This is an optimization exercise on Yosys and OpenROAD, whose aim is small area, a short achievable clock period and few clock cycles, not a production implementation.
At most, simulation tests tie the RTL to the original design; equivalence was not proved.
Not every run is shown, and edits may drop behaviour that the tests do not exercise.
Function not checked in run 8: the RTL went through the layout flow alone.

==> flow/run.sh <==
#!/bin/bash
# synth_recipe.tcl (not shown) runs the flow's synth.tcl, then flattens the netlist and writes it again
# the make line also repeats each setting of config.mk as NAME=value (left out here)
make -C /OpenROAD-flow-scripts/flow DESIGN_CONFIG=/design/flow/config.mk WORK_HOME=/design/flow/orfs CLKGATE_MAP_FILE= SYNTH_SCRIPT=/design/flow/synth_recipe.tcl finish
==> flow/config.mk <==
export PLATFORM = sky130hd
export DESIGN_NAME = CHIP
export DESIGN_NICKNAME = CHIP
export VERILOG_FILES = /design/flow/design.v
export SDC_FILE = /design/flow/constraint.sdc
export NUM_CORES = 4
export LEC_CHECK = 0
export CAP_MARGIN = 20
export CORE_MARGIN = 2
export CORE_UTILIZATION = 35
export SLEW_MARGIN = 20
==> flow/constraint.sdc <==
create_clock -name core_clock -period 16.0 [get_ports {i_clk}]
set_input_delay 3.2000 -clock core_clock [delete_from_list [all_inputs] [get_ports {i_clk}]]
set_output_delay 3.2000 -clock core_clock [all_outputs]
set_load 0.01 [all_outputs]
==> flow/design.v <==
module CHIP #(
    parameter BIT_W = 32
)(
        input               i_clk,
        input               i_rst_n,
        input  [BIT_W-1:0]  i_IMEM_data,
        output [BIT_W-1:0]  o_IMEM_addr,
        output              o_IMEM_cen,
        input               i_DMEM_stall,
        input  [BIT_W-1:0]  i_DMEM_rdata,
        output              o_DMEM_cen,
        output              o_DMEM_wen,
        output [BIT_W-1:0]  o_DMEM_addr,
        output [BIT_W-1:0]  o_DMEM_wdata,
        output              o_finish,
        input               i_cache_finish,
        output              o_proc_finish
);
    reg  [31:0] pc_f;             
    reg  [31:0] ir_x;             
    reg  [31:0] pc_x;             
    reg         v_x;              
    reg  [31:0] m_res;            
    reg  [31:0] m_wdata;          
    reg  [4:0]  m_rd;
    reg         m_we;             
    reg         m_load, m_store, m_ecall;
    reg         m_started;        
    reg         mem_busy;         
    reg  [31:0] rf [1:31];
    reg  [31:1] rf_v;
    reg  [31:0] mul_a, mul_b, mul_acc;
    reg         mul_act;
    wire m_start     = (m_load | m_store) & ~mem_busy;
    wire load_done   = m_load & ~i_DMEM_stall & (~mem_busy | m_started);
    wire m_hold      = (m_load & ~load_done) | (m_store & mem_busy) | m_ecall;
    wire [31:0] wb_data = m_load ? i_DMEM_rdata : m_res;
    assign o_DMEM_cen   = m_load | m_store;
    assign o_DMEM_wen   = m_store;
    assign o_DMEM_addr  = m_res;
    assign o_DMEM_wdata = m_wdata;
    assign o_finish      = m_ecall;
    assign o_proc_finish = m_ecall;
    assign o_IMEM_cen    = ~m_ecall;
    assign o_IMEM_addr   = pc_f;
    wire [6:0] opc = ir_x[6:0];
    wire [2:0] f3  = ir_x[14:12];
    wire [4:0] rs1 = ir_x[19:15];
    wire [4:0] rs2 = ir_x[24:20];
    wire [4:0] rd  = ir_x[11:7];
    wire op_auipc = opc == 7'b0010111;
    wire op_jal   = opc == 7'b1101111;
    wire op_jalr  = opc == 7'b1100111;
    wire op_br    = opc == 7'b1100011;
    wire op_ld    = opc == 7'b0000011;
    wire op_st    = opc == 7'b0100011;
    wire op_imm   = opc == 7'b0010011;
    wire op_op    = opc == 7'b0110011;
    wire op_ecall = opc == 7'b1110011;
    wire is_sub = op_op & ir_x[30];
    wire is_mul = op_op & ~ir_x[30] & ir_x[25];
    wire use_rs1 = op_jalr | op_br | op_ld | op_st | op_imm | op_op;
    wire use_rs2 = op_br | op_st | op_op;
    wire wr_rd   = op_auipc | op_jal | op_jalr | op_ld | op_imm | op_op;
    wire fwd1 = m_we & ~m_load & (m_rd == rs1);
    wire fwd2 = m_we & ~m_load & (m_rd == rs2);
    reg [31:0] rs1v, rs2v;
    integer i;
    always @(*) begin
        rs1v = 32'd0;
        rs2v = 32'd0;
        for (i = 1; i < 32; i = i + 1) begin
            rs1v = rs1v | ({32{rf_v[i] & ~fwd1 & (rs1 == i)}} & rf[i]);
            rs2v = rs2v | ({32{rf_v[i] & ~fwd2 & (rs2 == i)}} & rf[i]);
        end
        rs1v = rs1v | ({32{~rf_v[2] & ~fwd1 & (rs1 == 5'd2)}} & 32'hbffffff0)
                    | ({32{~rf_v[3] & ~fwd1 & (rs1 == 5'd3)}} & 32'h10008000)
                    | ({32{fwd1}} & m_res);
        rs2v = rs2v | ({32{~rf_v[2] & ~fwd2 & (rs2 == 5'd2)}} & 32'hbffffff0)
                    | ({32{~rf_v[3] & ~fwd2 & (rs2 == 5'd3)}} & 32'h10008000)
                    | ({32{fwd2}} & m_res);
    end
    wire haz = m_load & m_we & ((use_rs1 & (m_rd == rs1)) | (use_rs2 & (m_rd == rs2)));
    wire [31:0] imm_i  = {{20{ir_x[31]}}, ir_x[31:20]};
    wire [31:0] imm_iz = {20'd0, ir_x[31:20]};
    wire [31:0] imm_sz = {20'd0, ir_x[31:25], ir_x[11:7]};
    wire [31:0] imm_b  = {{19{ir_x[31]}}, ir_x[31], ir_x[7], ir_x[30:25], ir_x[11:8], 1'b0};
    wire [31:0] imm_j  = {{11{ir_x[31]}}, ir_x[31], ir_x[19:12], ir_x[20], ir_x[30:21], 1'b0};
    wire [31:0] imm_u  = {ir_x[31:12], 12'd0};
    wire is_slt   = op_imm & (f3 == 3'b010);
    wire do_sub   = is_sub | op_br | is_slt;
    wire [31:0] opb_raw = use_rs2 & ~op_st ? rs2v :
                          op_st            ? imm_sz :
                          op_imm           ? imm_i  : imm_iz;
    wire [31:0] opb = opb_raw ^ {32{do_sub}};
    wire [31:0] sum = rs1v + opb + {31'd0, do_sub};
    wire lt  = (rs1v[31] ^ opb_raw[31]) ? rs1v[31] : sum[31];
    wire eq  = rs1v == rs2v;
    wire [31:0] pc_imm = pc_x + (op_br ? imm_b : op_jal ? imm_j : imm_u);
    wire [31:0] pc_4   = pc_x + 32'd4;
    wire        sh_left = ~f3[2];
    reg  [31:0] sh_in, sh_rev;
    always @(*) begin
        for (i = 0; i < 32; i = i + 1) sh_in[i] = sh_left ? rs1v[31-i] : rs1v[i];
    end
    wire        sh_fill = ~sh_left & rs1v[31];
    wire signed [32:0] sh_ext = {sh_fill, sh_in};
    wire [32:0] sh_sr = sh_ext >>> ir_x[24:20];
    wire [31:0] sh_r = ir_x[31] ? {32{sh_fill}} : sh_sr[31:0];
    always @(*) begin
        for (i = 0; i < 32; i = i + 1) sh_rev[i] = sh_left ? sh_r[31-i] : sh_r[i];
    end
    reg br_t;
    always @(*) begin
        case (f3)
            3'b000: br_t = eq;
            3'b001: br_t = ~eq;
            3'b100: br_t = lt;
            3'b101: br_t = ~lt;
            default: br_t = 1'b0;
        endcase
    end
    wire taken = v_x & ((op_br & br_t) | op_jal | op_jalr);
    wire [31:0] target = op_jalr ? sum : pc_imm;
    wire [31:0] pp0 = mul_b[0] ? mul_a        : 32'd0;
    wire [31:0] pp1 = mul_b[1] ? mul_a << 1   : 32'd0;
    wire [31:0] pp2 = mul_b[2] ? mul_a << 2   : 32'd0;
    wire [31:0] pp3 = mul_b[3] ? mul_a << 3   : 32'd0;
    wire [31:0] cs1_s = pp0 ^ pp1 ^ pp2;
    wire [31:0] cs1_c = ((pp0 & pp1) | (pp0 & pp2) | (pp1 & pp2)) << 1;
    wire [31:0] cs2_s = pp3 ^ mul_acc ^ cs1_s;
    wire [31:0] cs2_c = ((pp3 & mul_acc) | (pp3 & cs1_s) | (mul_acc & cs1_s)) << 1;
    wire [31:0] cs3_s = cs2_s ^ cs2_c ^ cs1_c;
    wire [31:0] cs3_c = ((cs2_s & cs2_c) | (cs2_s & cs1_c) | (cs2_c & cs1_c)) << 1;
    wire [31:0] acc_nx = cs3_s + cs3_c;
    wire        mul_fin = mul_act & ((mul_b[31:4] == 28'd0) | (mul_a[27:0] == 28'd0));
    wire        mul_wait = v_x & is_mul & ~mul_fin;
    reg [31:0] res;
    always @(*) begin
        res = 32'd0;
        if (op_auipc) res = pc_imm;
        else if (op_jal | op_jalr) res = pc_4;
        else if (op_ld | op_st) res = sum;
        else if (op_imm) begin
            case (f3)
                3'b000: res = sum;
                3'b001: res = sh_rev;
                3'b010: res = {31'd0, lt};
                3'b101: res = sh_rev;
                default: res = 32'd0;
            endcase
        end else if (op_op) begin
            if (ir_x[30]) res = sum;
            else if (ir_x[25]) res = acc_nx;
            else case (f3)
                3'b000: res = sum;
                3'b110: res = rs1v | rs2v;
                3'b111: res = rs1v & rs2v;
                default: res = 32'd0;
            endcase
        end
    end
    wire x_adv = ~m_hold & ~(v_x & (haz | mul_wait));
    always @(posedge i_clk or negedge i_rst_n) begin
        if (!i_rst_n) begin
            pc_f <= 32'h00010000;
            v_x  <= 1'b0;
            m_we <= 1'b0;
            m_load <= 1'b0;
            m_store <= 1'b0;
            m_ecall <= 1'b0;
            m_started <= 1'b0;
            mem_busy <= 1'b0;
            mul_act <= 1'b0;
            rf_v <= 31'd0;
        end else begin
            mem_busy  <= m_start ? i_DMEM_stall : (mem_busy & i_DMEM_stall);
            m_started <= m_load & ~load_done & (m_started | m_start);
            if (m_we) rf_v[m_rd] <= 1'b1;
            if (x_adv) mul_act <= 1'b0;
            else if (v_x & is_mul & ~haz) mul_act <= 1'b1;
            if (x_adv) begin
                pc_f <= taken ? target : pc_f + 32'd4;
                v_x  <= ~taken;
                m_we    <= v_x & wr_rd & (rd != 5'd0);
                m_load  <= v_x & op_ld;
                m_store <= v_x & op_st;
                m_ecall <= v_x & op_ecall;
            end else if (~m_hold) begin
                m_we    <= 1'b0;
                m_load  <= 1'b0;
                m_store <= 1'b0;
            end
        end
    end
    always @(posedge i_clk) begin
        if (m_we) rf[m_rd] <= wb_data;
        if (x_adv) begin
            ir_x    <= i_IMEM_data;
            pc_x    <= pc_f;
            m_res   <= res;
            m_wdata <= rs2v;
            m_rd    <= rd;
        end
        if (~mul_act) begin
            mul_a   <= rs1v;
            mul_b   <= rs2v;
            mul_acc <= 32'd0;
        end else begin
            mul_a   <= mul_a << 4;
            mul_b   <= mul_b >> 4;
            mul_acc <= acc_nx;
        end
    end
endmodule
run_1/placement.png
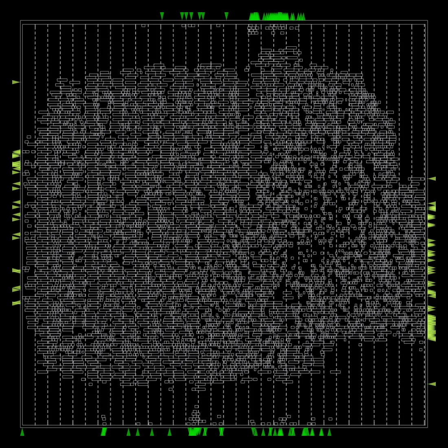
core area: 195000 sq um
Site Rows: 162
sequential cells: 1292
fin util: 40.6%
fraction of area in registers: 47.2%

run_1/clk_routes.png
Drawn at 1 px/um.
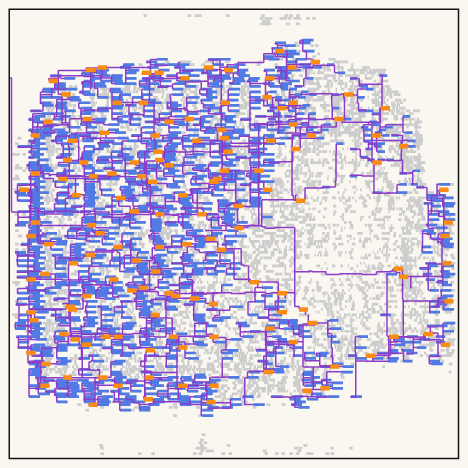
Blue shows flip-flops, count 1292. Purple shows clock wires, length 16700 um. Orange shows clock drivers, count 140.
There are 141 routed clock nets.

run_1/flops_by_reg.png
Drawn at 1 px/um.
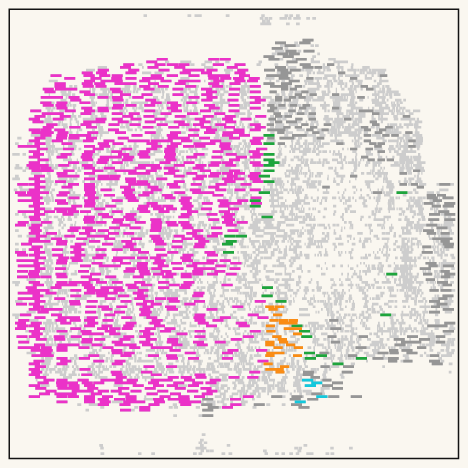
Orange shows rf_v, flops 31, where south. Magenta shows rf, flops 992. Green shows m_res, flops 32, where centre. Cyan shows m_rd, flops 5.

run_1/metal_density.png
The die is cut into 22 by 22 equal tiles; dark purple is low, yellow is high, scaled to the fullest tile. Values are wire area over tile area, all layers added.
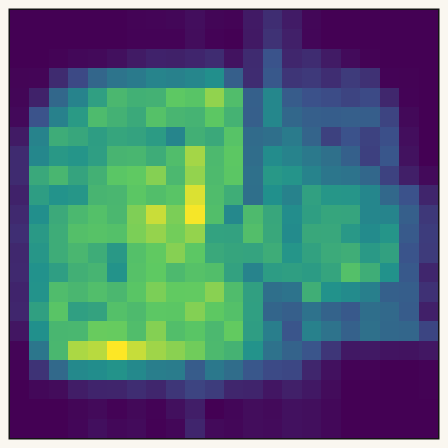
The fullest tile reaches 0.97. The emptiest ninth of the die: north-east. The densest ninth of the die: centre.

==> summary.txt, run 1 <==
Hold Path Depth 0; vias after detailed routing 62.5k; CP Capture Point pc_f[29]; CTS resizes 0; multi-input combinational gate total 4011; register area 37500 sq um; vias in the first global route 58.0k; DP Area 74600 sq um; Non-clk invs 139; Multi-input gate area 30000 sq um; H-tree Lvls 4; crit start category flop; Signal buf overhead 4.31%; Buffers & Inverters on Critical Path 4; # Post-CTS Setup Buffers 0; clk tree area frac 5.79%; fraction of area in multi-input gates 37.8%; met3 Usage GRT 16.3%; via/cell ratio 7.15; Area Overhead vs Synth 15.1%; total CTS buffers 140; flops & latches, synth 1292; share of layout cells above drive strength 1 11.7%; Req. time, crit path 16.59 ns; Die Y 448 um; # port buffers 167; initial antenna violation count 22; post-route setup slack 5.22 ns; non-filler cells, final 8745; largest net degree at the start of global routing 71; R2R cell count 29; Worst Setup SP m_load; Starting Density 35.3%; gr ovfl total 0; status timing/DRC/antenna clean; final net count 6311; Non-Clock Buffer Count 398; CP most frequent cell buf_4; hold_sp pc_f[17]; most frequent cell after synthesis edfxtp_1; CP delay by family, top simple AND/OR/NAND/NOR gates; Mapped Cells 5836; met3 wire length 60.8 mm; area share of the largest cell type after synthesis 49.0%; fillers 18.3k; ys async rst share 5.50%; clk slew on worst S/H paths 0.06 ns; WL met1 124 mm; CTS Hold Buffers Added 0; Tapcells 2624; Post-Syn Area 68900 sq um; Worst-Skew Late Latency 0.84 ns; Final GP Congestion 1.01; CP Capture Type flop; clock skew 0.0736 ns; Hold EP pc_x[17]; Worst path max stage delay 1.13 ns; critical path type reg -> reg; dpl ws 6.03 ns; CP max FO 46; final instance area 79300 sq um; Root Buffer clkbuf_16; HP Class reg -> reg; Mapped Nets 6165; R2R setup slack 5.22 ns; synth unique cells 94; Worst-Margin Slew 1.40 ns; DR iter-0 viols 13.9k; Critical Path Slowest Stage Cell a2111oi_0; met2 WL post-DR 146 mm; Antenna diodes 27
Testbench counts for the RTL of run 1, summed over its fixed seeds: cycles 136,821.
run 1: kinds of logic after synthesis:
logic type	after synthesis	synth area share, %
XOR/XNOR	189	2.41
AND/OR/NAND/NOR	1563	11.5
AO/OA/AOI/OAI	1799	19.1
flip-flops	1292	54.4
buffers and inverters	533	3.05
adder cells (fa/ha/maj)	261	5.71
multiplexers	199	3.77
run 1: registers in the layout (all words and copies together) (netlist names), 31 cells and up:
signal / flops
pc_x: 32
mul_b: 32
pc_f: 32
m_res: 32
rf: 992
ir_x: 32
rf_v: 31
mul_acc: 32
mul_a: 32
m_wdata: 32
run 1: layout by cell type, fill, tap and decap left out, types with 129 or more instances in the layout:
cell type,Yosys,layout
clkbuf_16,0,140
inv_1,136,134
a22o_1,143,143
a21oi_1,250,242
ha_1,172,172
buf_4,4,230
nor2_1,282,243
a22oi_1,425,425
nand4_1,130,130
nand2_1,384,382
a221oi_1,198,198
edfxtp_1,1125,1125
nand3_1,199,199
clkdlybuf4s50_1,0,166
and2_1,167,168
xnor2_1,129,129
o21ai_0,239,239
## Run 2: files that changed since run 1, shown whole
removed: flow/run.sh
==> flow/design.v <==
module CHIP #(
    parameter BIT_W = 32
)(
        input               i_clk,
        input               i_rst_n,
        input  [BIT_W-1:0]  i_IMEM_data,
        output [BIT_W-1:0]  o_IMEM_addr,
        output              o_IMEM_cen,
        input               i_DMEM_stall,
        input  [BIT_W-1:0]  i_DMEM_rdata,
        output              o_DMEM_cen,
        output              o_DMEM_wen,
        output [BIT_W-1:0]  o_DMEM_addr,
        output [BIT_W-1:0]  o_DMEM_wdata,
        output              o_finish,
        input               i_cache_finish,
        output              o_proc_finish
);
    integer i;
    reg  [31:0] pc_f;
    reg  [31:0] ir_x;
    reg  [31:0] pc_x;
    reg         v_x;
    reg  [31:1] sel1_x, sel2_x;   
    reg  [31:0] m_res;            
    reg  [31:0] m_wdata;
    reg  [4:0]  m_rd;
    reg         m_we;             
    reg         m_load, m_store, m_ecall;
    reg         mem_busy;         
    reg         lp_v;             
    reg  [4:0]  lp_rd;
    reg         lb_v;             
    reg  [4:0]  lb_rd;
    reg  [31:0] lb_data;
    reg  [31:0] mul_a, mul_b, mul_acc;
    reg         mul_busy;         
    reg         mul_done;         
    reg  [4:0]  mul_rd;
    reg  [31:0] rf [1:31];        
    reg  [31:1] rf_v;             
    wire m_mem   = m_load | m_store;
    wire m_start = m_mem & ~mem_busy;
    wire m_hold  = (m_mem & mem_busy) | m_ecall;
    wire ld_cap  = ~i_DMEM_stall & ((m_load & m_start) | lp_v);
    wire [4:0] cap_rd = lp_v ? lp_rd : m_rd;
    assign o_DMEM_cen    = m_mem;
    assign o_DMEM_wen    = m_store;
    assign o_DMEM_addr   = m_res;
    assign o_DMEM_wdata  = m_wdata;
    assign o_finish      = m_ecall;
    assign o_proc_finish = m_ecall;
    assign o_IMEM_cen    = ~m_ecall;
    assign o_IMEM_addr   = pc_f;
    wire        lb_wr  = ~m_we & lb_v;
    wire        mul_wr = ~m_we & ~lb_v & mul_done;
    wire        rf_we  = m_we | lb_v | mul_done;
    wire [4:0]  rf_wa  = m_we ? m_rd  : lb_v ? lb_rd   : mul_rd;
    wire [31:0] rf_wd  = m_we ? m_res : lb_v ? lb_data : mul_acc;
    wire [6:0] opc = ir_x[6:0];
    wire [2:0] f3  = ir_x[14:12];
    wire [4:0] rs1 = ir_x[19:15];
    wire [4:0] rs2 = ir_x[24:20];
    wire [4:0] rd  = ir_x[11:7];
    wire op_auipc = opc == 7'b0010111;
    wire op_jal   = opc == 7'b1101111;
    wire op_jalr  = opc == 7'b1100111;
    wire op_br    = opc == 7'b1100011;
    wire op_ld    = opc == 7'b0000011;
    wire op_st    = opc == 7'b0100011;
    wire op_imm   = opc == 7'b0010011;
    wire op_op    = opc == 7'b0110011;
    wire op_ecall = opc == 7'b1110011;
    wire is_sub  = op_op & ir_x[30];
    wire is_mul  = op_op & ~ir_x[30] & ir_x[25];
    wire use_rs1 = op_jalr | op_br | op_ld | op_st | op_imm | op_op;
    wire use_rs2 = op_br | op_st | op_op;
    wire wr_rd   = (op_auipc | op_jal | op_jalr | op_ld | op_imm | op_op) & (rd != 5'd0);
    reg [31:0] rd1, rd2;
    reg        v1, v2;
    always @(*) begin
        rd1 = 32'd0;
        rd2 = 32'd0;
        v1  = 1'b0;
        v2  = 1'b0;
        for (i = 1; i < 32; i = i + 1) begin
            rd1 = rd1 | ({32{sel1_x[i]}} & rf[i]);
            rd2 = rd2 | ({32{sel2_x[i]}} & rf[i]);
            v1  = v1  | (sel1_x[i] & rf_v[i]);
            v2  = v2  | (sel2_x[i] & rf_v[i]);
        end
    end
    wire [31:0] init1 = ({32{sel1_x[2]}} & 32'hbffffff0) | ({32{sel1_x[3]}} & 32'h10008000);
    wire [31:0] init2 = ({32{sel2_x[2]}} & 32'hbffffff0) | ({32{sel2_x[3]}} & 32'h10008000);
    wire fm1 = m_we & (m_rd == rs1);
    wire fm2 = m_we & (m_rd == rs2);
    wire fu1 = mul_done & (mul_rd == rs1);
    wire fu2 = mul_done & (mul_rd == rs2);
    wire fl1 = lb_v & (lb_rd == rs1);
    wire fl2 = lb_v & (lb_rd == rs2);
    wire [31:0] rs1v = fm1 ? m_res : fu1 ? mul_acc : fl1 ? lb_data : v1 ? rd1 : init1;
    wire [31:0] rs2v = fm2 ? m_res : fu2 ? mul_acc : fl2 ? lb_data : v2 ? rd2 : init2;
    wire ld_m = m_load & (m_rd != 5'd0);
    wire mu_p = mul_busy | mul_done;
    wire haz = (ld_m & ((use_rs1 & (m_rd == rs1)) | (use_rs2 & (m_rd == rs2)) | (wr_rd & (m_rd == rd)))) |
               (lp_v & ((use_rs1 & (lp_rd == rs1)) | (use_rs2 & (lp_rd == rs2)) | (wr_rd & (lp_rd == rd)))) |
               (mul_busy & ((use_rs1 & (mul_rd == rs1)) | (use_rs2 & (mul_rd == rs2)))) |
               (mu_p & wr_rd & (mul_rd == rd)) |
               (mu_p & is_mul);
    wire [31:0] imm_i  = {{20{ir_x[31]}}, ir_x[31:20]};
    wire [31:0] imm_iz = {20'd0, ir_x[31:20]};
    wire [31:0] imm_sz = {20'd0, ir_x[31:25], ir_x[11:7]};
    wire [31:0] imm_b  = {{19{ir_x[31]}}, ir_x[31], ir_x[7], ir_x[30:25], ir_x[11:8], 1'b0};
    wire [31:0] imm_j  = {{11{ir_x[31]}}, ir_x[31], ir_x[19:12], ir_x[20], ir_x[30:21], 1'b0};
    wire [31:0] imm_u  = {ir_x[31:12], 12'd0};
    wire is_slt = op_imm & (f3 == 3'b010);
    wire do_sub = is_sub | is_slt;
    wire [31:0] opb_raw = (op_op | op_br) ? rs2v :
                          op_st           ? imm_sz :
                          op_imm          ? imm_i  : imm_iz;
    wire [31:0] opb = opb_raw ^ {32{do_sub}};
    wire [31:0] sum = rs1v + opb + {31'd0, do_sub};
    wire slt = (rs1v[31] ^ opb_raw[31]) ? rs1v[31] : sum[31];
    wire eq  = rs1v == rs2v;
    wire lt  = $signed(rs1v) < $signed(rs2v);
    wire [31:0] pc_imm = pc_x + (op_br ? imm_b : op_jal ? imm_j : imm_u);
    wire [31:0] pc_4   = pc_x + 32'd4;
    wire        sh_left = ~f3[2];
    reg  [31:0] sh_in, sh_out;
    always @(*) begin
        for (i = 0; i < 32; i = i + 1) sh_in[i] = sh_left ? rs1v[31-i] : rs1v[i];
    end
    wire               sh_fill = ~sh_left & rs1v[31];
    wire signed [32:0] sh_ext  = {sh_fill, sh_in};
    wire        [32:0] sh_sr   = sh_ext >>> ir_x[24:20];
    wire        [31:0] sh_r    = ir_x[31] ? {32{sh_fill}} : sh_sr[31:0];
    always @(*) begin
        for (i = 0; i < 32; i = i + 1) sh_out[i] = sh_left ? sh_r[31-i] : sh_r[i];
    end
    reg br_t;
    always @(*) begin
        case (f3)
            3'b000:  br_t = eq;
            3'b001:  br_t = ~eq;
            3'b100:  br_t = lt;
            3'b101:  br_t = ~lt;
            default: br_t = 1'b0;
        endcase
    end
    wire taken = v_x & ((op_br & br_t) | op_jal | op_jalr);
    wire [31:0] target = op_jalr ? sum : pc_imm;
    reg [31:0] res;
    always @(*) begin
        res = 32'd0;
        if (op_auipc) res = pc_imm;
        else if (op_jal | op_jalr) res = pc_4;
        else if (op_ld | op_st) res = sum;
        else if (op_imm) begin
            case (f3)
                3'b000:  res = sum;
                3'b001:  res = sh_out;
                3'b010:  res = {31'd0, slt};
                3'b101:  res = sh_out;
                default: res = 32'd0;
            endcase
        end else if (op_op) begin
            if (ir_x[30]) res = sum;
            else case (f3)
                3'b000:  res = sum;
                3'b110:  res = rs1v | rs2v;
                3'b111:  res = rs1v & rs2v;
                default: res = 32'd0;
            endcase
        end
    end
    wire [31:0] pp0 = mul_b[0] ? mul_a      : 32'd0;
    wire [31:0] pp1 = mul_b[1] ? mul_a << 1 : 32'd0;
    wire [31:0] pp2 = mul_b[2] ? mul_a << 2 : 32'd0;
    wire [31:0] pp3 = mul_b[3] ? mul_a << 3 : 32'd0;
    wire [31:0] cs1_s = pp0 ^ pp1 ^ pp2;
    wire [31:0] cs1_c = ((pp0 & pp1) | (pp0 & pp2) | (pp1 & pp2)) << 1;
    wire [31:0] cs2_s = pp3 ^ mul_acc ^ cs1_s;
    wire [31:0] cs2_c = ((pp3 & mul_acc) | (pp3 & cs1_s) | (mul_acc & cs1_s)) << 1;
    wire [31:0] cs3_s = cs2_s ^ cs2_c ^ cs1_c;
    wire [31:0] cs3_c = ((cs2_s & cs2_c) | (cs2_s & cs1_c) | (cs2_c & cs1_c)) << 1;
    wire [31:0] acc_nx = cs3_s + cs3_c;
    wire        mul_fin = (mul_b[31:4] == 28'd0) | (mul_a[27:0] == 28'd0);
    wire x_adv   = ~m_hold & ~(v_x & haz);
    wire mul_iss = x_adv & v_x & is_mul;
    reg [31:1] sel1_n, sel2_n;
    always @(*) begin
        for (i = 1; i < 32; i = i + 1) begin
            sel1_n[i] = i_IMEM_data[19:15] == i;
            sel2_n[i] = i_IMEM_data[24:20] == i;
        end
    end
    always @(posedge i_clk or negedge i_rst_n) begin
        if (!i_rst_n) begin
            pc_f     <= 32'h00010000;
            v_x      <= 1'b0;
            m_we     <= 1'b0;
            m_load   <= 1'b0;
            m_store  <= 1'b0;
            m_ecall  <= 1'b0;
            mem_busy <= 1'b0;
            lp_v     <= 1'b0;
            lb_v     <= 1'b0;
            mul_busy <= 1'b0;
            mul_done <= 1'b0;
            rf_v     <= 31'd0;
        end else begin
            mem_busy <= m_start ? i_DMEM_stall : (mem_busy & i_DMEM_stall);
            lp_v     <= (m_load & m_start & i_DMEM_stall) | (lp_v & i_DMEM_stall);
            if (ld_cap) lb_v <= cap_rd != 5'd0;
            else if (~m_we | (m_rd == lb_rd)) lb_v <= 1'b0;
            if (rf_we) rf_v[rf_wa] <= 1'b1;
            if (mul_iss) begin
                mul_busy <= 1'b1;
                mul_done <= 1'b0;
            end else if (mul_busy) begin
                mul_busy <= ~mul_fin;
                mul_done <= mul_fin & (mul_rd != 5'd0);
            end else if (mul_wr) begin
                mul_done <= 1'b0;
            end
            if (x_adv) begin
                pc_f    <= taken ? target : pc_f + 32'd4;
                v_x     <= ~taken;
                m_we    <= v_x & wr_rd & ~op_ld & ~is_mul;
                m_load  <= v_x & op_ld;
                m_store <= v_x & op_st;
                m_ecall <= v_x & op_ecall;
            end else if (~m_hold) begin
                m_we    <= 1'b0;
                m_load  <= 1'b0;
                m_store <= 1'b0;
            end
        end
    end
    always @(posedge i_clk) begin
        if (rf_we) rf[rf_wa] <= rf_wd;
        if (m_load & m_start) lp_rd <= m_rd;
        if (ld_cap) begin
            lb_rd   <= cap_rd;
            lb_data <= i_DMEM_rdata;
        end
        if (x_adv) begin
            ir_x    <= i_IMEM_data;
            sel1_x  <= sel1_n;
            sel2_x  <= sel2_n;
            pc_x    <= pc_f;
            m_res   <= res;
            m_wdata <= rs2v;
            m_rd    <= rd;
        end
        if (mul_iss) begin
            mul_a   <= rs1v;
            mul_b   <= rs2v;
            mul_acc <= 32'd0;
            mul_rd  <= rd;
        end else begin
            mul_a   <= mul_a << 4;
            mul_b   <= mul_b >> 4;
            mul_acc <= acc_nx;
        end
    end
endmodule
==> flow/flow/run.sh <==
#!/bin/bash
set -euo pipefail
bash standard.sh SETUP_SLACK_MARGIN=10 finish > flow_make.log 2>&1
==> flow/standard.sh <==
#!/bin/bash
# synth_recipe.tcl (not shown) runs the flow's synth.tcl, then flattens the netlist and writes it again
# the make line also repeats each setting of config.mk as NAME=value (left out here)
make -C /OpenROAD-flow-scripts/flow DESIGN_CONFIG=/design/flow/config.mk WORK_HOME=/design/flow/orfs CLKGATE_MAP_FILE= SYNTH_SCRIPT=/design/flow/synth_recipe.tcl "${@:-finish}"
run_2/clk_routes.png
Drawn at 1 px/um.
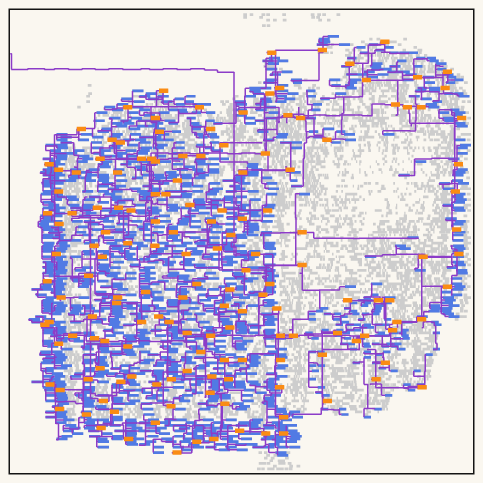
Blue shows flip-flops, count 1403. Orange shows clock drivers, count 154. Purple shows clock wires, length 18300 um.
There are 155 routed clock nets. Position of the flops: all over the die.

==> run 2 against run 1 <==
Compared with the run above: still clean; highest routed layer unchanged; critical path depth decreased by 11; sequential share of layout area decreased by 2.6 points; critical path type unchanged; first-iteration DRC count increased by 3.2%; final area increased by 15%; non-clock buffer count increased by 335; worst setup slack improved by 4.5 ns; area after synthesis increased by 7.0%; synthesized cell count increased by 7.1%.
==> summary.txt, run 2 <==
area share of the largest cell type after synthesis 50.3%; vias after detailed routing 67.3k; Hold Path Depth 2; status timing/DRC/antenna clean; critical path type reg -> reg; Fin. Hold Viols 0; register area 40800 sq um; ys async rst share 5.20%; HP Class reg -> reg; clock skew 0.0634 ns; Starting Density 35.2%; top post-synthesis cells by count edfxtp_1, nor2_1, nand2_1, a221oi_1, clkbuf_1; # Post-CTS Setup Buffers 158; Non-Clock Buffer Count 733; Reg with most FFs rf; clk slew on worst S/H paths 0.06 ns; R2R setup slack 9.69 ns; Hold EP mul_b[17]; multi-input combinational gate total 4276; Mapped Avg Cell Area 11.8 sq um; # port buffers 167; Die Y 463 um; Leading cell kind registers; fraction of area in multi-input gates 37.0%; CTS Hold Buffers Added 0; flops & latches, synth 1403; crit share post-route 39.4%; register area share after synthesis 55.3%; CP max FO 15; DP HPWL 224 mm; fraction of area in registers 44.7%; wire per inst 39.0 um; Final GP Congestion 1.01; core area 210000 sq um; clk tree area frac 5.44%; drt first pass iters 12; Critical Path Slowest Stage Cell nor4_1; CP Capture Point m_res[30]; crit-path cells buf_4 -> a221oi_1 -> and4_4 -> and2_4 -> buf_12 -> buf_12 -> buf_16 -> nor4_1 -> o31ai_1 -> o21a_2 -> inv_1 -> mux2i_1 -> a221o_1 -> mux4_2 -> o2111ai_1 -> o21a_1 -> nand2_1 -> a221o_1; CTS tree yes; first-pass GRT wire length 507 mm; via/cell ratio 6.97; Worst path max stage delay 0.87 ns; Mapped Nets 6610; hold_sp mul_b[21]; synth unique cells 97; fin util 43.6%; crit start category flop; RSZ-0062 raised after global routing yes; CTS Buffer Depth 3; CP Depth 18; gr ovfl total 0; ys flop type edfxtp_1; Site Rows 168; Multi-input gate area 33800 sq um; total CTS buffers 154; number of synthesized flops with an enable pin 1234; DR iter-0 viols 14.3k; initial antenna violation count 20; RR Startpoint sel1_x[27]; WHS 0.460 ns; clock sink count 1403; CTS resizes 525; Worst Setup SP sel1_x[27]; Signal buf overhead 8.42%; Tapcells 2805; most frequent cell after synthesis edfxtp_1; final slew viol count 0; most frequent cells in the layout edfxtp_1, nor2_1, buf_4; Tmin final 6.31 ns; Max Clk Rate 0.159 GHz; CP delay by family, top compound AO/OA/AOI/OAI gates; share of layout cells above drive strength 1 19.0%; DP Area 79800 sq um; Post-Syn Area 73700 sq um; commonest non-fill, non-tap cell in the layout edfxtp_1; sequential cells 1403; post-route ant nets 0; Setup violations, final 0; worst r2r dst m_res[30]; largest net degree at the start of global routing 173; H-tree Lvls 4; R2R cell count 18; CP Capture Type flop; # IOs 169; Buffers & Inverters on Critical Path 5; Worst-Skew Late Latency 0.85 ns; Area Overhead vs Synth 24.0%; vias in the first global route 62.6k; max_cap viols 0; GRT Overall Usage 33.5%; fillers 19.0k; Root Buffer clkbuf_16; Non-clk invs 144; Die Area 214000 sq um; worst rel slew slack 21.3%; # DRC 0; clkbuf count 184; Worst-Margin Slew 1.18 ns; CP arrival 6.87 ns; yosys warns 1; Die W 463 um; Req. time, crit path 16.56 ns; max FFs per register 992; routed wire length 376 mm; Mapped Cells 6248; final instance area 91400 sq um; final net count 7074; Fin Setup TNS 0 ns; Antenna diodes 11; Area contributors post-synth edfxtp_1, a221oi_1, a22o_1; leading area contributor after synthesis edfxtp_1
Testbench counts for the RTL of run 2, summed over its fixed seeds: cycles 119,799.
run_2/flops_by_reg.png
Drawn at 1 px/um.
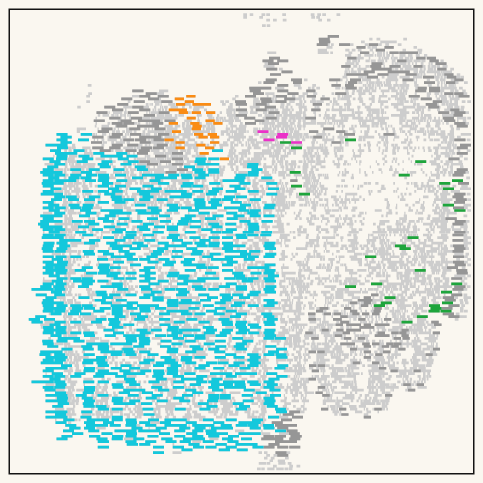
Orange shows rf_v, flops 31, where north. Cyan shows rf, flops 992. Magenta shows mul_rd, flops 5, where north. Green shows m_res, flops 32, where east.

==> run 2: kinds of logic after synthesis <==
group,Yosys count,synth area share [%]
AO/OA/AOI/OAI,2052,20.7
XOR/XNOR,214,2.54
adder cells (fa/ha/maj),295,5.91
buffers and inverters,571,2.99
flip-flops,1403,55.3
multiplexers,123,2.05
AND/OR/NAND/NOR,1590,10.4
==> run 2: metal layers <==
layer	up-vias	part of all wire [%]	GRT usage [%]
met5	-	0.14	0
met4	30	9.2	23.6
met3	1979	16	13.5
met2	6690	41	48.5
met1	32739	34	40.5
li1	25826	-	-
==> run 2: per-stage QoR <==
stage | std cells | worst slack, ns
3_3_place_gp | 9069 | 7.03
6_report | 9650 | 9.69
3_5_place_dp | 9070 | 6.98
2_1_floorplan | 6248 | 10.02
4_1_cts | 9526 | 9.87
5_1_grt | 9641 | 9.61
==> inputs of run 3 (changes only) <==
--- a/flow/design.v
+++ b/flow/design.v
@@ -24,8 +24,10 @@
     reg  [31:1] sel1_x, sel2_x;   
     reg  [31:0] m_res;            
-    reg  [31:0] m_wdata;
     reg  [4:0]  m_rd;
     reg         m_we;             
-    reg         m_load, m_store, m_ecall;
+    reg         m_ecall;
+    reg  [31:0] mq_addr, mq_wdata;
+    reg  [4:0]  mq_rd;
+    reg         mq_load, mq_store;
     reg         mem_busy;         
     reg         lp_v;             
@@ -37,16 +39,17 @@
     reg         mul_busy;         
     reg         mul_done;         
+    reg         mul_dead;         
     reg  [4:0]  mul_rd;
     reg  [31:0] rf [1:31];        
     reg  [31:1] rf_v;             
-    wire m_mem   = m_load | m_store;
-    wire m_start = m_mem & ~mem_busy;
-    wire m_hold  = (m_mem & mem_busy) | m_ecall;
-    wire ld_cap  = ~i_DMEM_stall & ((m_load & m_start) | lp_v);
-    wire [4:0] cap_rd = lp_v ? lp_rd : m_rd;
-    assign o_DMEM_cen    = m_mem;
-    assign o_DMEM_wen    = m_store;
-    assign o_DMEM_addr   = m_res;
-    assign o_DMEM_wdata  = m_wdata;
+    wire mq_v     = mq_load | mq_store;
+    wire mq_go    = mq_v & ~(mq_load & lb_v & m_we);
+    wire mq_start = mq_go & ~mem_busy;
+    wire ld_cap   = ~i_DMEM_stall & ((mq_load & mq_start) | lp_v);
+    wire [4:0] cap_rd = lp_v ? lp_rd : mq_rd;
+    assign o_DMEM_cen    = mq_go;
+    assign o_DMEM_wen    = mq_store;
+    assign o_DMEM_addr   = mq_addr;
+    assign o_DMEM_wdata  = mq_wdata;
     assign o_finish      = m_ecall;
     assign o_proc_finish = m_ecall;
@@ -101,10 +104,12 @@
     wire [31:0] rs1v = fm1 ? m_res : fu1 ? mul_acc : fl1 ? lb_data : v1 ? rd1 : init1;
     wire [31:0] rs2v = fm2 ? m_res : fu2 ? mul_acc : fl2 ? lb_data : v2 ? rd2 : init2;
-    wire ld_m = m_load & (m_rd != 5'd0);
-    wire mu_p = mul_busy | mul_done;
-    wire haz = (ld_m & ((use_rs1 & (m_rd == rs1)) | (use_rs2 & (m_rd == rs2)) | (wr_rd & (m_rd == rd)))) |
+    wire ld_m = mq_load & (mq_rd != 5'd0);
+    wire x_mem = op_ld | op_st;
+    wire mu_b = mul_busy & ~mul_dead;
+    wire mu_p = mu_b | mul_done;
+    wire haz = (ld_m & ((use_rs1 & (mq_rd == rs1)) | (use_rs2 & (mq_rd == rs2)) | (wr_rd & (mq_rd == rd)))) |
+               (x_mem & mq_v & ~mq_start) | (op_ecall & mq_v) |
                (lp_v & ((use_rs1 & (lp_rd == rs1)) | (use_rs2 & (lp_rd == rs2)) | (wr_rd & (lp_rd == rd)))) |
-               (mul_busy & ((use_rs1 & (mul_rd == rs1)) | (use_rs2 & (mul_rd == rs2)))) |
-               (mu_p & wr_rd & (mul_rd == rd)) |
+               (mu_b & ((use_rs1 & (mul_rd == rs1)) | (use_rs2 & (mul_rd == rs2)))) |
                (mu_p & is_mul);
     wire [31:0] imm_i  = {{20{ir_x[31]}}, ir_x[31:20]};
@@ -186,6 +191,7 @@
     wire [31:0] acc_nx = cs3_s + cs3_c;
     wire        mul_fin = (mul_b[31:4] == 28'd0) | (mul_a[27:0] == 28'd0);
-    wire x_adv   = ~m_hold & ~(v_x & haz);
+    wire x_adv   = ~m_ecall & ~(v_x & haz);
     wire mul_iss = x_adv & v_x & is_mul;
+    wire mul_kill = x_adv & v_x & wr_rd & mu_p & (mul_rd == rd);
     reg [31:1] sel1_n, sel2_n;
     always @(*) begin
@@ -200,6 +206,6 @@
             v_x      <= 1'b0;
             m_we     <= 1'b0;
-            m_load   <= 1'b0;
-            m_store  <= 1'b0;
+            mq_load  <= 1'b0;
+            mq_store <= 1'b0;
             m_ecall  <= 1'b0;
             mem_busy <= 1'b0;
@@ -208,8 +214,16 @@
             mul_busy <= 1'b0;
             mul_done <= 1'b0;
+            mul_dead <= 1'b0;
             rf_v     <= 31'd0;
         end else begin
-            mem_busy <= m_start ? i_DMEM_stall : (mem_busy & i_DMEM_stall);
-            lp_v     <= (m_load & m_start & i_DMEM_stall) | (lp_v & i_DMEM_stall);
+            mem_busy <= mq_start ? i_DMEM_stall : (mem_busy & i_DMEM_stall);
+            lp_v     <= (mq_load & mq_start & i_DMEM_stall) | (lp_v & i_DMEM_stall);
+            if (x_adv & v_x & x_mem) begin
+                mq_load  <= op_ld;
+                mq_store <= op_st;
+            end else if (mq_start) begin
+                mq_load  <= 1'b0;
+                mq_store <= 1'b0;
+            end
             if (ld_cap) lb_v <= cap_rd != 5'd0;
             else if (~m_we | (m_rd == lb_rd)) lb_v <= 1'b0;
@@ -218,9 +232,13 @@
                 mul_busy <= 1'b1;
                 mul_done <= 1'b0;
-            end else if (mul_busy) begin
-                mul_busy <= ~mul_fin;
-                mul_done <= mul_fin & (mul_rd != 5'd0);
-            end else if (mul_wr) begin
-                mul_done <= 1'b0;
+                mul_dead <= 1'b0;
+            end else begin
+                if (mul_kill) mul_dead <= 1'b1;
+                if (mul_busy) begin
+                    mul_busy <= ~mul_fin;
+                    mul_done <= mul_fin & ~mul_dead & ~mul_kill & (mul_rd != 5'd0);
+                end else if (mul_wr | mul_kill) begin
+                    mul_done <= 1'b0;
+                end
             end
             if (x_adv) begin
@@ -228,11 +246,7 @@
                 v_x     <= ~taken;
                 m_we    <= v_x & wr_rd & ~op_ld & ~is_mul;
-                m_load  <= v_x & op_ld;
-                m_store <= v_x & op_st;
                 m_ecall <= v_x & op_ecall;
-            end else if (~m_hold) begin
+            end else begin
                 m_we    <= 1'b0;
-                m_load  <= 1'b0;
-                m_store <= 1'b0;
             end
         end
@@ -240,5 +254,5 @@
     always @(posedge i_clk) begin
         if (rf_we) rf[rf_wa] <= rf_wd;
-        if (m_load & m_start) lp_rd <= m_rd;
+        if (mq_load & mq_start) lp_rd <= mq_rd;
         if (ld_cap) begin
             lb_rd   <= cap_rd;
@@ -251,6 +265,10 @@
             pc_x    <= pc_f;
             m_res   <= res;
-            m_wdata <= rs2v;
             m_rd    <= rd;
+        end
+        if (x_adv & v_x & x_mem) begin
+            mq_addr  <= sum;
+            mq_wdata <= rs2v;
+            mq_rd    <= rd;
         end
         if (mul_iss) begin
--- a/flow/config.mk
+++ b/flow/config.mk
@@ -9,3 +9,5 @@
 export CORE_MARGIN = 2
 export CORE_UTILIZATION = 35
+export CTS_CLUSTER_DIAMETER = 60
+export CTS_CLUSTER_SIZE = 20
 export SLEW_MARGIN = 20
run_3/clk_routes.png
Drawn at 1 px/um.
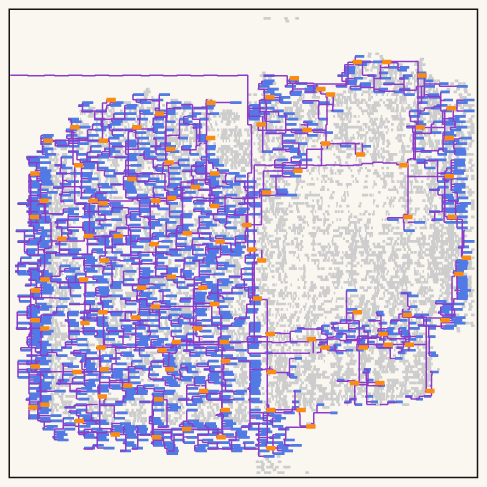
Purple shows clock wires, length 17100 um. Blue shows flip-flops, count 1441. Orange shows clock drivers, count 108.
Position of the flops: all over the die. There are 109 routed clock nets.

==> run 3 against run 2 <==
Compared with the run above: critical path depth rose by 7; core utilization fell by 1.2 points; register-to-register slack got worse by 0.25 ns; via count rose by 0.36%; fmax fell by 3.8%; final area fell by 1.3%; area after synthesis rose by 1.6%; die area rose by 1.6%; non-clock buffer count fell by 80; hold slack improved by 0.025 ns; clock-buffer cell count fell by 64; largest cell class unchanged.
==> summary.txt, run 3 <==
status timing/DRC/antenna clean; total CTS buffers 108; HP Class reg -> reg; fillers 19.5k; ys async rst share 5.14%; Buffers & Inverters on Critical Path 3; Area contributors post-synth edfxtp_1, a22oi_1, ha_1; RR Startpoint sel1_x[3]; clk slew on worst S/H paths 0.08 ns; CTS Hold Buffers Added 0; final net count 7030; most frequent cell after synthesis edfxtp_1; R2R cell count 25; top post-synthesis cells by count edfxtp_1, a22oi_1, nor2_1, nand2_1, clkbuf_1; commonest non-fill, non-tap cell in the layout edfxtp_1; Final GP Congestion 0.992; CP Capture Point m_res[24]; Worst-Margin Slew 1.28 ns; post-route ant nets 0; crit share post-route 41.0%; DP Area 81200 sq um; Root Buffer clkbuf_16; WHS 0.485 ns; wire per inst 39.4 um; Critical Path Slowest Stage Cell nor3_4; max FFs per register 992; critical path type reg -> reg; dpl ws 7.04 ns; Post-Syn Area 74900 sq um; core area 213000 sq um; Area Overhead vs Synth 20.3%; post-route setup slack 9.44 ns; fin util 42.4%; Setup violations, final 0; clock sink count 1441; Worst path max stage delay 0.51 ns; CTS resizes 466; CP Capture Type flop; # port buffers 167; Worst Setup SP sel1_x[3]; # IOs 169; CP max FO 22; worst r2r dst m_res[24]; Max Clk Rate 0.153 GHz; CP arrival 7.04 ns; leading area contributor after synthesis edfxtp_1; Fin Setup TNS 0 ns; DR iter-0 viols 14.3k; Mapped Nets 6678; Req. time, crit path 16.49 ns; drt first pass iters 8; largest net degree at the start of global routing 94; synth unique cells 94; Worst-Skew Late Latency 0.83 ns; CTS Buffer Depth 3; Mapped Avg Cell Area 11.9 sq um; GRT Overall Usage 33.3%; clock skew 0.0850 ns; share of layout cells above drive strength 1 16.0%; Site Rows 169; register area share after synthesis 56.0%; RSZ-0062 raised after global routing yes; non-filler cells, final 9583; flops & latches, synth 1441; H-tree Lvls 3; routed wire length 378 mm; Reg with most FFs rf; vias in the first global route 62.3k; Multi-input gate area 33600 sq um; CP Depth 25; gr ovfl total 0; hold_sp mul_b[4]; R2R setup slack 9.44 ns; CP delay by family, top compound AO/OA/AOI/OAI gates; via/cell ratio 7.04; register area 42000 sq um; Die W 467 um; ys flop type edfxtp_1; max_cap viols 0; final instance area 90200 sq um; # Post-CTS Setup Buffers 136; DP HPWL 230 mm; number of synthesized flops with an enable pin 1271; first-pass GRT wire length 509 mm; CTS tree yes; yosys warns 1; Tmin final 6.56 ns; most frequent cells in the layout edfxtp_1, a22oi_1, nor2_1; crit start category flop; final slew viol count 0; Mapped Cells 6316; placed cell count 9168; Die Area 218000 sq um; Fin. Hold Viols 0; worst rel slew slack 14.6%; Hold EP mul_b[0]; initial antenna violation count 23; Die Y 467 um; # DRC 0; Hold Path Depth 2; vias after detailed routing 67.5k; Starting Density 35.3%; area share of the largest cell type after synthesis 50.9%
Testbench counts for the RTL of run 3, summed over its fixed seeds: cycles 115,314.
run_3/flops_by_reg.png
Drawn at 1 px/um.
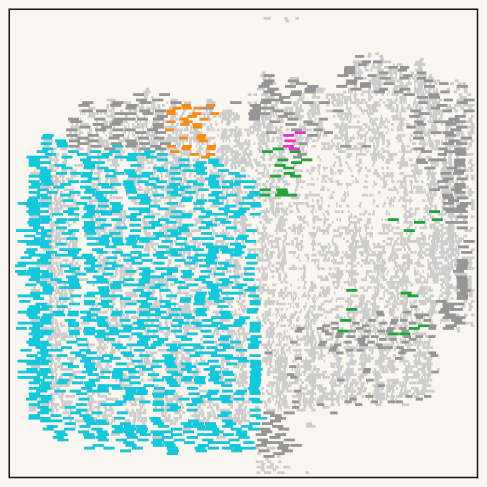
Orange shows rf_v, flops 31, where north. Cyan shows rf, flops 992. Magenta shows mul_rd, flops 5, where north. Green shows m_res, flops 32.

## run 3: cell count changes after synthesis, moves of 23 or more
cell      previous run  this run
nand3_1            130       158
nor3_1              82       116
a22o_1             340       230
o41ai_1              3        33
nor4_1              79        35
a21o_1              91        60
o311ai_0            29         6
a221oi_1           360       253
edfxtp_1          1234      1271
a22oi_1            273       493
o211ai_1            21        61
## run 3: cell families after synthesis
kind of cell	Yosys count	share of synthesized area (%)
flip-flops	1441	56.0
AND/OR/NAND/NOR	1596	10.3
XOR/XNOR	229	2.68
adder cells (fa/ha/maj)	294	5.80
multiplexers	108	1.80
buffers and inverters	556	2.82
AO/OA/AOI/OAI	2092	20.6
## run 3: per-layer routing
layer  GRT usage (%)  vias up  wire [um]
met5           0.483        -        417
met4            23.5       24      36100
met3            13.1     1973      57400
met2            48.3     6768     156000
met1            40.3    32897     128000
li1                -    25844          -
## run 3: area by class of cell
| class | count | share of cell area [%] |
|---|---|---|
| clock buffer | 120 | 3.10 |
| timing repair buffer | 653 | 7.51 |
| tap | 2821 | 3.91 |
| antenna | 19 | 0.0527 |
| multi-input combinational | 4321 | 37.3 |
| sequential | 1441 | 46.5 |
| inverter | 143 | 0.606 |
| clock inverter | 65 | 0.993 |
## Run 4: files that changed since run 3, shown whole
==> flow/design.v <==
module CHIP #(
    parameter BIT_W = 32
)(
        input               i_clk,
        input               i_rst_n,
        input  [BIT_W-1:0]  i_IMEM_data,
        output [BIT_W-1:0]  o_IMEM_addr,
        output              o_IMEM_cen,
        input               i_DMEM_stall,
        input  [BIT_W-1:0]  i_DMEM_rdata,
        output              o_DMEM_cen,
        output              o_DMEM_wen,
        output [BIT_W-1:0]  o_DMEM_addr,
        output [BIT_W-1:0]  o_DMEM_wdata,
        output              o_finish,
        input               i_cache_finish,
        output              o_proc_finish
);
    integer i;
    reg  [31:0] pc_f;
    reg  [31:0] ir_1;             
    reg         v_1;
    reg  [31:0] ir_2;             
    reg         v_2;
    reg  [31:0] op1_2, op2_2;     
    reg  [31:0] m_res;            
    reg  [4:0]  m_rd;
    reg         m_we;             
    reg         m_ecall;
    reg  [31:0] mq_addr, mq_wdata;
    reg  [4:0]  mq_rd;
    reg         mq_load, mq_store;
    reg         mq_go;            
    reg         mem_busy;         
    reg         lp_v;             
    reg  [4:0]  lp_rd;
    reg         lb_v;             
    reg  [4:0]  lb_rd;
    reg  [31:0] lb_data;
    reg  [31:0] mul_a, mul_b;
    reg  [31:0] mul_acc, mul_cy;  
    reg         mul_busy;         
    reg         mul_add;          
    reg         mul_done;         
    reg  [4:0]  mul_rd;
    reg  [31:0] rf [1:31];        
    reg  [31:1] rf_v;             
    wire [31:0] pc_1 = pc_f - 32'd4;
    wire [31:0] pc_2 = pc_f - 32'd8;
    wire mq_v     = mq_load | mq_store;
    wire mq_start = mq_go & ~mem_busy;
    wire ld_cap   = ~i_DMEM_stall & ((mq_load & mq_start) | lp_v);
    wire [4:0] cap_rd = lp_v ? lp_rd : mq_rd;
    assign o_DMEM_cen    = mq_go;
    assign o_DMEM_wen    = mq_store;
    assign o_DMEM_addr   = mq_addr;
    assign o_DMEM_wdata  = mq_wdata;
    assign o_finish      = m_ecall;
    assign o_proc_finish = m_ecall;
    assign o_IMEM_cen    = ~m_ecall;
    assign o_IMEM_addr   = pc_f;
    wire        mul_wr = ~m_we & ~lb_v & mul_done;
    wire        rf_we  = m_we | lb_v | mul_done;
    wire [4:0]  rf_wa  = m_we ? m_rd  : lb_v ? lb_rd   : mul_rd;
    wire [31:0] rf_wd  = m_we ? m_res : lb_v ? lb_data : mul_acc;
    wire [6:0] opc = ir_2[6:0];
    wire [2:0] f3  = ir_2[14:12];
    wire [4:0] rd2 = ir_2[11:7];
    wire op_auipc = opc == 7'b0010111;
    wire op_jal   = opc == 7'b1101111;
    wire op_jalr  = opc == 7'b1100111;
    wire op_br    = opc == 7'b1100011;
    wire op_ld    = opc == 7'b0000011;
    wire op_st    = opc == 7'b0100011;
    wire op_imm   = opc == 7'b0010011;
    wire op_op    = opc == 7'b0110011;
    wire op_ecall = opc == 7'b1110011;
    wire is_sub   = op_op & ir_2[30];
    wire is_mul   = op_op & ~ir_2[30] & ir_2[25];
    wire wr2      = (op_auipc | op_jal | op_jalr | op_ld | op_imm | op_op) & (rd2 != 5'd0);
    wire x_mem    = op_ld | op_st;
    wire [31:0] imm_i  = {{20{ir_2[31]}}, ir_2[31:20]};
    wire [31:0] imm_iz = {20'd0, ir_2[31:20]};
    wire [31:0] imm_sz = {20'd0, ir_2[31:25], ir_2[11:7]};
    wire [31:0] imm_b  = {{19{ir_2[31]}}, ir_2[31], ir_2[7], ir_2[30:25], ir_2[11:8], 1'b0};
    wire [31:0] imm_j  = {{11{ir_2[31]}}, ir_2[31], ir_2[19:12], ir_2[20], ir_2[30:21], 1'b0};
    wire [31:0] imm_u  = {ir_2[31:12], 12'd0};
    wire is_slt = op_imm & (f3 == 3'b010);
    wire do_sub = is_sub | is_slt;
    wire [31:0] opb_raw = (op_op | op_br) ? op2_2 :
                          op_st           ? imm_sz :
                          op_imm          ? imm_i  : imm_iz;
    wire [31:0] opb = opb_raw ^ {32{do_sub}};
    wire [31:0] sum = op1_2 + opb + {31'd0, do_sub};
    wire slt = (op1_2[31] ^ opb_raw[31]) ? op1_2[31] : sum[31];
    wire eq  = op1_2 == op2_2;
    wire lt  = $signed(op1_2) < $signed(op2_2);
    wire [31:0] pc_imm = pc_2 + (op_br ? imm_b : op_jal ? imm_j : imm_u);
    wire        sh_left = ~f3[2];
    reg  [31:0] sh_in, sh_out;
    always @(*) begin
        for (i = 0; i < 32; i = i + 1) sh_in[i] = sh_left ? op1_2[31-i] : op1_2[i];
    end
    wire               sh_fill = ~sh_left & op1_2[31];
    wire signed [32:0] sh_ext  = {sh_fill, sh_in};
    wire        [32:0] sh_sr   = sh_ext >>> ir_2[24:20];
    wire        [31:0] sh_r    = ir_2[31] ? {32{sh_fill}} : sh_sr[31:0];
    always @(*) begin
        for (i = 0; i < 32; i = i + 1) sh_out[i] = sh_left ? sh_r[31-i] : sh_r[i];
    end
    reg br_t;
    always @(*) begin
        case (f3)
            3'b000:  br_t = eq;
            3'b001:  br_t = ~eq;
            3'b100:  br_t = lt;
            3'b101:  br_t = ~lt;
            default: br_t = 1'b0;
        endcase
    end
    wire taken = v_2 & ((op_br & br_t) | op_jal | op_jalr);
    wire [31:0] target = op_jalr ? sum : pc_imm;
    reg [31:0] res;
    always @(*) begin
        res = 32'd0;
        if (op_auipc) res = pc_imm;
        else if (op_jal | op_jalr) res = pc_1;
        else if (op_imm) begin
            case (f3)
                3'b000:  res = sum;
                3'b001:  res = sh_out;
                3'b010:  res = {31'd0, slt};
                3'b101:  res = sh_out;
                default: res = 32'd0;
            endcase
        end else if (op_op) begin
            if (ir_2[30]) res = sum;
            else case (f3)
                3'b000:  res = sum;
                3'b110:  res = op1_2 | op2_2;
                3'b111:  res = op1_2 & op2_2;
                default: res = 32'd0;
            endcase
        end
    end
    wire [31:0] pp0 = mul_b[0] ? mul_a      : 32'd0;
    wire [31:0] pp1 = mul_b[1] ? mul_a << 1 : 32'd0;
    wire [31:0] pp2 = mul_b[2] ? mul_a << 2 : 32'd0;
    wire [31:0] pp3 = mul_b[3] ? mul_a << 3 : 32'd0;
    wire [31:0] cs1_s = mul_acc ^ mul_cy ^ pp0;
    wire [31:0] cs1_c = ((mul_acc & mul_cy) | (mul_acc & pp0) | (mul_cy & pp0)) << 1;
    wire [31:0] cs2_s = pp1 ^ pp2 ^ pp3;
    wire [31:0] cs2_c = ((pp1 & pp2) | (pp1 & pp3) | (pp2 & pp3)) << 1;
    wire [31:0] cs3_s = cs1_s ^ cs1_c ^ cs2_s;
    wire [31:0] cs3_c = ((cs1_s & cs1_c) | (cs1_s & cs2_s) | (cs1_c & cs2_s)) << 1;
    wire [31:0] cs4_s = cs3_s ^ cs3_c ^ cs2_c;
    wire [31:0] cs4_c = ((cs3_s & cs3_c) | (cs3_s & cs2_c) | (cs3_c & cs2_c)) << 1;
    wire        mul_fin = (mul_b[31:4] == 28'd0) | (mul_a[27:0] == 28'd0);
    wire        mu_p    = mul_busy | mul_add | mul_done;
    wire hold2 = v_2 & ((x_mem & mq_v & ~mq_start) | (is_mul & mu_p) | (op_ecall & mq_v));
    wire adv2  = ~m_ecall & ~hold2;
    wire mul_iss = adv2 & v_2 & is_mul;
    wire [6:0] opc1 = ir_1[6:0];
    wire [4:0] rs1 = ir_1[19:15];
    wire [4:0] rs2 = ir_1[24:20];
    wire [4:0] rd1 = ir_1[11:7];
    wire u1_1  = (opc1 == 7'b1100111) | (opc1 == 7'b1100011) | (opc1 == 7'b0000011) |
                 (opc1 == 7'b0100011) | (opc1 == 7'b0010011) | (opc1 == 7'b0110011);
    wire u2_1  = (opc1 == 7'b1100011) | (opc1 == 7'b0100011) | (opc1 == 7'b0110011);
    wire wr_1  = ((opc1 == 7'b0010111) | (opc1 == 7'b1101111) | (opc1 == 7'b1100111) |
                  (opc1 == 7'b0000011) | (opc1 == 7'b0010011) | (opc1 == 7'b0110011)) & (rd1 != 5'd0);
    reg [31:1] sel1_1, sel2_1;
    always @(*) begin
        for (i = 1; i < 32; i = i + 1) begin
            sel1_1[i] = rs1 == i;
            sel2_1[i] = rs2 == i;
        end
    end
    reg [31:0] rv1, rv2;
    reg        vv1, vv2;
    always @(*) begin
        rv1 = 32'd0;
        rv2 = 32'd0;
        vv1 = 1'b0;
        vv2 = 1'b0;
        for (i = 1; i < 32; i = i + 1) begin
            rv1 = rv1 | ({32{sel1_1[i]}} & rf[i]);
            rv2 = rv2 | ({32{sel2_1[i]}} & rf[i]);
            vv1 = vv1 | (sel1_1[i] & rf_v[i]);
            vv2 = vv2 | (sel2_1[i] & rf_v[i]);
        end
    end
    wire [31:0] init1 = ({32{sel1_1[2]}} & 32'hbffffff0) | ({32{sel1_1[3]}} & 32'h10008000);
    wire [31:0] init2 = ({32{sel2_1[2]}} & 32'hbffffff0) | ({32{sel2_1[3]}} & 32'h10008000);
    wire f2ok = v_2 & wr2 & ~op_ld & ~is_mul;
    wire fx1 = f2ok & (rd2 == rs1);
    wire fx2 = f2ok & (rd2 == rs2);
    wire fm1 = m_we & (m_rd == rs1);
    wire fm2 = m_we & (m_rd == rs2);
    wire fu1 = mul_done & (mul_rd == rs1);
    wire fu2 = mul_done & (mul_rd == rs2);
    wire fl1 = lb_v & (lb_rd == rs1);
    wire fl2 = lb_v & (lb_rd == rs2);
    wire [31:0] rs1v = fx1 ? res : fm1 ? m_res : fu1 ? mul_acc : fl1 ? lb_data : vv1 ? rv1 : init1;
    wire [31:0] rs2v = fx2 ? res : fm2 ? m_res : fu2 ? mul_acc : fl2 ? lb_data : vv2 ? rv2 : init2;
    wire p2 = v_2 & (op_ld | is_mul) & (rd2 != 5'd0);
    wire pq = mq_load & (mq_rd != 5'd0);
    wire haz1 = (p2   & ((u1_1 & (rd2   == rs1)) | (u2_1 & (rd2   == rs2)) | (wr_1 & (rd2   == rd1)))) |
                (pq   & ((u1_1 & (mq_rd == rs1)) | (u2_1 & (mq_rd == rs2)) | (wr_1 & (mq_rd == rd1)))) |
                (lp_v & ((u1_1 & (lp_rd == rs1)) | (u2_1 & (lp_rd == rs2)) | (wr_1 & (lp_rd == rd1)))) |
                ((mul_busy | mul_add) & ((u1_1 & (mul_rd == rs1)) | (u2_1 & (mul_rd == rs2)))) |
                (mu_p & wr_1 & (mul_rd == rd1));
    wire adv1 = adv2 & ~(v_1 & haz1);
    wire m_we_n     = adv2 & v_2 & wr2 & ~op_ld & ~is_mul;
    wire mq_enter   = adv2 & v_2 & x_mem;
    wire mq_load_n  = mq_enter ? op_ld : mq_load & ~mq_start;
    wire mq_store_n = mq_enter ? op_st : mq_store & ~mq_start;
    wire lb_v_n     = ld_cap ? (cap_rd != 5'd0) : lb_v & m_we & (m_rd != lb_rd);
    wire redirect = adv2 & taken;
    always @(posedge i_clk or negedge i_rst_n) begin
        if (!i_rst_n) begin
            pc_f     <= 32'h00010000;
            v_1      <= 1'b0;
            v_2      <= 1'b0;
            m_we     <= 1'b0;
            m_ecall  <= 1'b0;
            mq_load  <= 1'b0;
            mq_store <= 1'b0;
            mq_go    <= 1'b0;
            mem_busy <= 1'b0;
            lp_v     <= 1'b0;
            lb_v     <= 1'b0;
            mul_busy <= 1'b0;
            mul_add  <= 1'b0;
            mul_done <= 1'b0;
            rf_v     <= 31'd0;
        end else begin
            mem_busy <= mq_start ? i_DMEM_stall : (mem_busy & i_DMEM_stall);
            lp_v     <= (mq_load & mq_start & i_DMEM_stall) | (lp_v & i_DMEM_stall);
            mq_load  <= mq_load_n;
            mq_store <= mq_store_n;
            lb_v     <= lb_v_n;
            mq_go    <= (mq_load_n | mq_store_n) & ~(mq_load_n & lb_v_n & m_we_n);
            if (rf_we) rf_v[rf_wa] <= 1'b1;
            if (mul_iss) begin
                mul_busy <= 1'b1;
                mul_done <= 1'b0;
            end else if (mul_busy) begin
                mul_busy <= ~mul_fin;
                mul_add  <= mul_fin;
            end else if (mul_add) begin
                mul_add  <= 1'b0;
                mul_done <= mul_rd != 5'd0;
            end else if (mul_wr) begin
                mul_done <= 1'b0;
            end
            m_we <= m_we_n;
            if (adv2) m_ecall <= v_2 & op_ecall;
            if (redirect) begin
                pc_f <= target;
                v_1  <= 1'b0;
                v_2  <= 1'b0;
            end else begin
                if (adv2) v_2 <= adv1 & v_1;
                if (adv1) begin
                    pc_f <= pc_f + 32'd4;
                    v_1  <= 1'b1;
                end
            end
        end
    end
    always @(posedge i_clk) begin
        if (rf_we) rf[rf_wa] <= rf_wd;
        if (mq_load & mq_start) lp_rd <= mq_rd;
        if (ld_cap) begin
            lb_rd   <= cap_rd;
            lb_data <= i_DMEM_rdata;
        end
        if (adv1) begin
            ir_1   <= i_IMEM_data;
            ir_2   <= ir_1;
            op1_2  <= rs1v;
            op2_2  <= rs2v;
        end
        if (adv2) begin
            m_res <= res;
            m_rd  <= rd2;
        end
        if (mq_enter) begin
            mq_addr  <= sum;
            mq_wdata <= op2_2;
            mq_rd    <= rd2;
        end
        if (mul_iss) begin
            mul_a   <= op1_2;
            mul_b   <= op2_2;
            mul_acc <= 32'd0;
            mul_cy  <= 32'd0;
            mul_rd  <= rd2;
        end else if (mul_add) begin
            mul_acc <= mul_acc + mul_cy;
            mul_cy  <= 32'd0;
        end else begin
            mul_a   <= mul_a << 4;
            mul_b   <= mul_b >> 4;
            mul_acc <= cs4_s;
            mul_cy  <= cs4_c;
        end
    end
endmodule
==> flow/flow/run.sh <==
#!/bin/bash
set -euo pipefail
bash standard.sh SETUP_SLACK_MARGIN=11.3 finish > flow_make.log 2>&1
run_4/placement.png
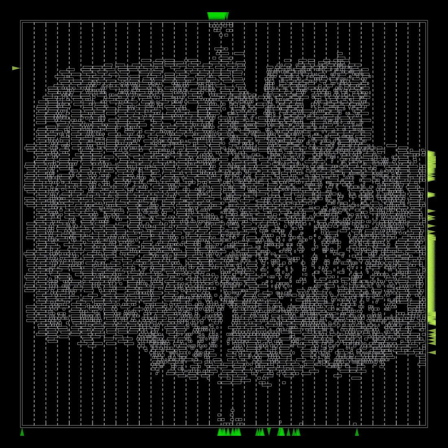
fraction of area in registers: 46.8%
sequential cells: 1474
Site Rows: 175
non-filler cells, final: 10.2k
Tapcells: 3009

==> run 4 against run 3 <==
Compared with the run above: largest cell class unchanged; global-route usage is 1.8 points lower; critical path type unchanged; die area increased by 6.3%; clock skew is 0.0035 ns higher; wire length rose by 0.53%; register-to-register slack improved by 1.5 ns; final cell count increased by 6.7%; final area is 2.7% higher.
==> summary.txt, run 4 <==
H-tree Lvls 3; top post-synthesis cells by count edfxtp_1, a22oi_1, nand2_1, inv_1, clkbuf_1; met2 GRT Util 46.3%; clock skew 0.0885 ns; core area 227000 sq um; Reg with most FFs rf; leading area contributor after synthesis edfxtp_1; met3 Usage GRT 11.8%; ys async rst share 5.16%; CP max FO 26; met1 usage 39.4%; Die Y 481 um; area share of the largest cell type after synthesis 50.4%; dpl ws 9.10 ns; Mapped Avg Cell Area 11.5 sq um; vias after detailed routing 68.7k; # port buffers 167; CP most frequent cell buf_4; Starting Density 35.1%; first-pass GRT wire length 514 mm; Buffers & Inverters on Critical Path 4; synth unique cells 97; clk slew on worst S/H paths 0.07 ns; CTS resizes 350; ys flop type edfxtp_1; max FFs per register 992; yosys warns 1; flops & latches, synth 1474; drt first pass iters 12; GRT Overall Usage 31.6%; GRT Max-Usage Layer met2; Req. time, crit path 16.52 ns; CTS tree yes; fillers 21.3k; Tmin final 5.07 ns; CP delay by family, top simple AND/OR/NAND/NOR gates; DP Area 85800 sq um; Fin. Hold Viols 0; final net count 7539; met3 wire length 55.9 mm; final instance area 92600 sq um; initial antenna violation count 17; most frequent cell after synthesis edfxtp_1; Worst-Skew Late Latency 0.84 ns; HP Class reg -> reg; crit start category flop; commonest non-fill, non-tap cell in the layout edfxtp_1; fin util 40.8%; Max Clk Rate 0.197 GHz; Area contributors post-synth edfxtp_1, a22oi_1, ha_1; Post-Syn Area 79700 sq um; # Post-CTS Setup Buffers 106; Worst path max stage delay 0.94 ns; share of layout cells above drive strength 1 15.2%; crit share post-route 31.7%; Die Area 232000 sq um; crit-path cells buf_4 -> or3b_2 -> nor2_4 -> buf_4 -> a221o_1 -> nor4_1 -> nand2_1 -> buf_4 -> buf_4 -> nor4b_1 -> o311ai_0 -> o211ai_1 -> a22oi_2; Root Buffer clkbuf_16; vias in the first global route 64.4k; # DRC 0; critical path type reg -> reg; Final GP Congestion 1.00; number of synthesized flops with an enable pin 1337; most frequent cells in the layout edfxtp_1, a22oi_1, nand2_1; RSZ-0062 raised after global routing yes; placed cell count 9852; CP Capture Type flop; CTS Buffer Depth 3; post-route setup slack 10.93 ns; gr ovfl total 0; final slew viol count 0; CP arrival 5.59 ns; met2 WL post-DR 159 mm; CTS Hold Buffers Added 0; register area share after synthesis 54.3%; Fin Setup TNS 0 ns; via/cell ratio 6.72; Mapped Nets 7328; Die W 481 um; clock sink count 1474; # IOs 169; top sig layer met5; Critical Path Slowest Stage Cell nor4b_1; DR iter-0 viols 13.2k; max_cap viols 0; status timing/DRC/antenna clean; DP HPWL 236 mm; WHS 0.420 ns; wire per inst 37.2 um; Worst-Margin Slew 1.28 ns; Mapped Cells 6911; largest net degree at the start of global routing 75; Area Overhead vs Synth 16.2%; WL met1 134 mm; Setup violations, final 0; post-route ant nets 0; worst rel slew slack 14.4%; total CTS buffers 112; routed wire length 380 mm
Testbench counts for the RTL of run 4, summed over its fixed seeds: cycles 127,900.
run_4/clk_routes.png
Drawn at 1 px/um.
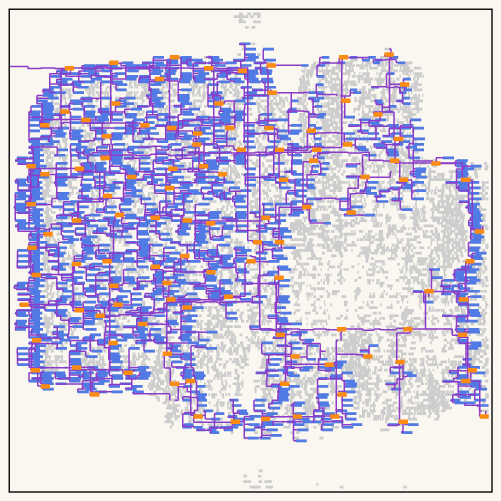
Orange shows clock drivers, count 112. Blue shows flip-flops, count 1474. Purple shows clock wires, length 17400 um.
There are 113 routed clock nets.

-- run 4: final cells by class --
type                       instances  area (sq um)  area share (%)
clock buffer                     128          2930            3.16
antenna                           12          30.0          0.0324
inverter                         374          1410            1.53
clock inverter                    66           847           0.915
tap                             3009          3760            4.06
timing repair buffer             567          4840            5.23
sequential                      1474         43300            46.8
multi-input combinational       4593         35500            38.3
-- run 4: final timing paths --
| kind | slack [ns] | start | depth (start not counted) | endpoint |
|---|---|---|---|---|
| setup / recovery | 10.93 | ir_1[23] | 13 | op2_2[20] |
| hold / removal | 0.42 | ir_1[25] | 0 | ir_2[25] |
| setup reg to reg | 10.93 | ir_1[23] | 13 | op2_2[20] |
| hold reg to reg | 0.42 | ir_1[25] | 0 | ir_2[25] |
| max in group asynchronous | 12.50 | i_rst_n | 2 | m_we |
| min in group asynchronous | 2.35 | i_rst_n | 1 | pc_f[9] |
-- run 4: kinds of logic (layout without fill, tap and decap cells) --
family          Yosys count  count (layout)  share of synthesized area, %
xor+xnor                266             266                          2.94
compound gates         2038            2038                          18.3
fa+ha+maj               350             350                          6.59
flops                  1474            1474                          54.3
mux                     196             196                          3.03
other cells               0              12                             0
buf+inv                 845            1135                          4.16
simple gates           1742            1743                          10.7
==> inputs of run 5 (changes only) <==
--- a/flow/design.v
+++ b/flow/design.v
@@ -31,8 +31,10 @@
     reg  [4:0]  mq_rd;
     reg         mq_load, mq_store;
+    reg         mq_dead;          
     reg         mq_go;            
     reg         mem_busy;         
     reg         lp_v;             
     reg  [4:0]  lp_rd;
+    reg         lp_dead;
     reg         lb_v;             
     reg  [4:0]  lb_rd;
@@ -43,4 +45,5 @@
     reg         mul_add;          
     reg         mul_done;         
+    reg         mul_dead;         
     reg  [4:0]  mul_rd;
     reg  [31:0] rf [1:31];        
@@ -52,4 +55,5 @@
     wire ld_cap   = ~i_DMEM_stall & ((mq_load & mq_start) | lp_v);
     wire [4:0] cap_rd = lp_v ? lp_rd : mq_rd;
+    wire cap_ok = ld_cap & ~(lp_v ? lp_dead : mq_dead);
     assign o_DMEM_cen    = mq_go;
     assign o_DMEM_wen    = mq_store;
@@ -157,5 +161,6 @@
     wire [31:0] cs4_c = ((cs3_s & cs3_c) | (cs3_s & cs2_c) | (cs3_c & cs2_c)) << 1;
     wire        mul_fin = (mul_b[31:4] == 28'd0) | (mul_a[27:0] == 28'd0);
-    wire        mu_p    = mul_busy | mul_add | mul_done;
+    wire        mu_b    = (mul_busy | mul_add) & ~mul_dead;
+    wire        mu_p    = mu_b | mul_done;
     wire hold2 = v_2 & ((x_mem & mq_v & ~mq_start) | (is_mul & mu_p) | (op_ecall & mq_v));
     wire adv2  = ~m_ecall & ~hold2;
@@ -202,19 +207,26 @@
     wire fl1 = lb_v & (lb_rd == rs1);
     wire fl2 = lb_v & (lb_rd == rs2);
-    wire [31:0] rs1v = fx1 ? res : fm1 ? m_res : fu1 ? mul_acc : fl1 ? lb_data : vv1 ? rv1 : init1;
-    wire [31:0] rs2v = fx2 ? res : fm2 ? m_res : fu2 ? mul_acc : fl2 ? lb_data : vv2 ? rv2 : init2;
+    wire fc1 = cap_ok & (cap_rd == rs1);      
+    wire fc2 = cap_ok & (cap_rd == rs2);
+    wire [31:0] rs1v = fx1 ? res : fm1 ? m_res : fc1 ? i_DMEM_rdata : fu1 ? mul_acc : fl1 ? lb_data : vv1 ? rv1 : init1;
+    wire [31:0] rs2v = fx2 ? res : fm2 ? m_res : fc2 ? i_DMEM_rdata : fu2 ? mul_acc : fl2 ? lb_data : vv2 ? rv2 : init2;
     wire p2 = v_2 & (op_ld | is_mul) & (rd2 != 5'd0);
     wire pq = mq_load & (mq_rd != 5'd0);
-    wire haz1 = (p2   & ((u1_1 & (rd2   == rs1)) | (u2_1 & (rd2   == rs2)) | (wr_1 & (rd2   == rd1)))) |
-                (pq   & ((u1_1 & (mq_rd == rs1)) | (u2_1 & (mq_rd == rs2)) | (wr_1 & (mq_rd == rd1)))) |
-                (lp_v & ((u1_1 & (lp_rd == rs1)) | (u2_1 & (lp_rd == rs2)) | (wr_1 & (lp_rd == rd1)))) |
-                ((mul_busy | mul_add) & ((u1_1 & (mul_rd == rs1)) | (u2_1 & (mul_rd == rs2)))) |
-                (mu_p & wr_1 & (mul_rd == rd1));
+    wire haz1 = (p2   & ((u1_1 & (rd2   == rs1)) | (u2_1 & (rd2   == rs2)))) |
+                (pq & ~(mq_start & ~i_DMEM_stall) & ((u1_1 & (mq_rd == rs1)) | (u2_1 & (mq_rd == rs2)))) |
+                (lp_v & i_DMEM_stall & ((u1_1 & (lp_rd == rs1)) | (u2_1 & (lp_rd == rs2)))) |
+                (mu_b & ((u1_1 & (mul_rd == rs1)) | (u2_1 & (mul_rd == rs2))));
     wire adv1 = adv2 & ~(v_1 & haz1);
+    wire kw      = adv1 & v_1 & wr_1 & ~taken;    
+    wire kill_2  = kw & (rd2 == rd1);
+    wire kill_q  = kw & (mq_rd == rd1);
+    wire kill_p  = kw & (lp_rd == rd1);
+    wire kill_m  = kw & (mul_rd == rd1);
     wire m_we_n     = adv2 & v_2 & wr2 & ~op_ld & ~is_mul;
     wire mq_enter   = adv2 & v_2 & x_mem;
     wire mq_load_n  = mq_enter ? op_ld : mq_load & ~mq_start;
     wire mq_store_n = mq_enter ? op_st : mq_store & ~mq_start;
-    wire lb_v_n     = ld_cap ? (cap_rd != 5'd0) : lb_v & m_we & (m_rd != lb_rd);
+    wire cap_dead   = lp_v ? (lp_dead | kill_p) : (mq_dead | kill_q);
+    wire lb_v_n     = ld_cap ? (cap_rd != 5'd0) & ~cap_dead : lb_v & m_we & (m_rd != lb_rd);
     wire redirect = adv2 & taken;
     always @(posedge i_clk or negedge i_rst_n) begin
@@ -234,4 +246,5 @@
             mul_add  <= 1'b0;
             mul_done <= 1'b0;
+            mul_dead <= 1'b0;
             rf_v     <= 31'd0;
         end else begin
@@ -245,13 +258,18 @@
             if (mul_iss) begin
                 mul_busy <= 1'b1;
-                mul_done <= 1'b0;
-            end else if (mul_busy) begin
-                mul_busy <= ~mul_fin;
-                mul_add  <= mul_fin;
-            end else if (mul_add) begin
                 mul_add  <= 1'b0;
-                mul_done <= mul_rd != 5'd0;
-            end else if (mul_wr) begin
                 mul_done <= 1'b0;
+                mul_dead <= kill_2;
+            end else begin
+                if (kill_m) mul_dead <= 1'b1;
+                if (mul_busy) begin
+                    mul_busy <= ~mul_fin;
+                    mul_add  <= mul_fin;
+                end else if (mul_add) begin
+                    mul_add  <= 1'b0;
+                    mul_done <= (mul_rd != 5'd0) & ~mul_dead & ~kill_m;
+                end else if (mul_wr | kill_m) begin
+                    mul_done <= 1'b0;
+                end
             end
             m_we <= m_we_n;
@@ -272,5 +290,12 @@
     always @(posedge i_clk) begin
         if (rf_we) rf[rf_wa] <= rf_wd;
-        if (mq_load & mq_start) lp_rd <= mq_rd;
+        if (mq_load & mq_start) begin
+            lp_rd   <= mq_rd;
+            lp_dead <= mq_dead | kill_q;
+        end else if (kill_p) begin
+            lp_dead <= 1'b1;
+        end
+        if (mq_enter)    mq_dead <= kill_2;
+        else if (kill_q) mq_dead <= 1'b1;
         if (ld_cap) begin
             lb_rd   <= cap_rd;
run_5/clk_routes.png
Drawn at 1 px/um.
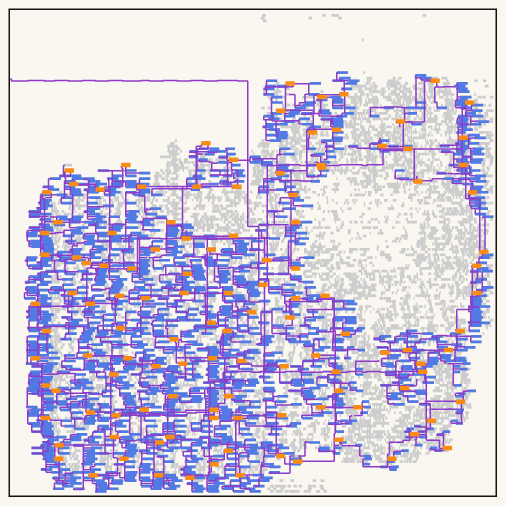
Orange shows clock drivers, count 120. Purple shows clock wires, length 18000 um. Blue shows flip-flops, count 1477.
There are 121 routed clock nets.

==> run 5 against run 4 <==
Compared with the run above: synthesized cell count up 4.1%; die area up 1.8%; non-clock buffer count up 18; largest cell class unchanged; via count up 4.1%; final area up 2.2%; global-route usage up 0.56 points.
==> summary.txt, run 5 <==
Reg with most FFs rf; R2R cell count 13; CTS tree yes; register area 43400 sq um; met2 WL post-DR 165 mm; DP HPWL 247 mm; number of synthesized flops with an enable pin 1339; via/cell ratio 6.77; top sig layer met5; post-route ant nets 0; ys async rst share 5.21%; register area share after synthesis 53.4%; worst r2r dst op2_2[31]; final instance area 94700 sq um; crit-path cells buf_4 -> or3b_2 -> nor2_4 -> buf_4 -> a22o_1 -> or4_4 -> or2_2 -> buf_6 -> nand3_1 -> a221oi_1 -> or3_1 -> a311o_1 -> o41ai_2; max FFs per register 992; RSZ-0062 raised after global routing yes; share of layout cells above drive strength 1 15.1%; post-route setup slack 11.24 ns; Worst-Skew Late Latency 0.88 ns; Site Rows 176; final net count 7850; CTS Hold Buffers Added 0; core area 230000 sq um; Setup violations, final 0; hold_sp ir_1[30]; Worst-Margin Slew 1.24 ns; Fin Setup TNS 0 ns; WL met1 138 mm; Critical Path Slowest Stage Cell or3b_2; fillers 21.6k; total CTS buffers 120; fin util 41.1%; dpl ws 8.81 ns; clk slew on worst S/H paths 0.08 ns; H-tree Lvls 3; Root Buffer clkbuf_16; most frequent cells in the layout edfxtp_1, a22oi_1, nand2_1; commonest non-fill, non-tap cell in the layout edfxtp_1; largest net degree at the start of global routing 71; DP Area 87400 sq um; CP max FO 33; Worst Setup SP ir_1[24]; clock skew 0.108 ns; max_cap viols 0; # port buffers 167; ys flop type edfxtp_1; Req. time, crit path 16.53 ns; worst rel slew slack 16.7%; Starting Density 35.2%; met3 Usage GRT 11.6%; Die Y 486 um; Post-Syn Area 81200 sq um; Worst path max stage delay 0.63 ns; final slew viol count 0; Mapped Nets 7614; CP Depth 13; yosys warns 1; gr ovfl total 0; initial antenna violation count 17; crit share post-route 29.8%; # Post-CTS Setup Buffers 108; Hold Path Depth 0; R2R setup slack 11.24 ns; crit start category flop; drt first pass iters 12; Tmin final 4.76 ns; RR Startpoint ir_1[24]; area share of the largest cell type after synthesis 49.5%; leading area contributor after synthesis edfxtp_1; vias in the first global route 66.4k; Area Overhead vs Synth 16.6%; CP most frequent cell buf_4; # DRC 0; Hold EP ir_2[30]; Die Area 236000 sq um; Multi-input gate area 36700 sq um; DR iter-0 viols 14.1k; placed cell count 10.2k; Area contributors post-synth edfxtp_1, a22oi_1, ha_1; Buffers & Inverters on Critical Path 3; Mapped Cells 7197; Max Clk Rate 0.210 GHz; met1 usage 40.0%; CP Capture Point op2_2[31]; CTS Buffer Depth 3; Die W 486 um; routed wire length 396 mm; non-filler cells, final 10.6k; GRT Overall Usage 32.1%; CP delay by family, top simple AND/OR/NAND/NOR gates; clock sink count 1477; Fin. Hold Viols 0; CTS resizes 377; top post-synthesis cells by count edfxtp_1, a22oi_1, nand2_1, nor2_1, inv_1; synth unique cells 113; met3 wire length 60.0 mm; most frequent cell after synthesis edfxtp_1; vias after detailed routing 71.6k; Mapped Avg Cell Area 11.3 sq um; WHS 0.422 ns; Final GP Congestion 1.01; status timing/DRC/antenna clean; met2 GRT Util 47.2%; GRT Max-Usage Layer met2; critical path type reg -> reg; flops & latches, synth 1477; CP Capture Type flop; CP arrival 5.29 ns; # IOs 169; first-pass GRT wire length 535 mm; HP Class reg -> reg; wire per inst 37.5 um
Testbench counts for the RTL of run 5, summed over its fixed seeds: cycles 123,264.
run_5/flops_by_reg.png
Drawn at 1 px/um.
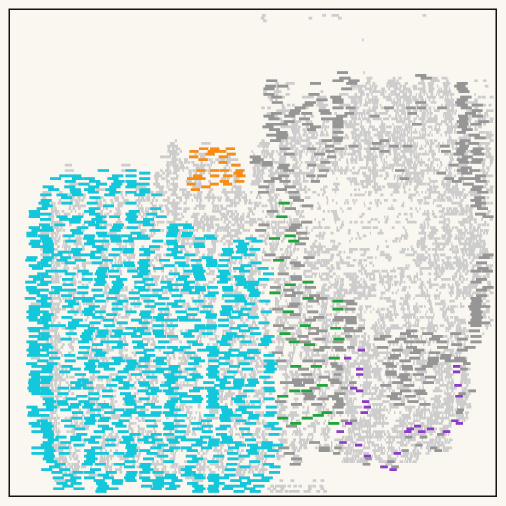
Green shows m_res, flops 32. Orange shows rf_v, flops 31. Cyan shows rf, flops 992. Purple shows mul_cy, flops 29, where south-east.
Another 393 sequential cells are not coloured.

-- run 5: changes by cell type in the layout (fill, tap and decap cells not counted), moves of 43 or more --
| cell | delta |
|---|---|
| a22oi_1 | +123 |
| nor2_1 | +82 |
| a22o_1 | -71 |
| nand2_1 | +69 |
| o21ai_0 | +57 |
| nand3_1 | -56 |
| nor3_1 | +53 |
| a221oi_1 | -43 |
-- run 5: cells by family after synthesis --
family	after synthesis	synth area share, %
flip-flops	1477	53.4
XOR/XNOR	272	2.94
buffers and inverters	844	4.20
AO/OA/AOI/OAI	2104	18.3
adder cells (fa/ha/maj)	350	6.47
multiplexers	189	2.90
AND/OR/NAND/NOR	1961	11.8
-- run 5: final cells by class --
cell class	count	area share, %
sequential	1477	45.9
multi-input combinational	4877	38.7
timing repair buffer	585	5.38
tap	3026	4.00
clock buffer	131	3.31
inverter	372	1.48
clock inverter	87	1.23
antenna	9	0.0238
==> inputs of run 6 (changes only) <==
--- a/flow/design.v
+++ b/flow/design.v
@@ -24,4 +24,8 @@
     reg         v_2;
     reg  [31:0] op1_2, op2_2;     
+    reg c_auipc, c_jal, c_jalr, c_br, c_ld, c_st, c_ecall, c_mul, c_wr, c_sub;
+    reg c_brs2, c_bsz, c_bii;
+    reg c_rsum, c_rsh, c_rslt, c_ror, c_rand, c_rlink;
+    reg c_beq, c_bne, c_blt, c_bge;
     reg  [31:0] m_res;            
     reg  [4:0]  m_rd;
@@ -68,20 +72,14 @@
     wire [4:0]  rf_wa  = m_we ? m_rd  : lb_v ? lb_rd   : mul_rd;
     wire [31:0] rf_wd  = m_we ? m_res : lb_v ? lb_data : mul_acc;
-    wire [6:0] opc = ir_2[6:0];
-    wire [2:0] f3  = ir_2[14:12];
     wire [4:0] rd2 = ir_2[11:7];
-    wire op_auipc = opc == 7'b0010111;
-    wire op_jal   = opc == 7'b1101111;
-    wire op_jalr  = opc == 7'b1100111;
-    wire op_br    = opc == 7'b1100011;
-    wire op_ld    = opc == 7'b0000011;
-    wire op_st    = opc == 7'b0100011;
-    wire op_imm   = opc == 7'b0010011;
-    wire op_op    = opc == 7'b0110011;
-    wire op_ecall = opc == 7'b1110011;
-    wire is_sub   = op_op & ir_2[30];
-    wire is_mul   = op_op & ~ir_2[30] & ir_2[25];
-    wire wr2      = (op_auipc | op_jal | op_jalr | op_ld | op_imm | op_op) & (rd2 != 5'd0);
-    wire x_mem    = op_ld | op_st;
+    wire op_jal   = c_jal;
+    wire op_jalr  = c_jalr;
+    wire op_br    = c_br;
+    wire op_ld    = c_ld;
+    wire op_st    = c_st;
+    wire op_ecall = c_ecall;
+    wire is_mul   = c_mul;
+    wire wr2      = c_wr;
+    wire x_mem    = c_ld | c_st;
     wire [31:0] imm_i  = {{20{ir_2[31]}}, ir_2[31:20]};
     wire [31:0] imm_iz = {20'd0, ir_2[31:20]};
@@ -90,9 +88,8 @@
     wire [31:0] imm_j  = {{11{ir_2[31]}}, ir_2[31], ir_2[19:12], ir_2[20], ir_2[30:21], 1'b0};
     wire [31:0] imm_u  = {ir_2[31:12], 12'd0};
-    wire is_slt = op_imm & (f3 == 3'b010);
-    wire do_sub = is_sub | is_slt;
-    wire [31:0] opb_raw = (op_op | op_br) ? op2_2 :
-                          op_st           ? imm_sz :
-                          op_imm          ? imm_i  : imm_iz;
+    wire do_sub = c_sub;
+    wire [31:0] opb_raw = c_brs2 ? op2_2 :
+                          c_bsz  ? imm_sz :
+                          c_bii  ? imm_i  : imm_iz;
     wire [31:0] opb = opb_raw ^ {32{do_sub}};
     wire [31:0] sum = op1_2 + opb + {31'd0, do_sub};
@@ -101,5 +98,5 @@
     wire lt  = $signed(op1_2) < $signed(op2_2);
     wire [31:0] pc_imm = pc_2 + (op_br ? imm_b : op_jal ? imm_j : imm_u);
-    wire        sh_left = ~f3[2];
+    wire        sh_left = ~ir_2[14];
     reg  [31:0] sh_in, sh_out;
     always @(*) begin
@@ -113,39 +110,14 @@
         for (i = 0; i < 32; i = i + 1) sh_out[i] = sh_left ? sh_r[31-i] : sh_r[i];
     end
-    reg br_t;
-    always @(*) begin
-        case (f3)
-            3'b000:  br_t = eq;
-            3'b001:  br_t = ~eq;
-            3'b100:  br_t = lt;
-            3'b101:  br_t = ~lt;
-            default: br_t = 1'b0;
-        endcase
-    end
-    wire taken = v_2 & ((op_br & br_t) | op_jal | op_jalr);
+    wire br_t  = (c_beq & eq) | (c_bne & ~eq) | (c_blt & lt) | (c_bge & ~lt);
+    wire taken = v_2 & (br_t | op_jal | op_jalr);
     wire [31:0] target = op_jalr ? sum : pc_imm;
-    reg [31:0] res;
-    always @(*) begin
-        res = 32'd0;
-        if (op_auipc) res = pc_imm;
-        else if (op_jal | op_jalr) res = pc_1;
-        else if (op_imm) begin
-            case (f3)
-                3'b000:  res = sum;
-                3'b001:  res = sh_out;
-                3'b010:  res = {31'd0, slt};
-                3'b101:  res = sh_out;
-                default: res = 32'd0;
-            endcase
-        end else if (op_op) begin
-            if (ir_2[30]) res = sum;
-            else case (f3)
-                3'b000:  res = sum;
-                3'b110:  res = op1_2 | op2_2;
-                3'b111:  res = op1_2 & op2_2;
-                default: res = 32'd0;
-            endcase
-        end
-    end
+    wire [31:0] res = ({32{c_rsum}}  & sum) |
+                      ({32{c_rsh}}   & sh_out) |
+                      ({32{c_rslt}}  & {31'd0, slt}) |
+                      ({32{c_ror}}   & (op1_2 | op2_2)) |
+                      ({32{c_rand}}  & (op1_2 & op2_2)) |
+                      ({32{c_auipc}} & pc_imm) |
+                      ({32{c_rlink}} & pc_1);
     wire [31:0] pp0 = mul_b[0] ? mul_a      : 32'd0;
     wire [31:0] pp1 = mul_b[1] ? mul_a << 1 : 32'd0;
@@ -183,19 +155,12 @@
     end
     reg [31:0] rv1, rv2;
-    reg        vv1, vv2;
     always @(*) begin
-        rv1 = 32'd0;
-        rv2 = 32'd0;
-        vv1 = 1'b0;
-        vv2 = 1'b0;
+        rv1 = ({32{sel1_1[2] & ~rf_v[2]}} & 32'hbffffff0) | ({32{sel1_1[3] & ~rf_v[3]}} & 32'h10008000);
+        rv2 = ({32{sel2_1[2] & ~rf_v[2]}} & 32'hbffffff0) | ({32{sel2_1[3] & ~rf_v[3]}} & 32'h10008000);
         for (i = 1; i < 32; i = i + 1) begin
-            rv1 = rv1 | ({32{sel1_1[i]}} & rf[i]);
-            rv2 = rv2 | ({32{sel2_1[i]}} & rf[i]);
-            vv1 = vv1 | (sel1_1[i] & rf_v[i]);
-            vv2 = vv2 | (sel2_1[i] & rf_v[i]);
+            rv1 = rv1 | ({32{sel1_1[i] & rf_v[i]}} & rf[i]);
+            rv2 = rv2 | ({32{sel2_1[i] & rf_v[i]}} & rf[i]);
         end
     end
-    wire [31:0] init1 = ({32{sel1_1[2]}} & 32'hbffffff0) | ({32{sel1_1[3]}} & 32'h10008000);
-    wire [31:0] init2 = ({32{sel2_1[2]}} & 32'hbffffff0) | ({32{sel2_1[3]}} & 32'h10008000);
     wire f2ok = v_2 & wr2 & ~op_ld & ~is_mul;
     wire fx1 = f2ok & (rd2 == rs1);
@@ -209,6 +174,6 @@
     wire fc1 = cap_ok & (cap_rd == rs1);      
     wire fc2 = cap_ok & (cap_rd == rs2);
-    wire [31:0] rs1v = fx1 ? res : fm1 ? m_res : fc1 ? i_DMEM_rdata : fu1 ? mul_acc : fl1 ? lb_data : vv1 ? rv1 : init1;
-    wire [31:0] rs2v = fx2 ? res : fm2 ? m_res : fc2 ? i_DMEM_rdata : fu2 ? mul_acc : fl2 ? lb_data : vv2 ? rv2 : init2;
+    wire [31:0] rs1v = fx1 ? res : fm1 ? m_res : fc1 ? i_DMEM_rdata : fu1 ? mul_acc : fl1 ? lb_data : rv1;
+    wire [31:0] rs2v = fx2 ? res : fm2 ? m_res : fc2 ? i_DMEM_rdata : fu2 ? mul_acc : fl2 ? lb_data : rv2;
     wire p2 = v_2 & (op_ld | is_mul) & (rd2 != 5'd0);
     wire pq = mq_load & (mq_rd != 5'd0);
@@ -218,4 +183,14 @@
                 (mu_b & ((u1_1 & (mul_rd == rs1)) | (u2_1 & (mul_rd == rs2))));
     wire adv1 = adv2 & ~(v_1 & haz1);
+    wire [2:0] f31  = ir_1[14:12];
+    wire d_auipc = opc1 == 7'b0010111;
+    wire d_jal   = opc1 == 7'b1101111;
+    wire d_jalr  = opc1 == 7'b1100111;
+    wire d_br    = opc1 == 7'b1100011;
+    wire d_ld    = opc1 == 7'b0000011;
+    wire d_st    = opc1 == 7'b0100011;
+    wire d_imm   = opc1 == 7'b0010011;
+    wire d_op    = opc1 == 7'b0110011;
+    wire d_ecall = opc1 == 7'b1110011;
     wire kw      = adv1 & v_1 & wr_1 & ~taken;    
     wire kill_2  = kw & (rd2 == rd1);
@@ -305,11 +280,32 @@
             ir_1   <= i_IMEM_data;
             ir_2   <= ir_1;
+            c_auipc <= d_auipc;
+            c_jal   <= d_jal;
+            c_jalr  <= d_jalr;
+            c_br    <= d_br;
+            c_ld    <= d_ld;
+            c_st    <= d_st;
+            c_ecall <= d_ecall;
+            c_mul   <= d_op & ~ir_1[30] & ir_1[25];
+            c_wr    <= wr_1;
+            c_sub   <= (d_op & ir_1[30]) | (d_imm & (f31 == 3'b010));
+            c_brs2  <= d_op | d_br;
+            c_bsz   <= d_st;
+            c_bii   <= d_imm;
+            c_rsum  <= (d_imm & (f31 == 3'b000)) | (d_op & (ir_1[30] | (f31 == 3'b000)));
+            c_rsh   <= d_imm & (f31[1:0] == 2'b01);
+            c_rslt  <= d_imm & (f31 == 3'b010);
+            c_ror   <= d_op & ~ir_1[30] & (f31 == 3'b110);
+            c_rand  <= d_op & ~ir_1[30] & (f31 == 3'b111);
+            c_rlink <= d_jal | d_jalr;
+            c_beq   <= d_br & (f31 == 3'b000);
+            c_bne   <= d_br & (f31 == 3'b001);
+            c_blt   <= d_br & (f31 == 3'b100);
+            c_bge   <= d_br & (f31 == 3'b101);
             op1_2  <= rs1v;
             op2_2  <= rs2v;
         end
-        if (adv2) begin
-            m_res <= res;
-            m_rd  <= rd2;
-        end
+        m_res <= res;                 
+        m_rd  <= rd2;
         if (mq_enter) begin
             mq_addr  <= sum;
@@ -323,12 +319,9 @@
             mul_cy  <= 32'd0;
             mul_rd  <= rd2;
-        end else if (mul_add) begin
-            mul_acc <= mul_acc + mul_cy;
-            mul_cy  <= 32'd0;
         end else begin
             mul_a   <= mul_a << 4;
             mul_b   <= mul_b >> 4;
-            mul_acc <= cs4_s;
-            mul_cy  <= cs4_c;
+            mul_acc <= mul_add ? mul_acc + mul_cy : cs4_s;
+            mul_cy  <= mul_add ? 32'd0 : cs4_c;
         end
     end
run_6/metal_density.png
The die is cut into 24 by 24 equal tiles; dark purple is low, yellow is high, scaled to the fullest tile. Values are wire area over tile area, all layers added.
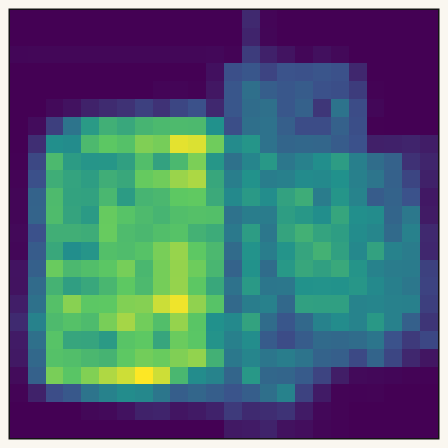
The densest ninth of the die: centre. 31% of the tiles are over half the peak. 26% of the tiles are nearly empty.

==> run 6 against run 5 <==
Compared with the run above: area after synthesis is 1.9% lower; critical path depth is 1 lower; critical endpoint is now op2_2[21]; clock skew is 0.0037 ns higher; highest routed layer unchanged.
==> summary.txt, run 6 <==
dpl ws 9.17 ns; routed wire length 383 mm; via/cell ratio 6.71; Final GP Congestion 1.00; met2 GRT Util 46.1%; Worst-Margin Slew 1.35 ns; top post-synthesis cells by count edfxtp_1, a22oi_1, nand2_1, clkbuf_1, inv_1; number of synthesized flops with an enable pin 1253; DP Area 85600 sq um; Synth Area in Compound Gates 17.5%; Max Clk Rate 0.205 GHz; first-pass GRT wire length 520 mm; Die Area 231000 sq um; core area 227000 sq um; # port buffers 167; fillers 21.6k; crit start category flop; GRT Overall Usage 31.9%; Worst Setup SP ir_1[20]; RSZ-0062 raised after global routing yes; Mapped Cells 7004; HP Class reg -> reg; # IOs 169; crit share post-route 30.5%; Hold Path Depth 0; post-route setup slack 11.12 ns; CP Capture Type flop; register area share after synthesis 53.7%; largest family of logic cells by synthesized area compound AO/OA/AOI/OAI gates; status timing/DRC/antenna clean; final instance area 91000 sq um; RR Startpoint ir_1[20]; Area Overhead vs Synth 14.3%; gr ovfl total 0; met3 Usage GRT 12.3%; fin util 40.1%; clock sink count 1492; ys async rst share 5.16%; Post-Synth XOR/XNOR Area 2.82%; CP max FO 27; clk slew on worst S/H paths 0.07 ns; DR iter-0 viols 13.9k; crit-path cells buf_4 -> and3b_1 -> and4_2 -> buf_4 -> a22oi_1 -> nand4_1 -> nor3_1 -> nand4_1 -> o211ai_1 -> and3_1 -> o311a_1 -> a21oi_1; flops & latches, synth 1492; WL met1 133 mm; post-route ant nets 0; CP arrival 5.49 ns; Post-Syn Area 79600 sq um; ys flop type edfxtp_1; total CTS buffers 117; Req. time, crit path 16.62 ns; worst rel slew slack 9.20%; # Post-CTS Setup Buffers 53; non-filler cells, final 10.2k; drt first pass iters 11; CTS tree yes; area share of the largest cell type after synthesis 47.2%; Root Buffer clkbuf_16; R2R setup slack 11.12 ns; Starting Density 35.1%; vias in the first global route 64.4k; critical path type reg -> reg; GRT Max-Usage Layer met2; DP HPWL 237 mm; max_cap viols 0; Die W 481 um; mux cell area share after synthesis 3.02%; most frequent cell after synthesis edfxtp_1; Critical Path Slowest Stage Cell and4_2; share of layout cells above drive strength 1 12.1%; Tmin final 4.88 ns; met1 usage 39.2%; met2 WL post-DR 158 mm; wire per inst 37.5 um; Area contributors post-synth edfxtp_1, a22oi_1, dfxtp_1; Site Rows 175; Worst-Skew Late Latency 0.86 ns; Worst path max stage delay 0.79 ns; hold_sp ir_1[28]; final net count 7523; Setup violations, final 0; max FFs per register 992; Mapped Nets 7421; CTS Buffer Depth 3; WHS 0.429 ns; yosys warns 1; H-tree Lvls 3; placed cell count 9911; met3 wire length 57.6 mm; Synth Area in Simple Gates 12.1%; synth unique cells 92; vias after detailed routing 68.6k; Fin Setup TNS 0 ns; top sig layer met5; adder-cell share of the synthesized area 6.59%; clock skew 0.112 ns; Reg with most FFs rf; Die Y 481 um; R2R cell count 12; largest net degree at the start of global routing 73; commonest non-fill, non-tap cell in the layout edfxtp_1; CTS resizes 267; CTS Hold Buffers Added 0; leading area contributor after synthesis edfxtp_1; # DRC 0; most frequent cells in the layout edfxtp_1, a22oi_1, nand2_1; initial antenna violation count 30; Fin. Hold Viols 0; Mapped Avg Cell Area 11.4 sq um; final slew viol count 0
Testbench counts for the RTL of run 6, summed over its fixed seeds: cycles 123,264.
run_6/flops_by_reg.png
Drawn at 1 px/um.
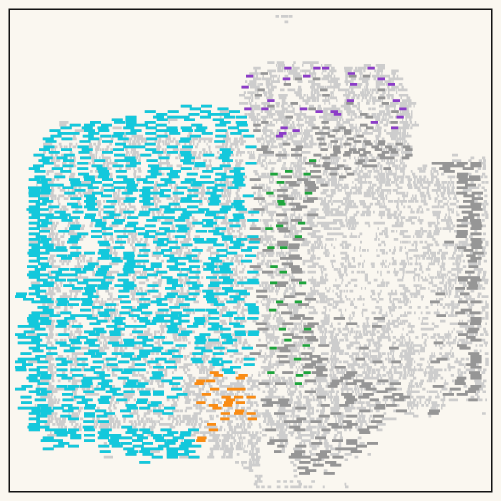
Green shows m_res, flops 32. Orange shows rf_v, flops 31, where south. Cyan shows rf, flops 992. Purple shows mul_cy, flops 29.

[run 6: worst max-delay path: cells and delay by family, from the launching register on]
family | cells | cell delay, ns
and+or+nand+nor | 6 | 2.37
buffers and inverters | 2 | 0.97
AOI/OAI and AO/OA | 4 | 0.92
DFF | 1 | 0.33
[run 6: path summary, 6_finish.rpt]
kind / endpoint
worst max-delay path: op2_2[21]
worst min-delay path: ir_2[28]
worst max register to register: op2_2[21]
worst min register to register: ir_2[28]
max in group asynchronous: m_we
min in group asynchronous: m_ecall
[run 6: layout make-up]
class,instances,area [sq um],area share (%)
Sequential cell,1492,42800,47.1
Multi-Input combinational cell,4645,34900,38.3
Timing Repair Buffer,462,3990,4.38
Tap cell,3009,3760,4.14
Clock buffer,126,2970,3.27
Inverter,387,1460,1.61
Clock inverter,82,1070,1.18
Antenna cell,14,35.0,0.0385
Timing Repair inverter,1,5.00,0.00550
==> inputs of run 7 (changes only) <==
--- a/flow/design.v
+++ b/flow/design.v
@@ -20,4 +20,6 @@
     reg  [31:0] pc_f;
     reg  [31:0] ir_1;             
+    reg  [3:0]  s1h_1, s2h_1;     
+    reg  [7:0]  s1l_1, s2l_1;     
     reg         v_1;
     reg  [31:0] ir_2;             
@@ -150,6 +152,6 @@
     always @(*) begin
         for (i = 1; i < 32; i = i + 1) begin
-            sel1_1[i] = rs1 == i;
-            sel2_1[i] = rs2 == i;
+            sel1_1[i] = s1h_1[i / 8] & s1l_1[i % 8];
+            sel2_1[i] = s2h_1[i / 8] & s2l_1[i % 8];
         end
     end
@@ -279,4 +281,12 @@
         if (adv1) begin
             ir_1   <= i_IMEM_data;
+            for (i = 0; i < 4; i = i + 1) begin
+                s1h_1[i] <= i_IMEM_data[19:18] == i;
+                s2h_1[i] <= i_IMEM_data[24:23] == i;
+            end
+            for (i = 0; i < 8; i = i + 1) begin
+                s1l_1[i] <= i_IMEM_data[17:15] == i;
+                s2l_1[i] <= i_IMEM_data[22:20] == i;
+            end
             ir_2   <= ir_1;
             c_auipc <= d_auipc;
run_7/metal_density.png
The die is cut into 24 by 24 equal tiles; dark purple is low, yellow is high, scaled to the fullest tile. Values are wire area over tile area, all layers added.
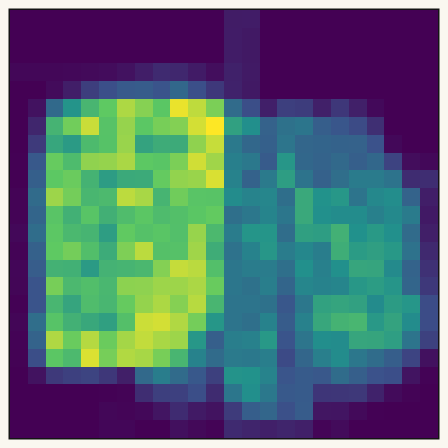
The emptiest ninth of the die: north-east. The mean over all tiles is 0.29. 32% of the tiles are over half the peak. The fullest tile reaches 0.85. 26% of the tiles are nearly empty.

==> run 7 against run 6 <==
Compared with the run above: die area is 0.42% lower; still clean; hold slack worse by 0.0099 ns; sequential share of layout area is 1.3 points higher; wire length is 4.1% lower; critical path type is now reg -> out; largest cell class unchanged; non-clock buffer count is 34 lower; synthesized cell count is 4.8% lower.
==> summary.txt, run 7 <==
GRT Overall Usage 30.7%; CP Capture Type output port; CTS Buffer Depth 3; post-route ant nets 0; Area Overhead vs Synth 13.6%; routed wire length 367 mm; Fin. Hold Viols 0; post-route setup slack 11.31 ns; R2R cell count 16; commonest non-fill, non-tap cell in the layout edfxtp_1; CP Depth 1; Mapped Cells 6670; crit share post-route 29.3%; crit-path cells buf_2; H-tree Lvls 3; RSZ-0062 raised after global routing yes; dpl ws 8.65 ns; yosys warns 1; DP HPWL 224 mm; placed cell count 9529; ys async rst share 5.08%; leading area contributor after synthesis edfxtp_1; R2R setup slack 11.39 ns; Die Y 480 um; clk slew on worst S/H paths 0.07 ns; CTS Hold Buffers Added 0; CTS tree yes; CP delay by family, top flip-flops; Buffers & Inverters on Critical Path 1; Reg with most FFs rf; crit start category flop; most frequent cells in the layout edfxtp_1, nand2_1, a221oi_1; flops & latches, synth 1516; status timing/DRC/antenna clean; RR Startpoint c_bsz; Multi-input gate area 33600 sq um; first-pass GRT wire length 500 mm; Req. time, crit path 12.80 ns; vias after detailed routing 66.5k; gr ovfl total 0; top post-synthesis cells by count edfxtp_1, clkbuf_1, nand2_1, a221oi_1, inv_1; vias in the first global route 62.8k; area share of the largest cell type after synthesis 48.4%; Post-Syn Area 79300 sq um; core area 225000 sq um; critical path type reg -> out; Worst Setup SP mq_addr[1]; final slew viol count 0; largest net degree at the start of global routing 96; Root Buffer clkbuf_16; worst r2r dst op1_2[20]; total CTS buffers 116; final instance area 90100 sq um; Die W 480 um; Worst path max stage delay 0.50 ns; CP arrival 1.49 ns; # DRC 0; CP Capture Point o_DMEM_addr[1]; register area 43600 sq um; via/cell ratio 6.78; most frequent cell after synthesis edfxtp_1; Die Area 230000 sq um; DP Area 84800 sq um; drt first pass iters 10; HP Class reg -> reg; number of synthesized flops with an enable pin 1277; share of layout cells above drive strength 1 12.0%; Critical Path Slowest Stage Cell edfxtp_1; hold_sp ir_1[31]; # port buffers 167; Area contributors post-synth edfxtp_1, a221oi_1, a22o_1; Hold Path Depth 0; # IOs 169; initial antenna violation count 18; Mapped Nets 7087; Fin Setup TNS 0 ns; Worst-Margin Slew 1.32 ns
Testbench counts for the RTL of run 7, summed over its fixed seeds: cycles 123,264.
run_7/placement.png
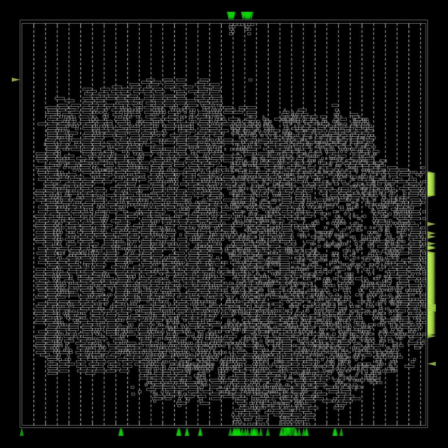
fin util: 40.0%
Site Rows: 174
Tapcells: 2992
fillers: 21.2k
non-filler cells, final: 9822

run 7: changes by cell type after synthesis, moves of 50 or more:
cell,before,now
a22o_1,74,374
a221oi_1,70,386
nor2_1,375,310
nor3_1,112,62
nand2_1,605,413
a22oi_1,673,167
run 7: cell families after synthesis:
family	count (synthesis)	share of synthesized area (%)
muxes	188	2.98
adders and majority gates	349	6.61
DFF	1516	54.9
and+or+nand+nor	1497	9.48
AOI/OAI and AO/OA	1990	18.9
buffers and inverters	865	4.19
xor gates and xnor gates	265	2.94
run 7: repair_timing:
action | CTS | global route
endpoints found under the hold margin | 0 | 0
buffers inserted | 53 | 16
setup endpoints to repair | 342 | 126
pin swaps | 7 | 17
cloned | 6 | 1
resized for setup | 268 | 60
run 7: area by class of cell:
type | instances | area share, %
sequential | 1516 | 48.3
tap | 2992 | 4.15
clock inverter | 77 | 1.13
antenna | 13 | 0.0361
timing repair buffer | 428 | 4.23
inverter | 378 | 1.59
multi-input combinational | 4290 | 37.2
timing repair inverter | 1 | 0.00555
clock buffer | 127 | 3.28
run 7: routing by layer:
metal  global-route usage, %  wire, um
met5                   0.456       180
met4                    19.5     30000
met3                    12.2     55900
met2                    44.7    152000
met1                    37.8    129000
## Run 8: large edit since run 7, in outline
flow/design.v: 338 -> 633 lines; modules unchanged: 0
  CHIP: edited, 338 -> 130 lines
  Control: new, 155 lines
  Imm_Gen: new, 57 lines
  ALU_control: new, 82 lines
  ALU: new, 77 lines
  Reg_file: new, 35 lines
  MULDIV_unit: new, 97 lines
==> module MULDIV_unit as of run 8 <==
module MULDIV_unit(i_clk, i_rst_n, do_mul, mul_input1, mul_input2, mul_result, mul_done);
    localparam BITS = 32;
    input i_clk, i_rst_n, do_mul;
    input [BITS-1:0] mul_input1, mul_input2;
    output [BITS-1:0] mul_result;
    output reg mul_done;
    localparam IDLE = 2'b00;
    localparam MUL  = 2'b01;
    localparam OUT  = 2'b10;
    reg  [ 1:0] state, state_next;
    reg  [ 4:0] counter, counter_next;
    reg  [63:0] shreg, shreg_next;
    reg  [31:0] alu_in, alu_in_next;
    reg  [32:0] alu_out;
    assign mul_result = shreg[31:0];
    always @(*) begin
        case(state)
            IDLE: begin
                if (do_mul) begin
                    state_next = MUL;
                    counter_next = 0;
                    mul_done = 0;
                end
                else begin
                    state_next = IDLE;
                    counter_next = 0;
                    mul_done = 1;
                end
            end
            MUL : begin 
                if (counter == 5'd31) begin
                    state_next = OUT;
                    counter_next = counter + 1;
                    mul_done = 0;
                end
                else begin
                    state_next = MUL;
                    counter_next = counter + 1;
                    mul_done = 0;
                end
            end
            OUT : begin
                state_next = IDLE;
                counter_next = 0;
                mul_done = 1;
            end
            default : begin
                state_next = OUT;
                counter_next = 0;
                mul_done = 1;
        end
        endcase
    end
    always @(*) begin
    case(state)
    IDLE: begin           
        if (do_mul)  alu_in_next = mul_input2;
        else alu_in_next = 0;
    end
    MUL:alu_in_next = alu_in;
    OUT : alu_in_next = 0;
    default: alu_in_next = alu_in;
    endcase
    end
    always @(*) begin
    case(state)
    IDLE: begin
        if (do_mul)  shreg_next = {32'b0,mul_input1};
        else shreg_next = 0;
    end
    MUL:    shreg_next = {alu_out,shreg[31:1]};
    OUT:    shreg_next = 64'b0;
    default: shreg_next = 64'b0;
    endcase
    end
    always @(*) begin
        if(state == MUL) begin
            if(shreg[0] == 1) alu_out = shreg[63:32] + alu_in;
            else alu_out=shreg[63:32];
        end
        else alu_out = 0;
    end
    always @(posedge i_clk or negedge i_rst_n) begin
    if (!i_rst_n) begin
        alu_in <= 0;
        counter <= 0;
        shreg <= 0;
        state <= IDLE;
    end
    else begin 
        alu_in <= alu_in_next;
        counter <= counter_next;
        shreg <= shreg_next;
        state <= state_next;
    end
    end
endmodule
==> module Imm_Gen as of run 8 <==
module Imm_Gen (inst, imm);
    localparam BIT_W = 32;
    input  [BIT_W-1:0]  inst;
    output reg [BIT_W-1:0]  imm;
    localparam  AUIPC = 7'b0010111;
    localparam  JAL = 7'b1101111;
    localparam  JALR = 7'b1100111;
    localparam  BRANCH = 7'b1100011;
    localparam  LOAD = 7'b0000011;
    localparam  STORE = 7'b0100011;
    localparam  OPERATION_IMM = 7'b0010011;
    localparam  OPERATION = 7'b0110011;
    localparam  ECALL = 7'b1110011;
    always @(*) begin
        case(inst[6:0])
            AUIPC: begin 
                imm = {inst[31:12], 12'b0};
            end
            JAL: begin 
                if(inst[31] == 1'b0) begin
                    imm = {11'b0, inst[31], inst[19:12], inst[20], inst[30:21], 1'b0};
                end
                else begin
                    imm = {{11{1'b1}}, inst[31], inst[19:12], inst[20], inst[30:21], 1'b0};  
                end
            end
            JALR: begin 
                imm = {20'b0, inst[31:20]};
            end
            BRANCH: begin 
                if(inst[31] == 1'b0) begin
                    imm = {{19{1'b0}}, inst[31], inst[7], inst[30:25], inst[11:8], 1'b0};
                end
                else begin
                    imm = {{19{1'b1}}, inst[31], inst[7], inst[30:25], inst[11:8], 1'b0};  
                end
            end
            LOAD: begin
                imm = {20'b0, inst[31:20]};
            end
            STORE: begin 
                imm = {20'b0, inst[31:25], inst[11:7]};
            end
            OPERATION_IMM: begin
                if(inst[14:12]== 3'b101 | inst[14:12]== 3'b001) begin  
                    imm = { {27{inst[31]}}, inst[24:20]};
                end
                else begin
                    imm = { {20{inst[31]}}, inst[31:20]};  
                end
            end
            default: begin
                imm = {32'b0};
            end
        endcase
    end
endmodule
==> flow/run.sh (new file) <==
#!/bin/bash
# synth_recipe.tcl (not shown) runs the flow's synth.tcl, then flattens the netlist and writes it again
# the make line also repeats each setting of config.mk as NAME=value (left out here)
make -C /OpenROAD-flow-scripts/flow DESIGN_CONFIG=/design/flow/config.mk WORK_HOME=/design/flow/orfs CLKGATE_MAP_FILE= SYNTH_SCRIPT=/design/flow/synth_recipe.tcl finish
--- a/flow/config.mk
+++ b/flow/config.mk
@@ -9,5 +9,3 @@
 export CORE_MARGIN = 2
 export CORE_UTILIZATION = 35
-export CTS_CLUSTER_DIAMETER = 60
-export CTS_CLUSTER_SIZE = 20
 export SLEW_MARGIN = 20
removed: flow/flow/run.sh
removed: flow/standard.sh
run_8/flops_by_reg.png
Drawn at 1 px/um.
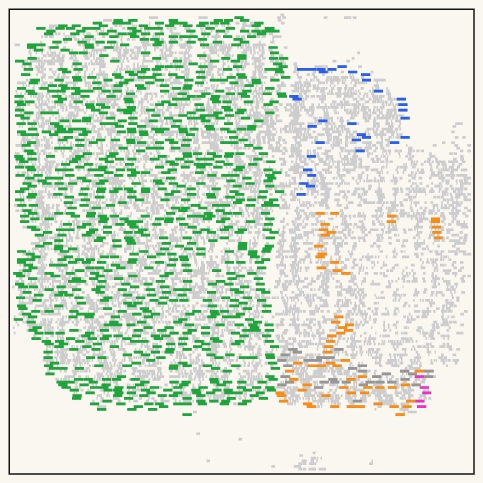
Green shows reg0.mem, flops 992. Blue shows PC, flops 32. Magenta shows muldiv0.counter, flops 5, where south-east. Orange shows muldiv0.shreg, flops 64.
Another 34 sequential cells are not coloured.

==> run 8 against run 7 <==
Compared with the run above: first-iteration DRC count is 26% higher; sequential share of layout area is 14 points lower; critical path depth is 18 higher; clock-buffer cell count is 66 higher; fmax is 69% lower; global-route usage is 6.7 points higher; non-clock buffer count is 87 higher; clock skew is 0.071 ns lower; sequential cell count is 389 lower; worst setup slack worse by 11 ns; critical endpoint is now o_DMEM_addr[0]; largest cell class is now multi-input gates; highest routed layer unchanged.
==> summary.txt, run 8 <==
Mapped Cells 9339; DR iter-0 viols 16.1k; RSZ-0062 raised after global routing no; Synth Area in Simple Gates 29.2%; CP delay by family, top simple AND/OR/NAND/NOR gates; drt first pass iters 12; worst r2r dst PC[31]; adder-cell share of the synthesized area 3.42%; Worst Setup SP i_IMEM_data[20]; crit share post-route 95.3%; register area 28200 sq um; largest net degree at the start of global routing 145; status timing/DRC/antenna clean; register area share after synthesis 38.3%; top post-synthesis cells by count nand3_1, nand2_1, dfrtp_1, o21ai_0, clkbuf_1; Post-Syn Area 73800 sq um; met3 Usage GRT 14.4%; post-route ant nets 0; ys flop type dfrtp_1; first-pass GRT wire length 584 mm; Synth Area in Compound Gates 19.2%; clock skew 0.0673 ns; CTS resizes 0; WL met1 152 mm; Root Buffer clkbuf_16; R2R setup slack 7.75 ns; top sig layer met5; ys async rst share 100%; vias after detailed routing 82.4k; met3 wire length 64.8 mm; WHS 0.463 ns; CTS Hold Buffers Added 0; placed cell count 11.8k; met1 usage 47.7%; Tmin final 15.24 ns; CTS Buffer Depth 3; mux cell area share after synthesis 1.84%; Worst path max stage delay 1.12 ns; final instance area 83400 sq um; leading area contributor after synthesis dfrtp_1; Setup violations, final 0; number of synthesized flops with an enable pin 0; Max Clk Rate 0.0656 GHz; Mapped Nets 9606; HP Class reg -> reg; vias in the first global route 75.8k; Fin. Hold Viols 0; Multi-input gate area 41900 sq um; dpl ws 1.23 ns; total CTS buffers 134; final slew viol count 0; Worst-Skew Late Latency 0.82 ns; Area contributors post-synth dfrtp_1, nand3_1, o21ai_0; routed wire length 418 mm; Buffers & Inverters on Critical Path 3; max_cap viols 0; final net count 9381; post-route setup slack 0.757 ns; Critical Path Slowest Stage Cell nor2_1; DP Area 78700 sq um; crit-path cells clkdlybuf4s50_1 -> nand2_1 -> nor2_1 -> a2111oi_0 -> and3_1 -> nand3_1 -> o21bai_1 -> ha_1 -> a21o_1 -> a21oi_1 -> inv_1 -> o311a_1 -> a311oi_1 -> nor2_1 -> a2111oi_0 -> a21oi_1 -> or4_1 -> nand3b_1 -> clkdlybuf4s50_1; commonest non-fill, non-tap cell in the layout nand3_1; R2R cell count 22; Fin Setup TNS 0 ns; Die W 463 um; yosys warns 9; biggest regs reg0.mem (992), muldiv0.shreg (64); Die Y 463 um; CTS tree yes; Reg with most FFs reg0.mem; GRT Max-Usage Layer met2; Post-Synth XOR/XNOR Area 1.89%; gr ovfl total 0; CP arrival 12.04 ns; CP Capture Point o_DMEM_addr[0]; max FFs per register 992; RR Startpoint reg0.mem[16][7]; largest family of logic cells by synthesized area simple AND/OR/NAND/NOR gates; Final GP Congestion 1.09; Site Rows 168; most frequent cell after synthesis nand3_1; synth unique cells 119; GRT Overall Usage 37.4%; area share of the largest cell type after synthesis 37.2%; # Post-CTS Setup Buffers 0; met2 GRT Util 51.4%; worst rel slew slack 6.27%; flops & latches, synth 1127; clk slew on worst S/H paths 0.06 ns; crit start category input pin; Die Area 215000 sq um; CP Capture Type output port; # IOs 169; Area Overhead vs Synth 13.0%; # port buffers 167; wire per inst 34.7 um; initial antenna violation count 36; CP max FO 13; Worst-Margin Slew 1.39 ns; via/cell ratio 6.84; met2 WL post-DR 163 mm; # DRC 0; CP Depth 19; Starting Density 35.2%; Req. time, crit path 12.80 ns; H-tree Lvls 4
run_8/placement.png
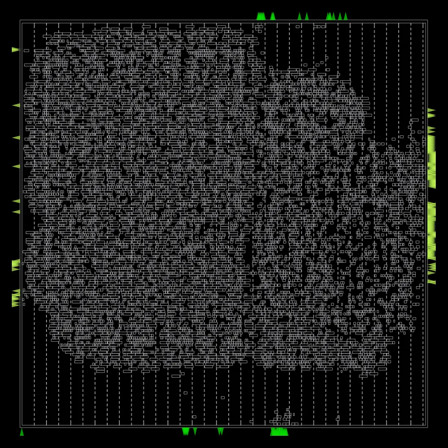
non-filler cells, final: 12.0k
fin util: 39.8%
core area: 210000 sq um
fillers: 21.4k

==> run 8: cell count changes in the layout (fill, tap and decap cells not counted), moves of 250 or more <==
cell | previous run | this run
a221oi_1 | 383 | 12
a22o_1 | 374 | 32
dfrtp_1 | 44 | 1096
edfxtp_1 | 1277 | 0
inv_1 | 373 | 123
nand2_1 | 410 | 1323
nand3_1 | 109 | 1592
nand4_1 | 147 | 402
o21ai_0 | 205 | 1025
==> run 8: cell type report <==
class	instances	area share [%]
antenna	16	0.0480
clock buffer	193	4.62
clock inverter	51	0.731
inverter	140	0.630
multi-input combinational	7196	50.3
sequential	1127	33.9
tap	2805	4.21
timing repair buffer	515	5.57
==> run 8: worst min path at each step <==
stage,from,end,slack (ns),cells past startpoint
4_1_cts,muldiv0.counter[0],muldiv0.counter[0],0.46,1
3_3_place_gp,muldiv0.counter[0],muldiv0.counter[0],0.45,1
5_1_grt,reg0.mem[2][20],reg0.mem[2][20],0.49,2
6_report,muldiv0.counter[0],muldiv0.counter[0],0.46,1
2_1_floorplan,muldiv0.counter[0],muldiv0.counter[0],0.43,1
3_5_place_dp,muldiv0.counter[0],muldiv0.counter[0],0.46,1

==> screenshots <==
Wire density map.
Plate I
The die is cut into 23 by 23 equal tiles; dark purple is low, yellow is high, scaled to the fullest tile. Values are wire area over tile area, all layers added.
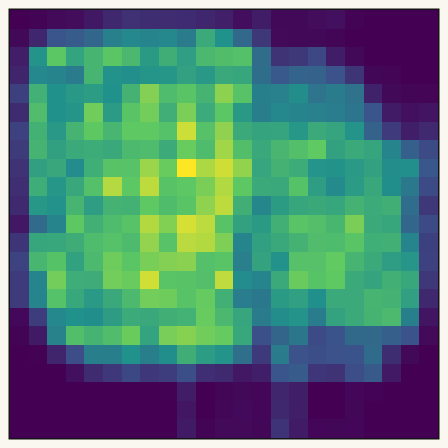
Plate II
The die is cut into 23 by 23 equal tiles; dark purple is low, yellow is high, scaled to the fullest tile. Values are wire area over tile area, all layers added.
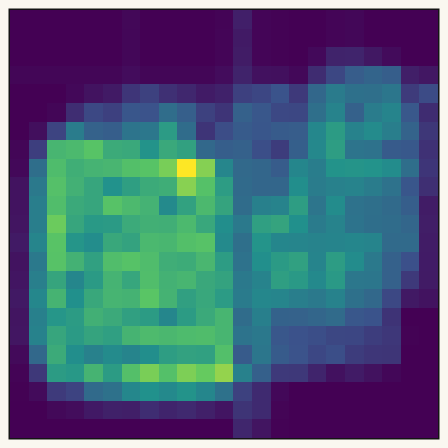
Plate III
The die is cut into 24 by 24 equal tiles; dark purple is low, yellow is high, scaled to the fullest tile. Values are wire area over tile area, all layers added.
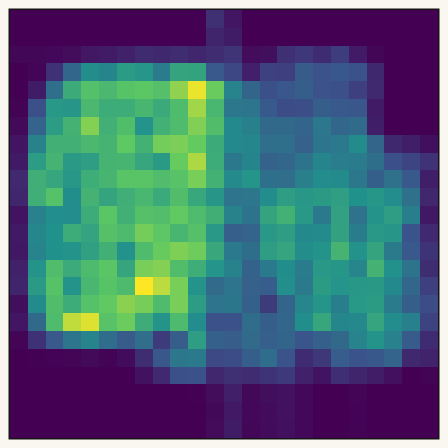
Plate III is run 4.
Plate I is run 8.
Plate II is run 3.


## Gallery

Routed clock nets over the placement.
Drawn at 1 px/um.
image #1
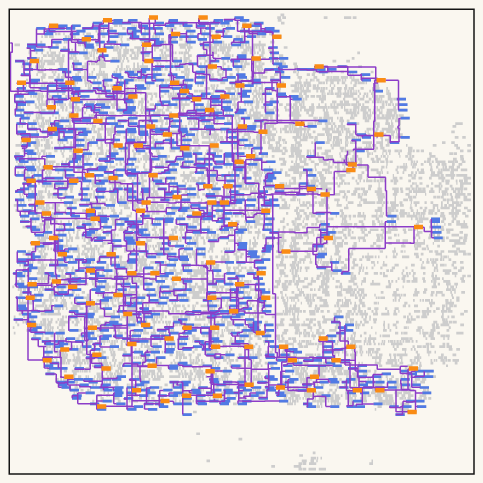
image #2
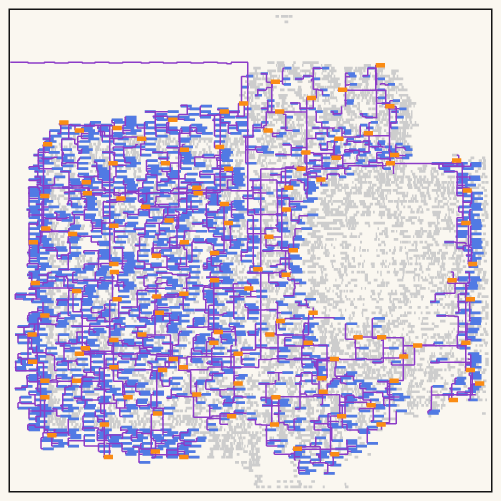
image #3
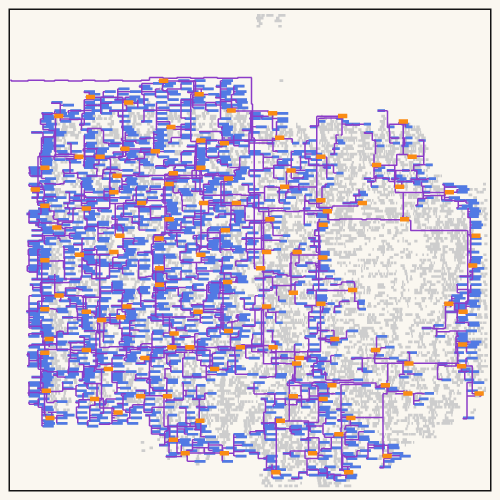
| from | picture |
|---|---|
| run 8 | image #1 |
| run 6 | image #2 |
| run 7 | image #3 |
Of these, fewest sequential cells: image #1

Key to image #1:
Orange shows clock drivers, count 134. Purple shows clock wires, length 17100 um. Blue shows flip-flops, count 1127.
There are 135 routed clock nets.

==> separate check: timing with driven ports <==
No port has a modelled driver above. Below, the same layouts with a new extraction and two added sets of constraints. Step 1, drivers: a clkbuf_16 drives i_clk and a buf_2 each remaining input, both assumed. Step 2 moves the port delays by t, midway between the first and last clock arrival at a register: inputs arrive t later, outputs are due t later. That takes back most of the time a late clock gives input paths. Slacks: no drivers / after step 1 / after step 2; pairs: no drivers / after step 1.
| run | t (ns) | setup slack, ns | worst hold slack (ns) | pins driven straight from the clock port |
|---|---|---|---|---|
| run 1 | 0.887 | 5.219 / 5.219 / 5.219 | 0.484 / 0.484 / 0.484 | 1 |
| run 2 | 0.906 | 9.695 / 9.695 / 9.695 | 0.460 / 0.460 / 0.460 | 1 |
| run 3 | 0.864 | 9.445 / 9.445 / 9.445 | 0.485 / 0.485 / 0.485 | 1 |
| run 4 | 0.893 | 10.929 / 10.929 / 10.840 | 0.420 / 0.420 / 0.420 | 1 |
| run 5 | 0.913 | 11.238 / 11.193 / 10.357 | 0.422 / 0.422 / 0.422 | 1 |
| run 6 | 0.893 | 11.121 / 11.121 / 10.549 | 0.429 / 0.429 / 0.429 | 1 |
| run 7 | 0.902 | 11.307 / 11.221 / 10.586 | 0.419 / 0.419 / 0.419 | 1 |
| run 8 | 0.890 | 0.757 / 0.543 / 0.543 | 0.463 / 0.463 / 0.463 | 1 |
After both steps every run listed still meets setup and hold. For run 5, which loses most, drivers alone change the setup slack by -0.045 ns; drivers and shift together by -0.881 ns.
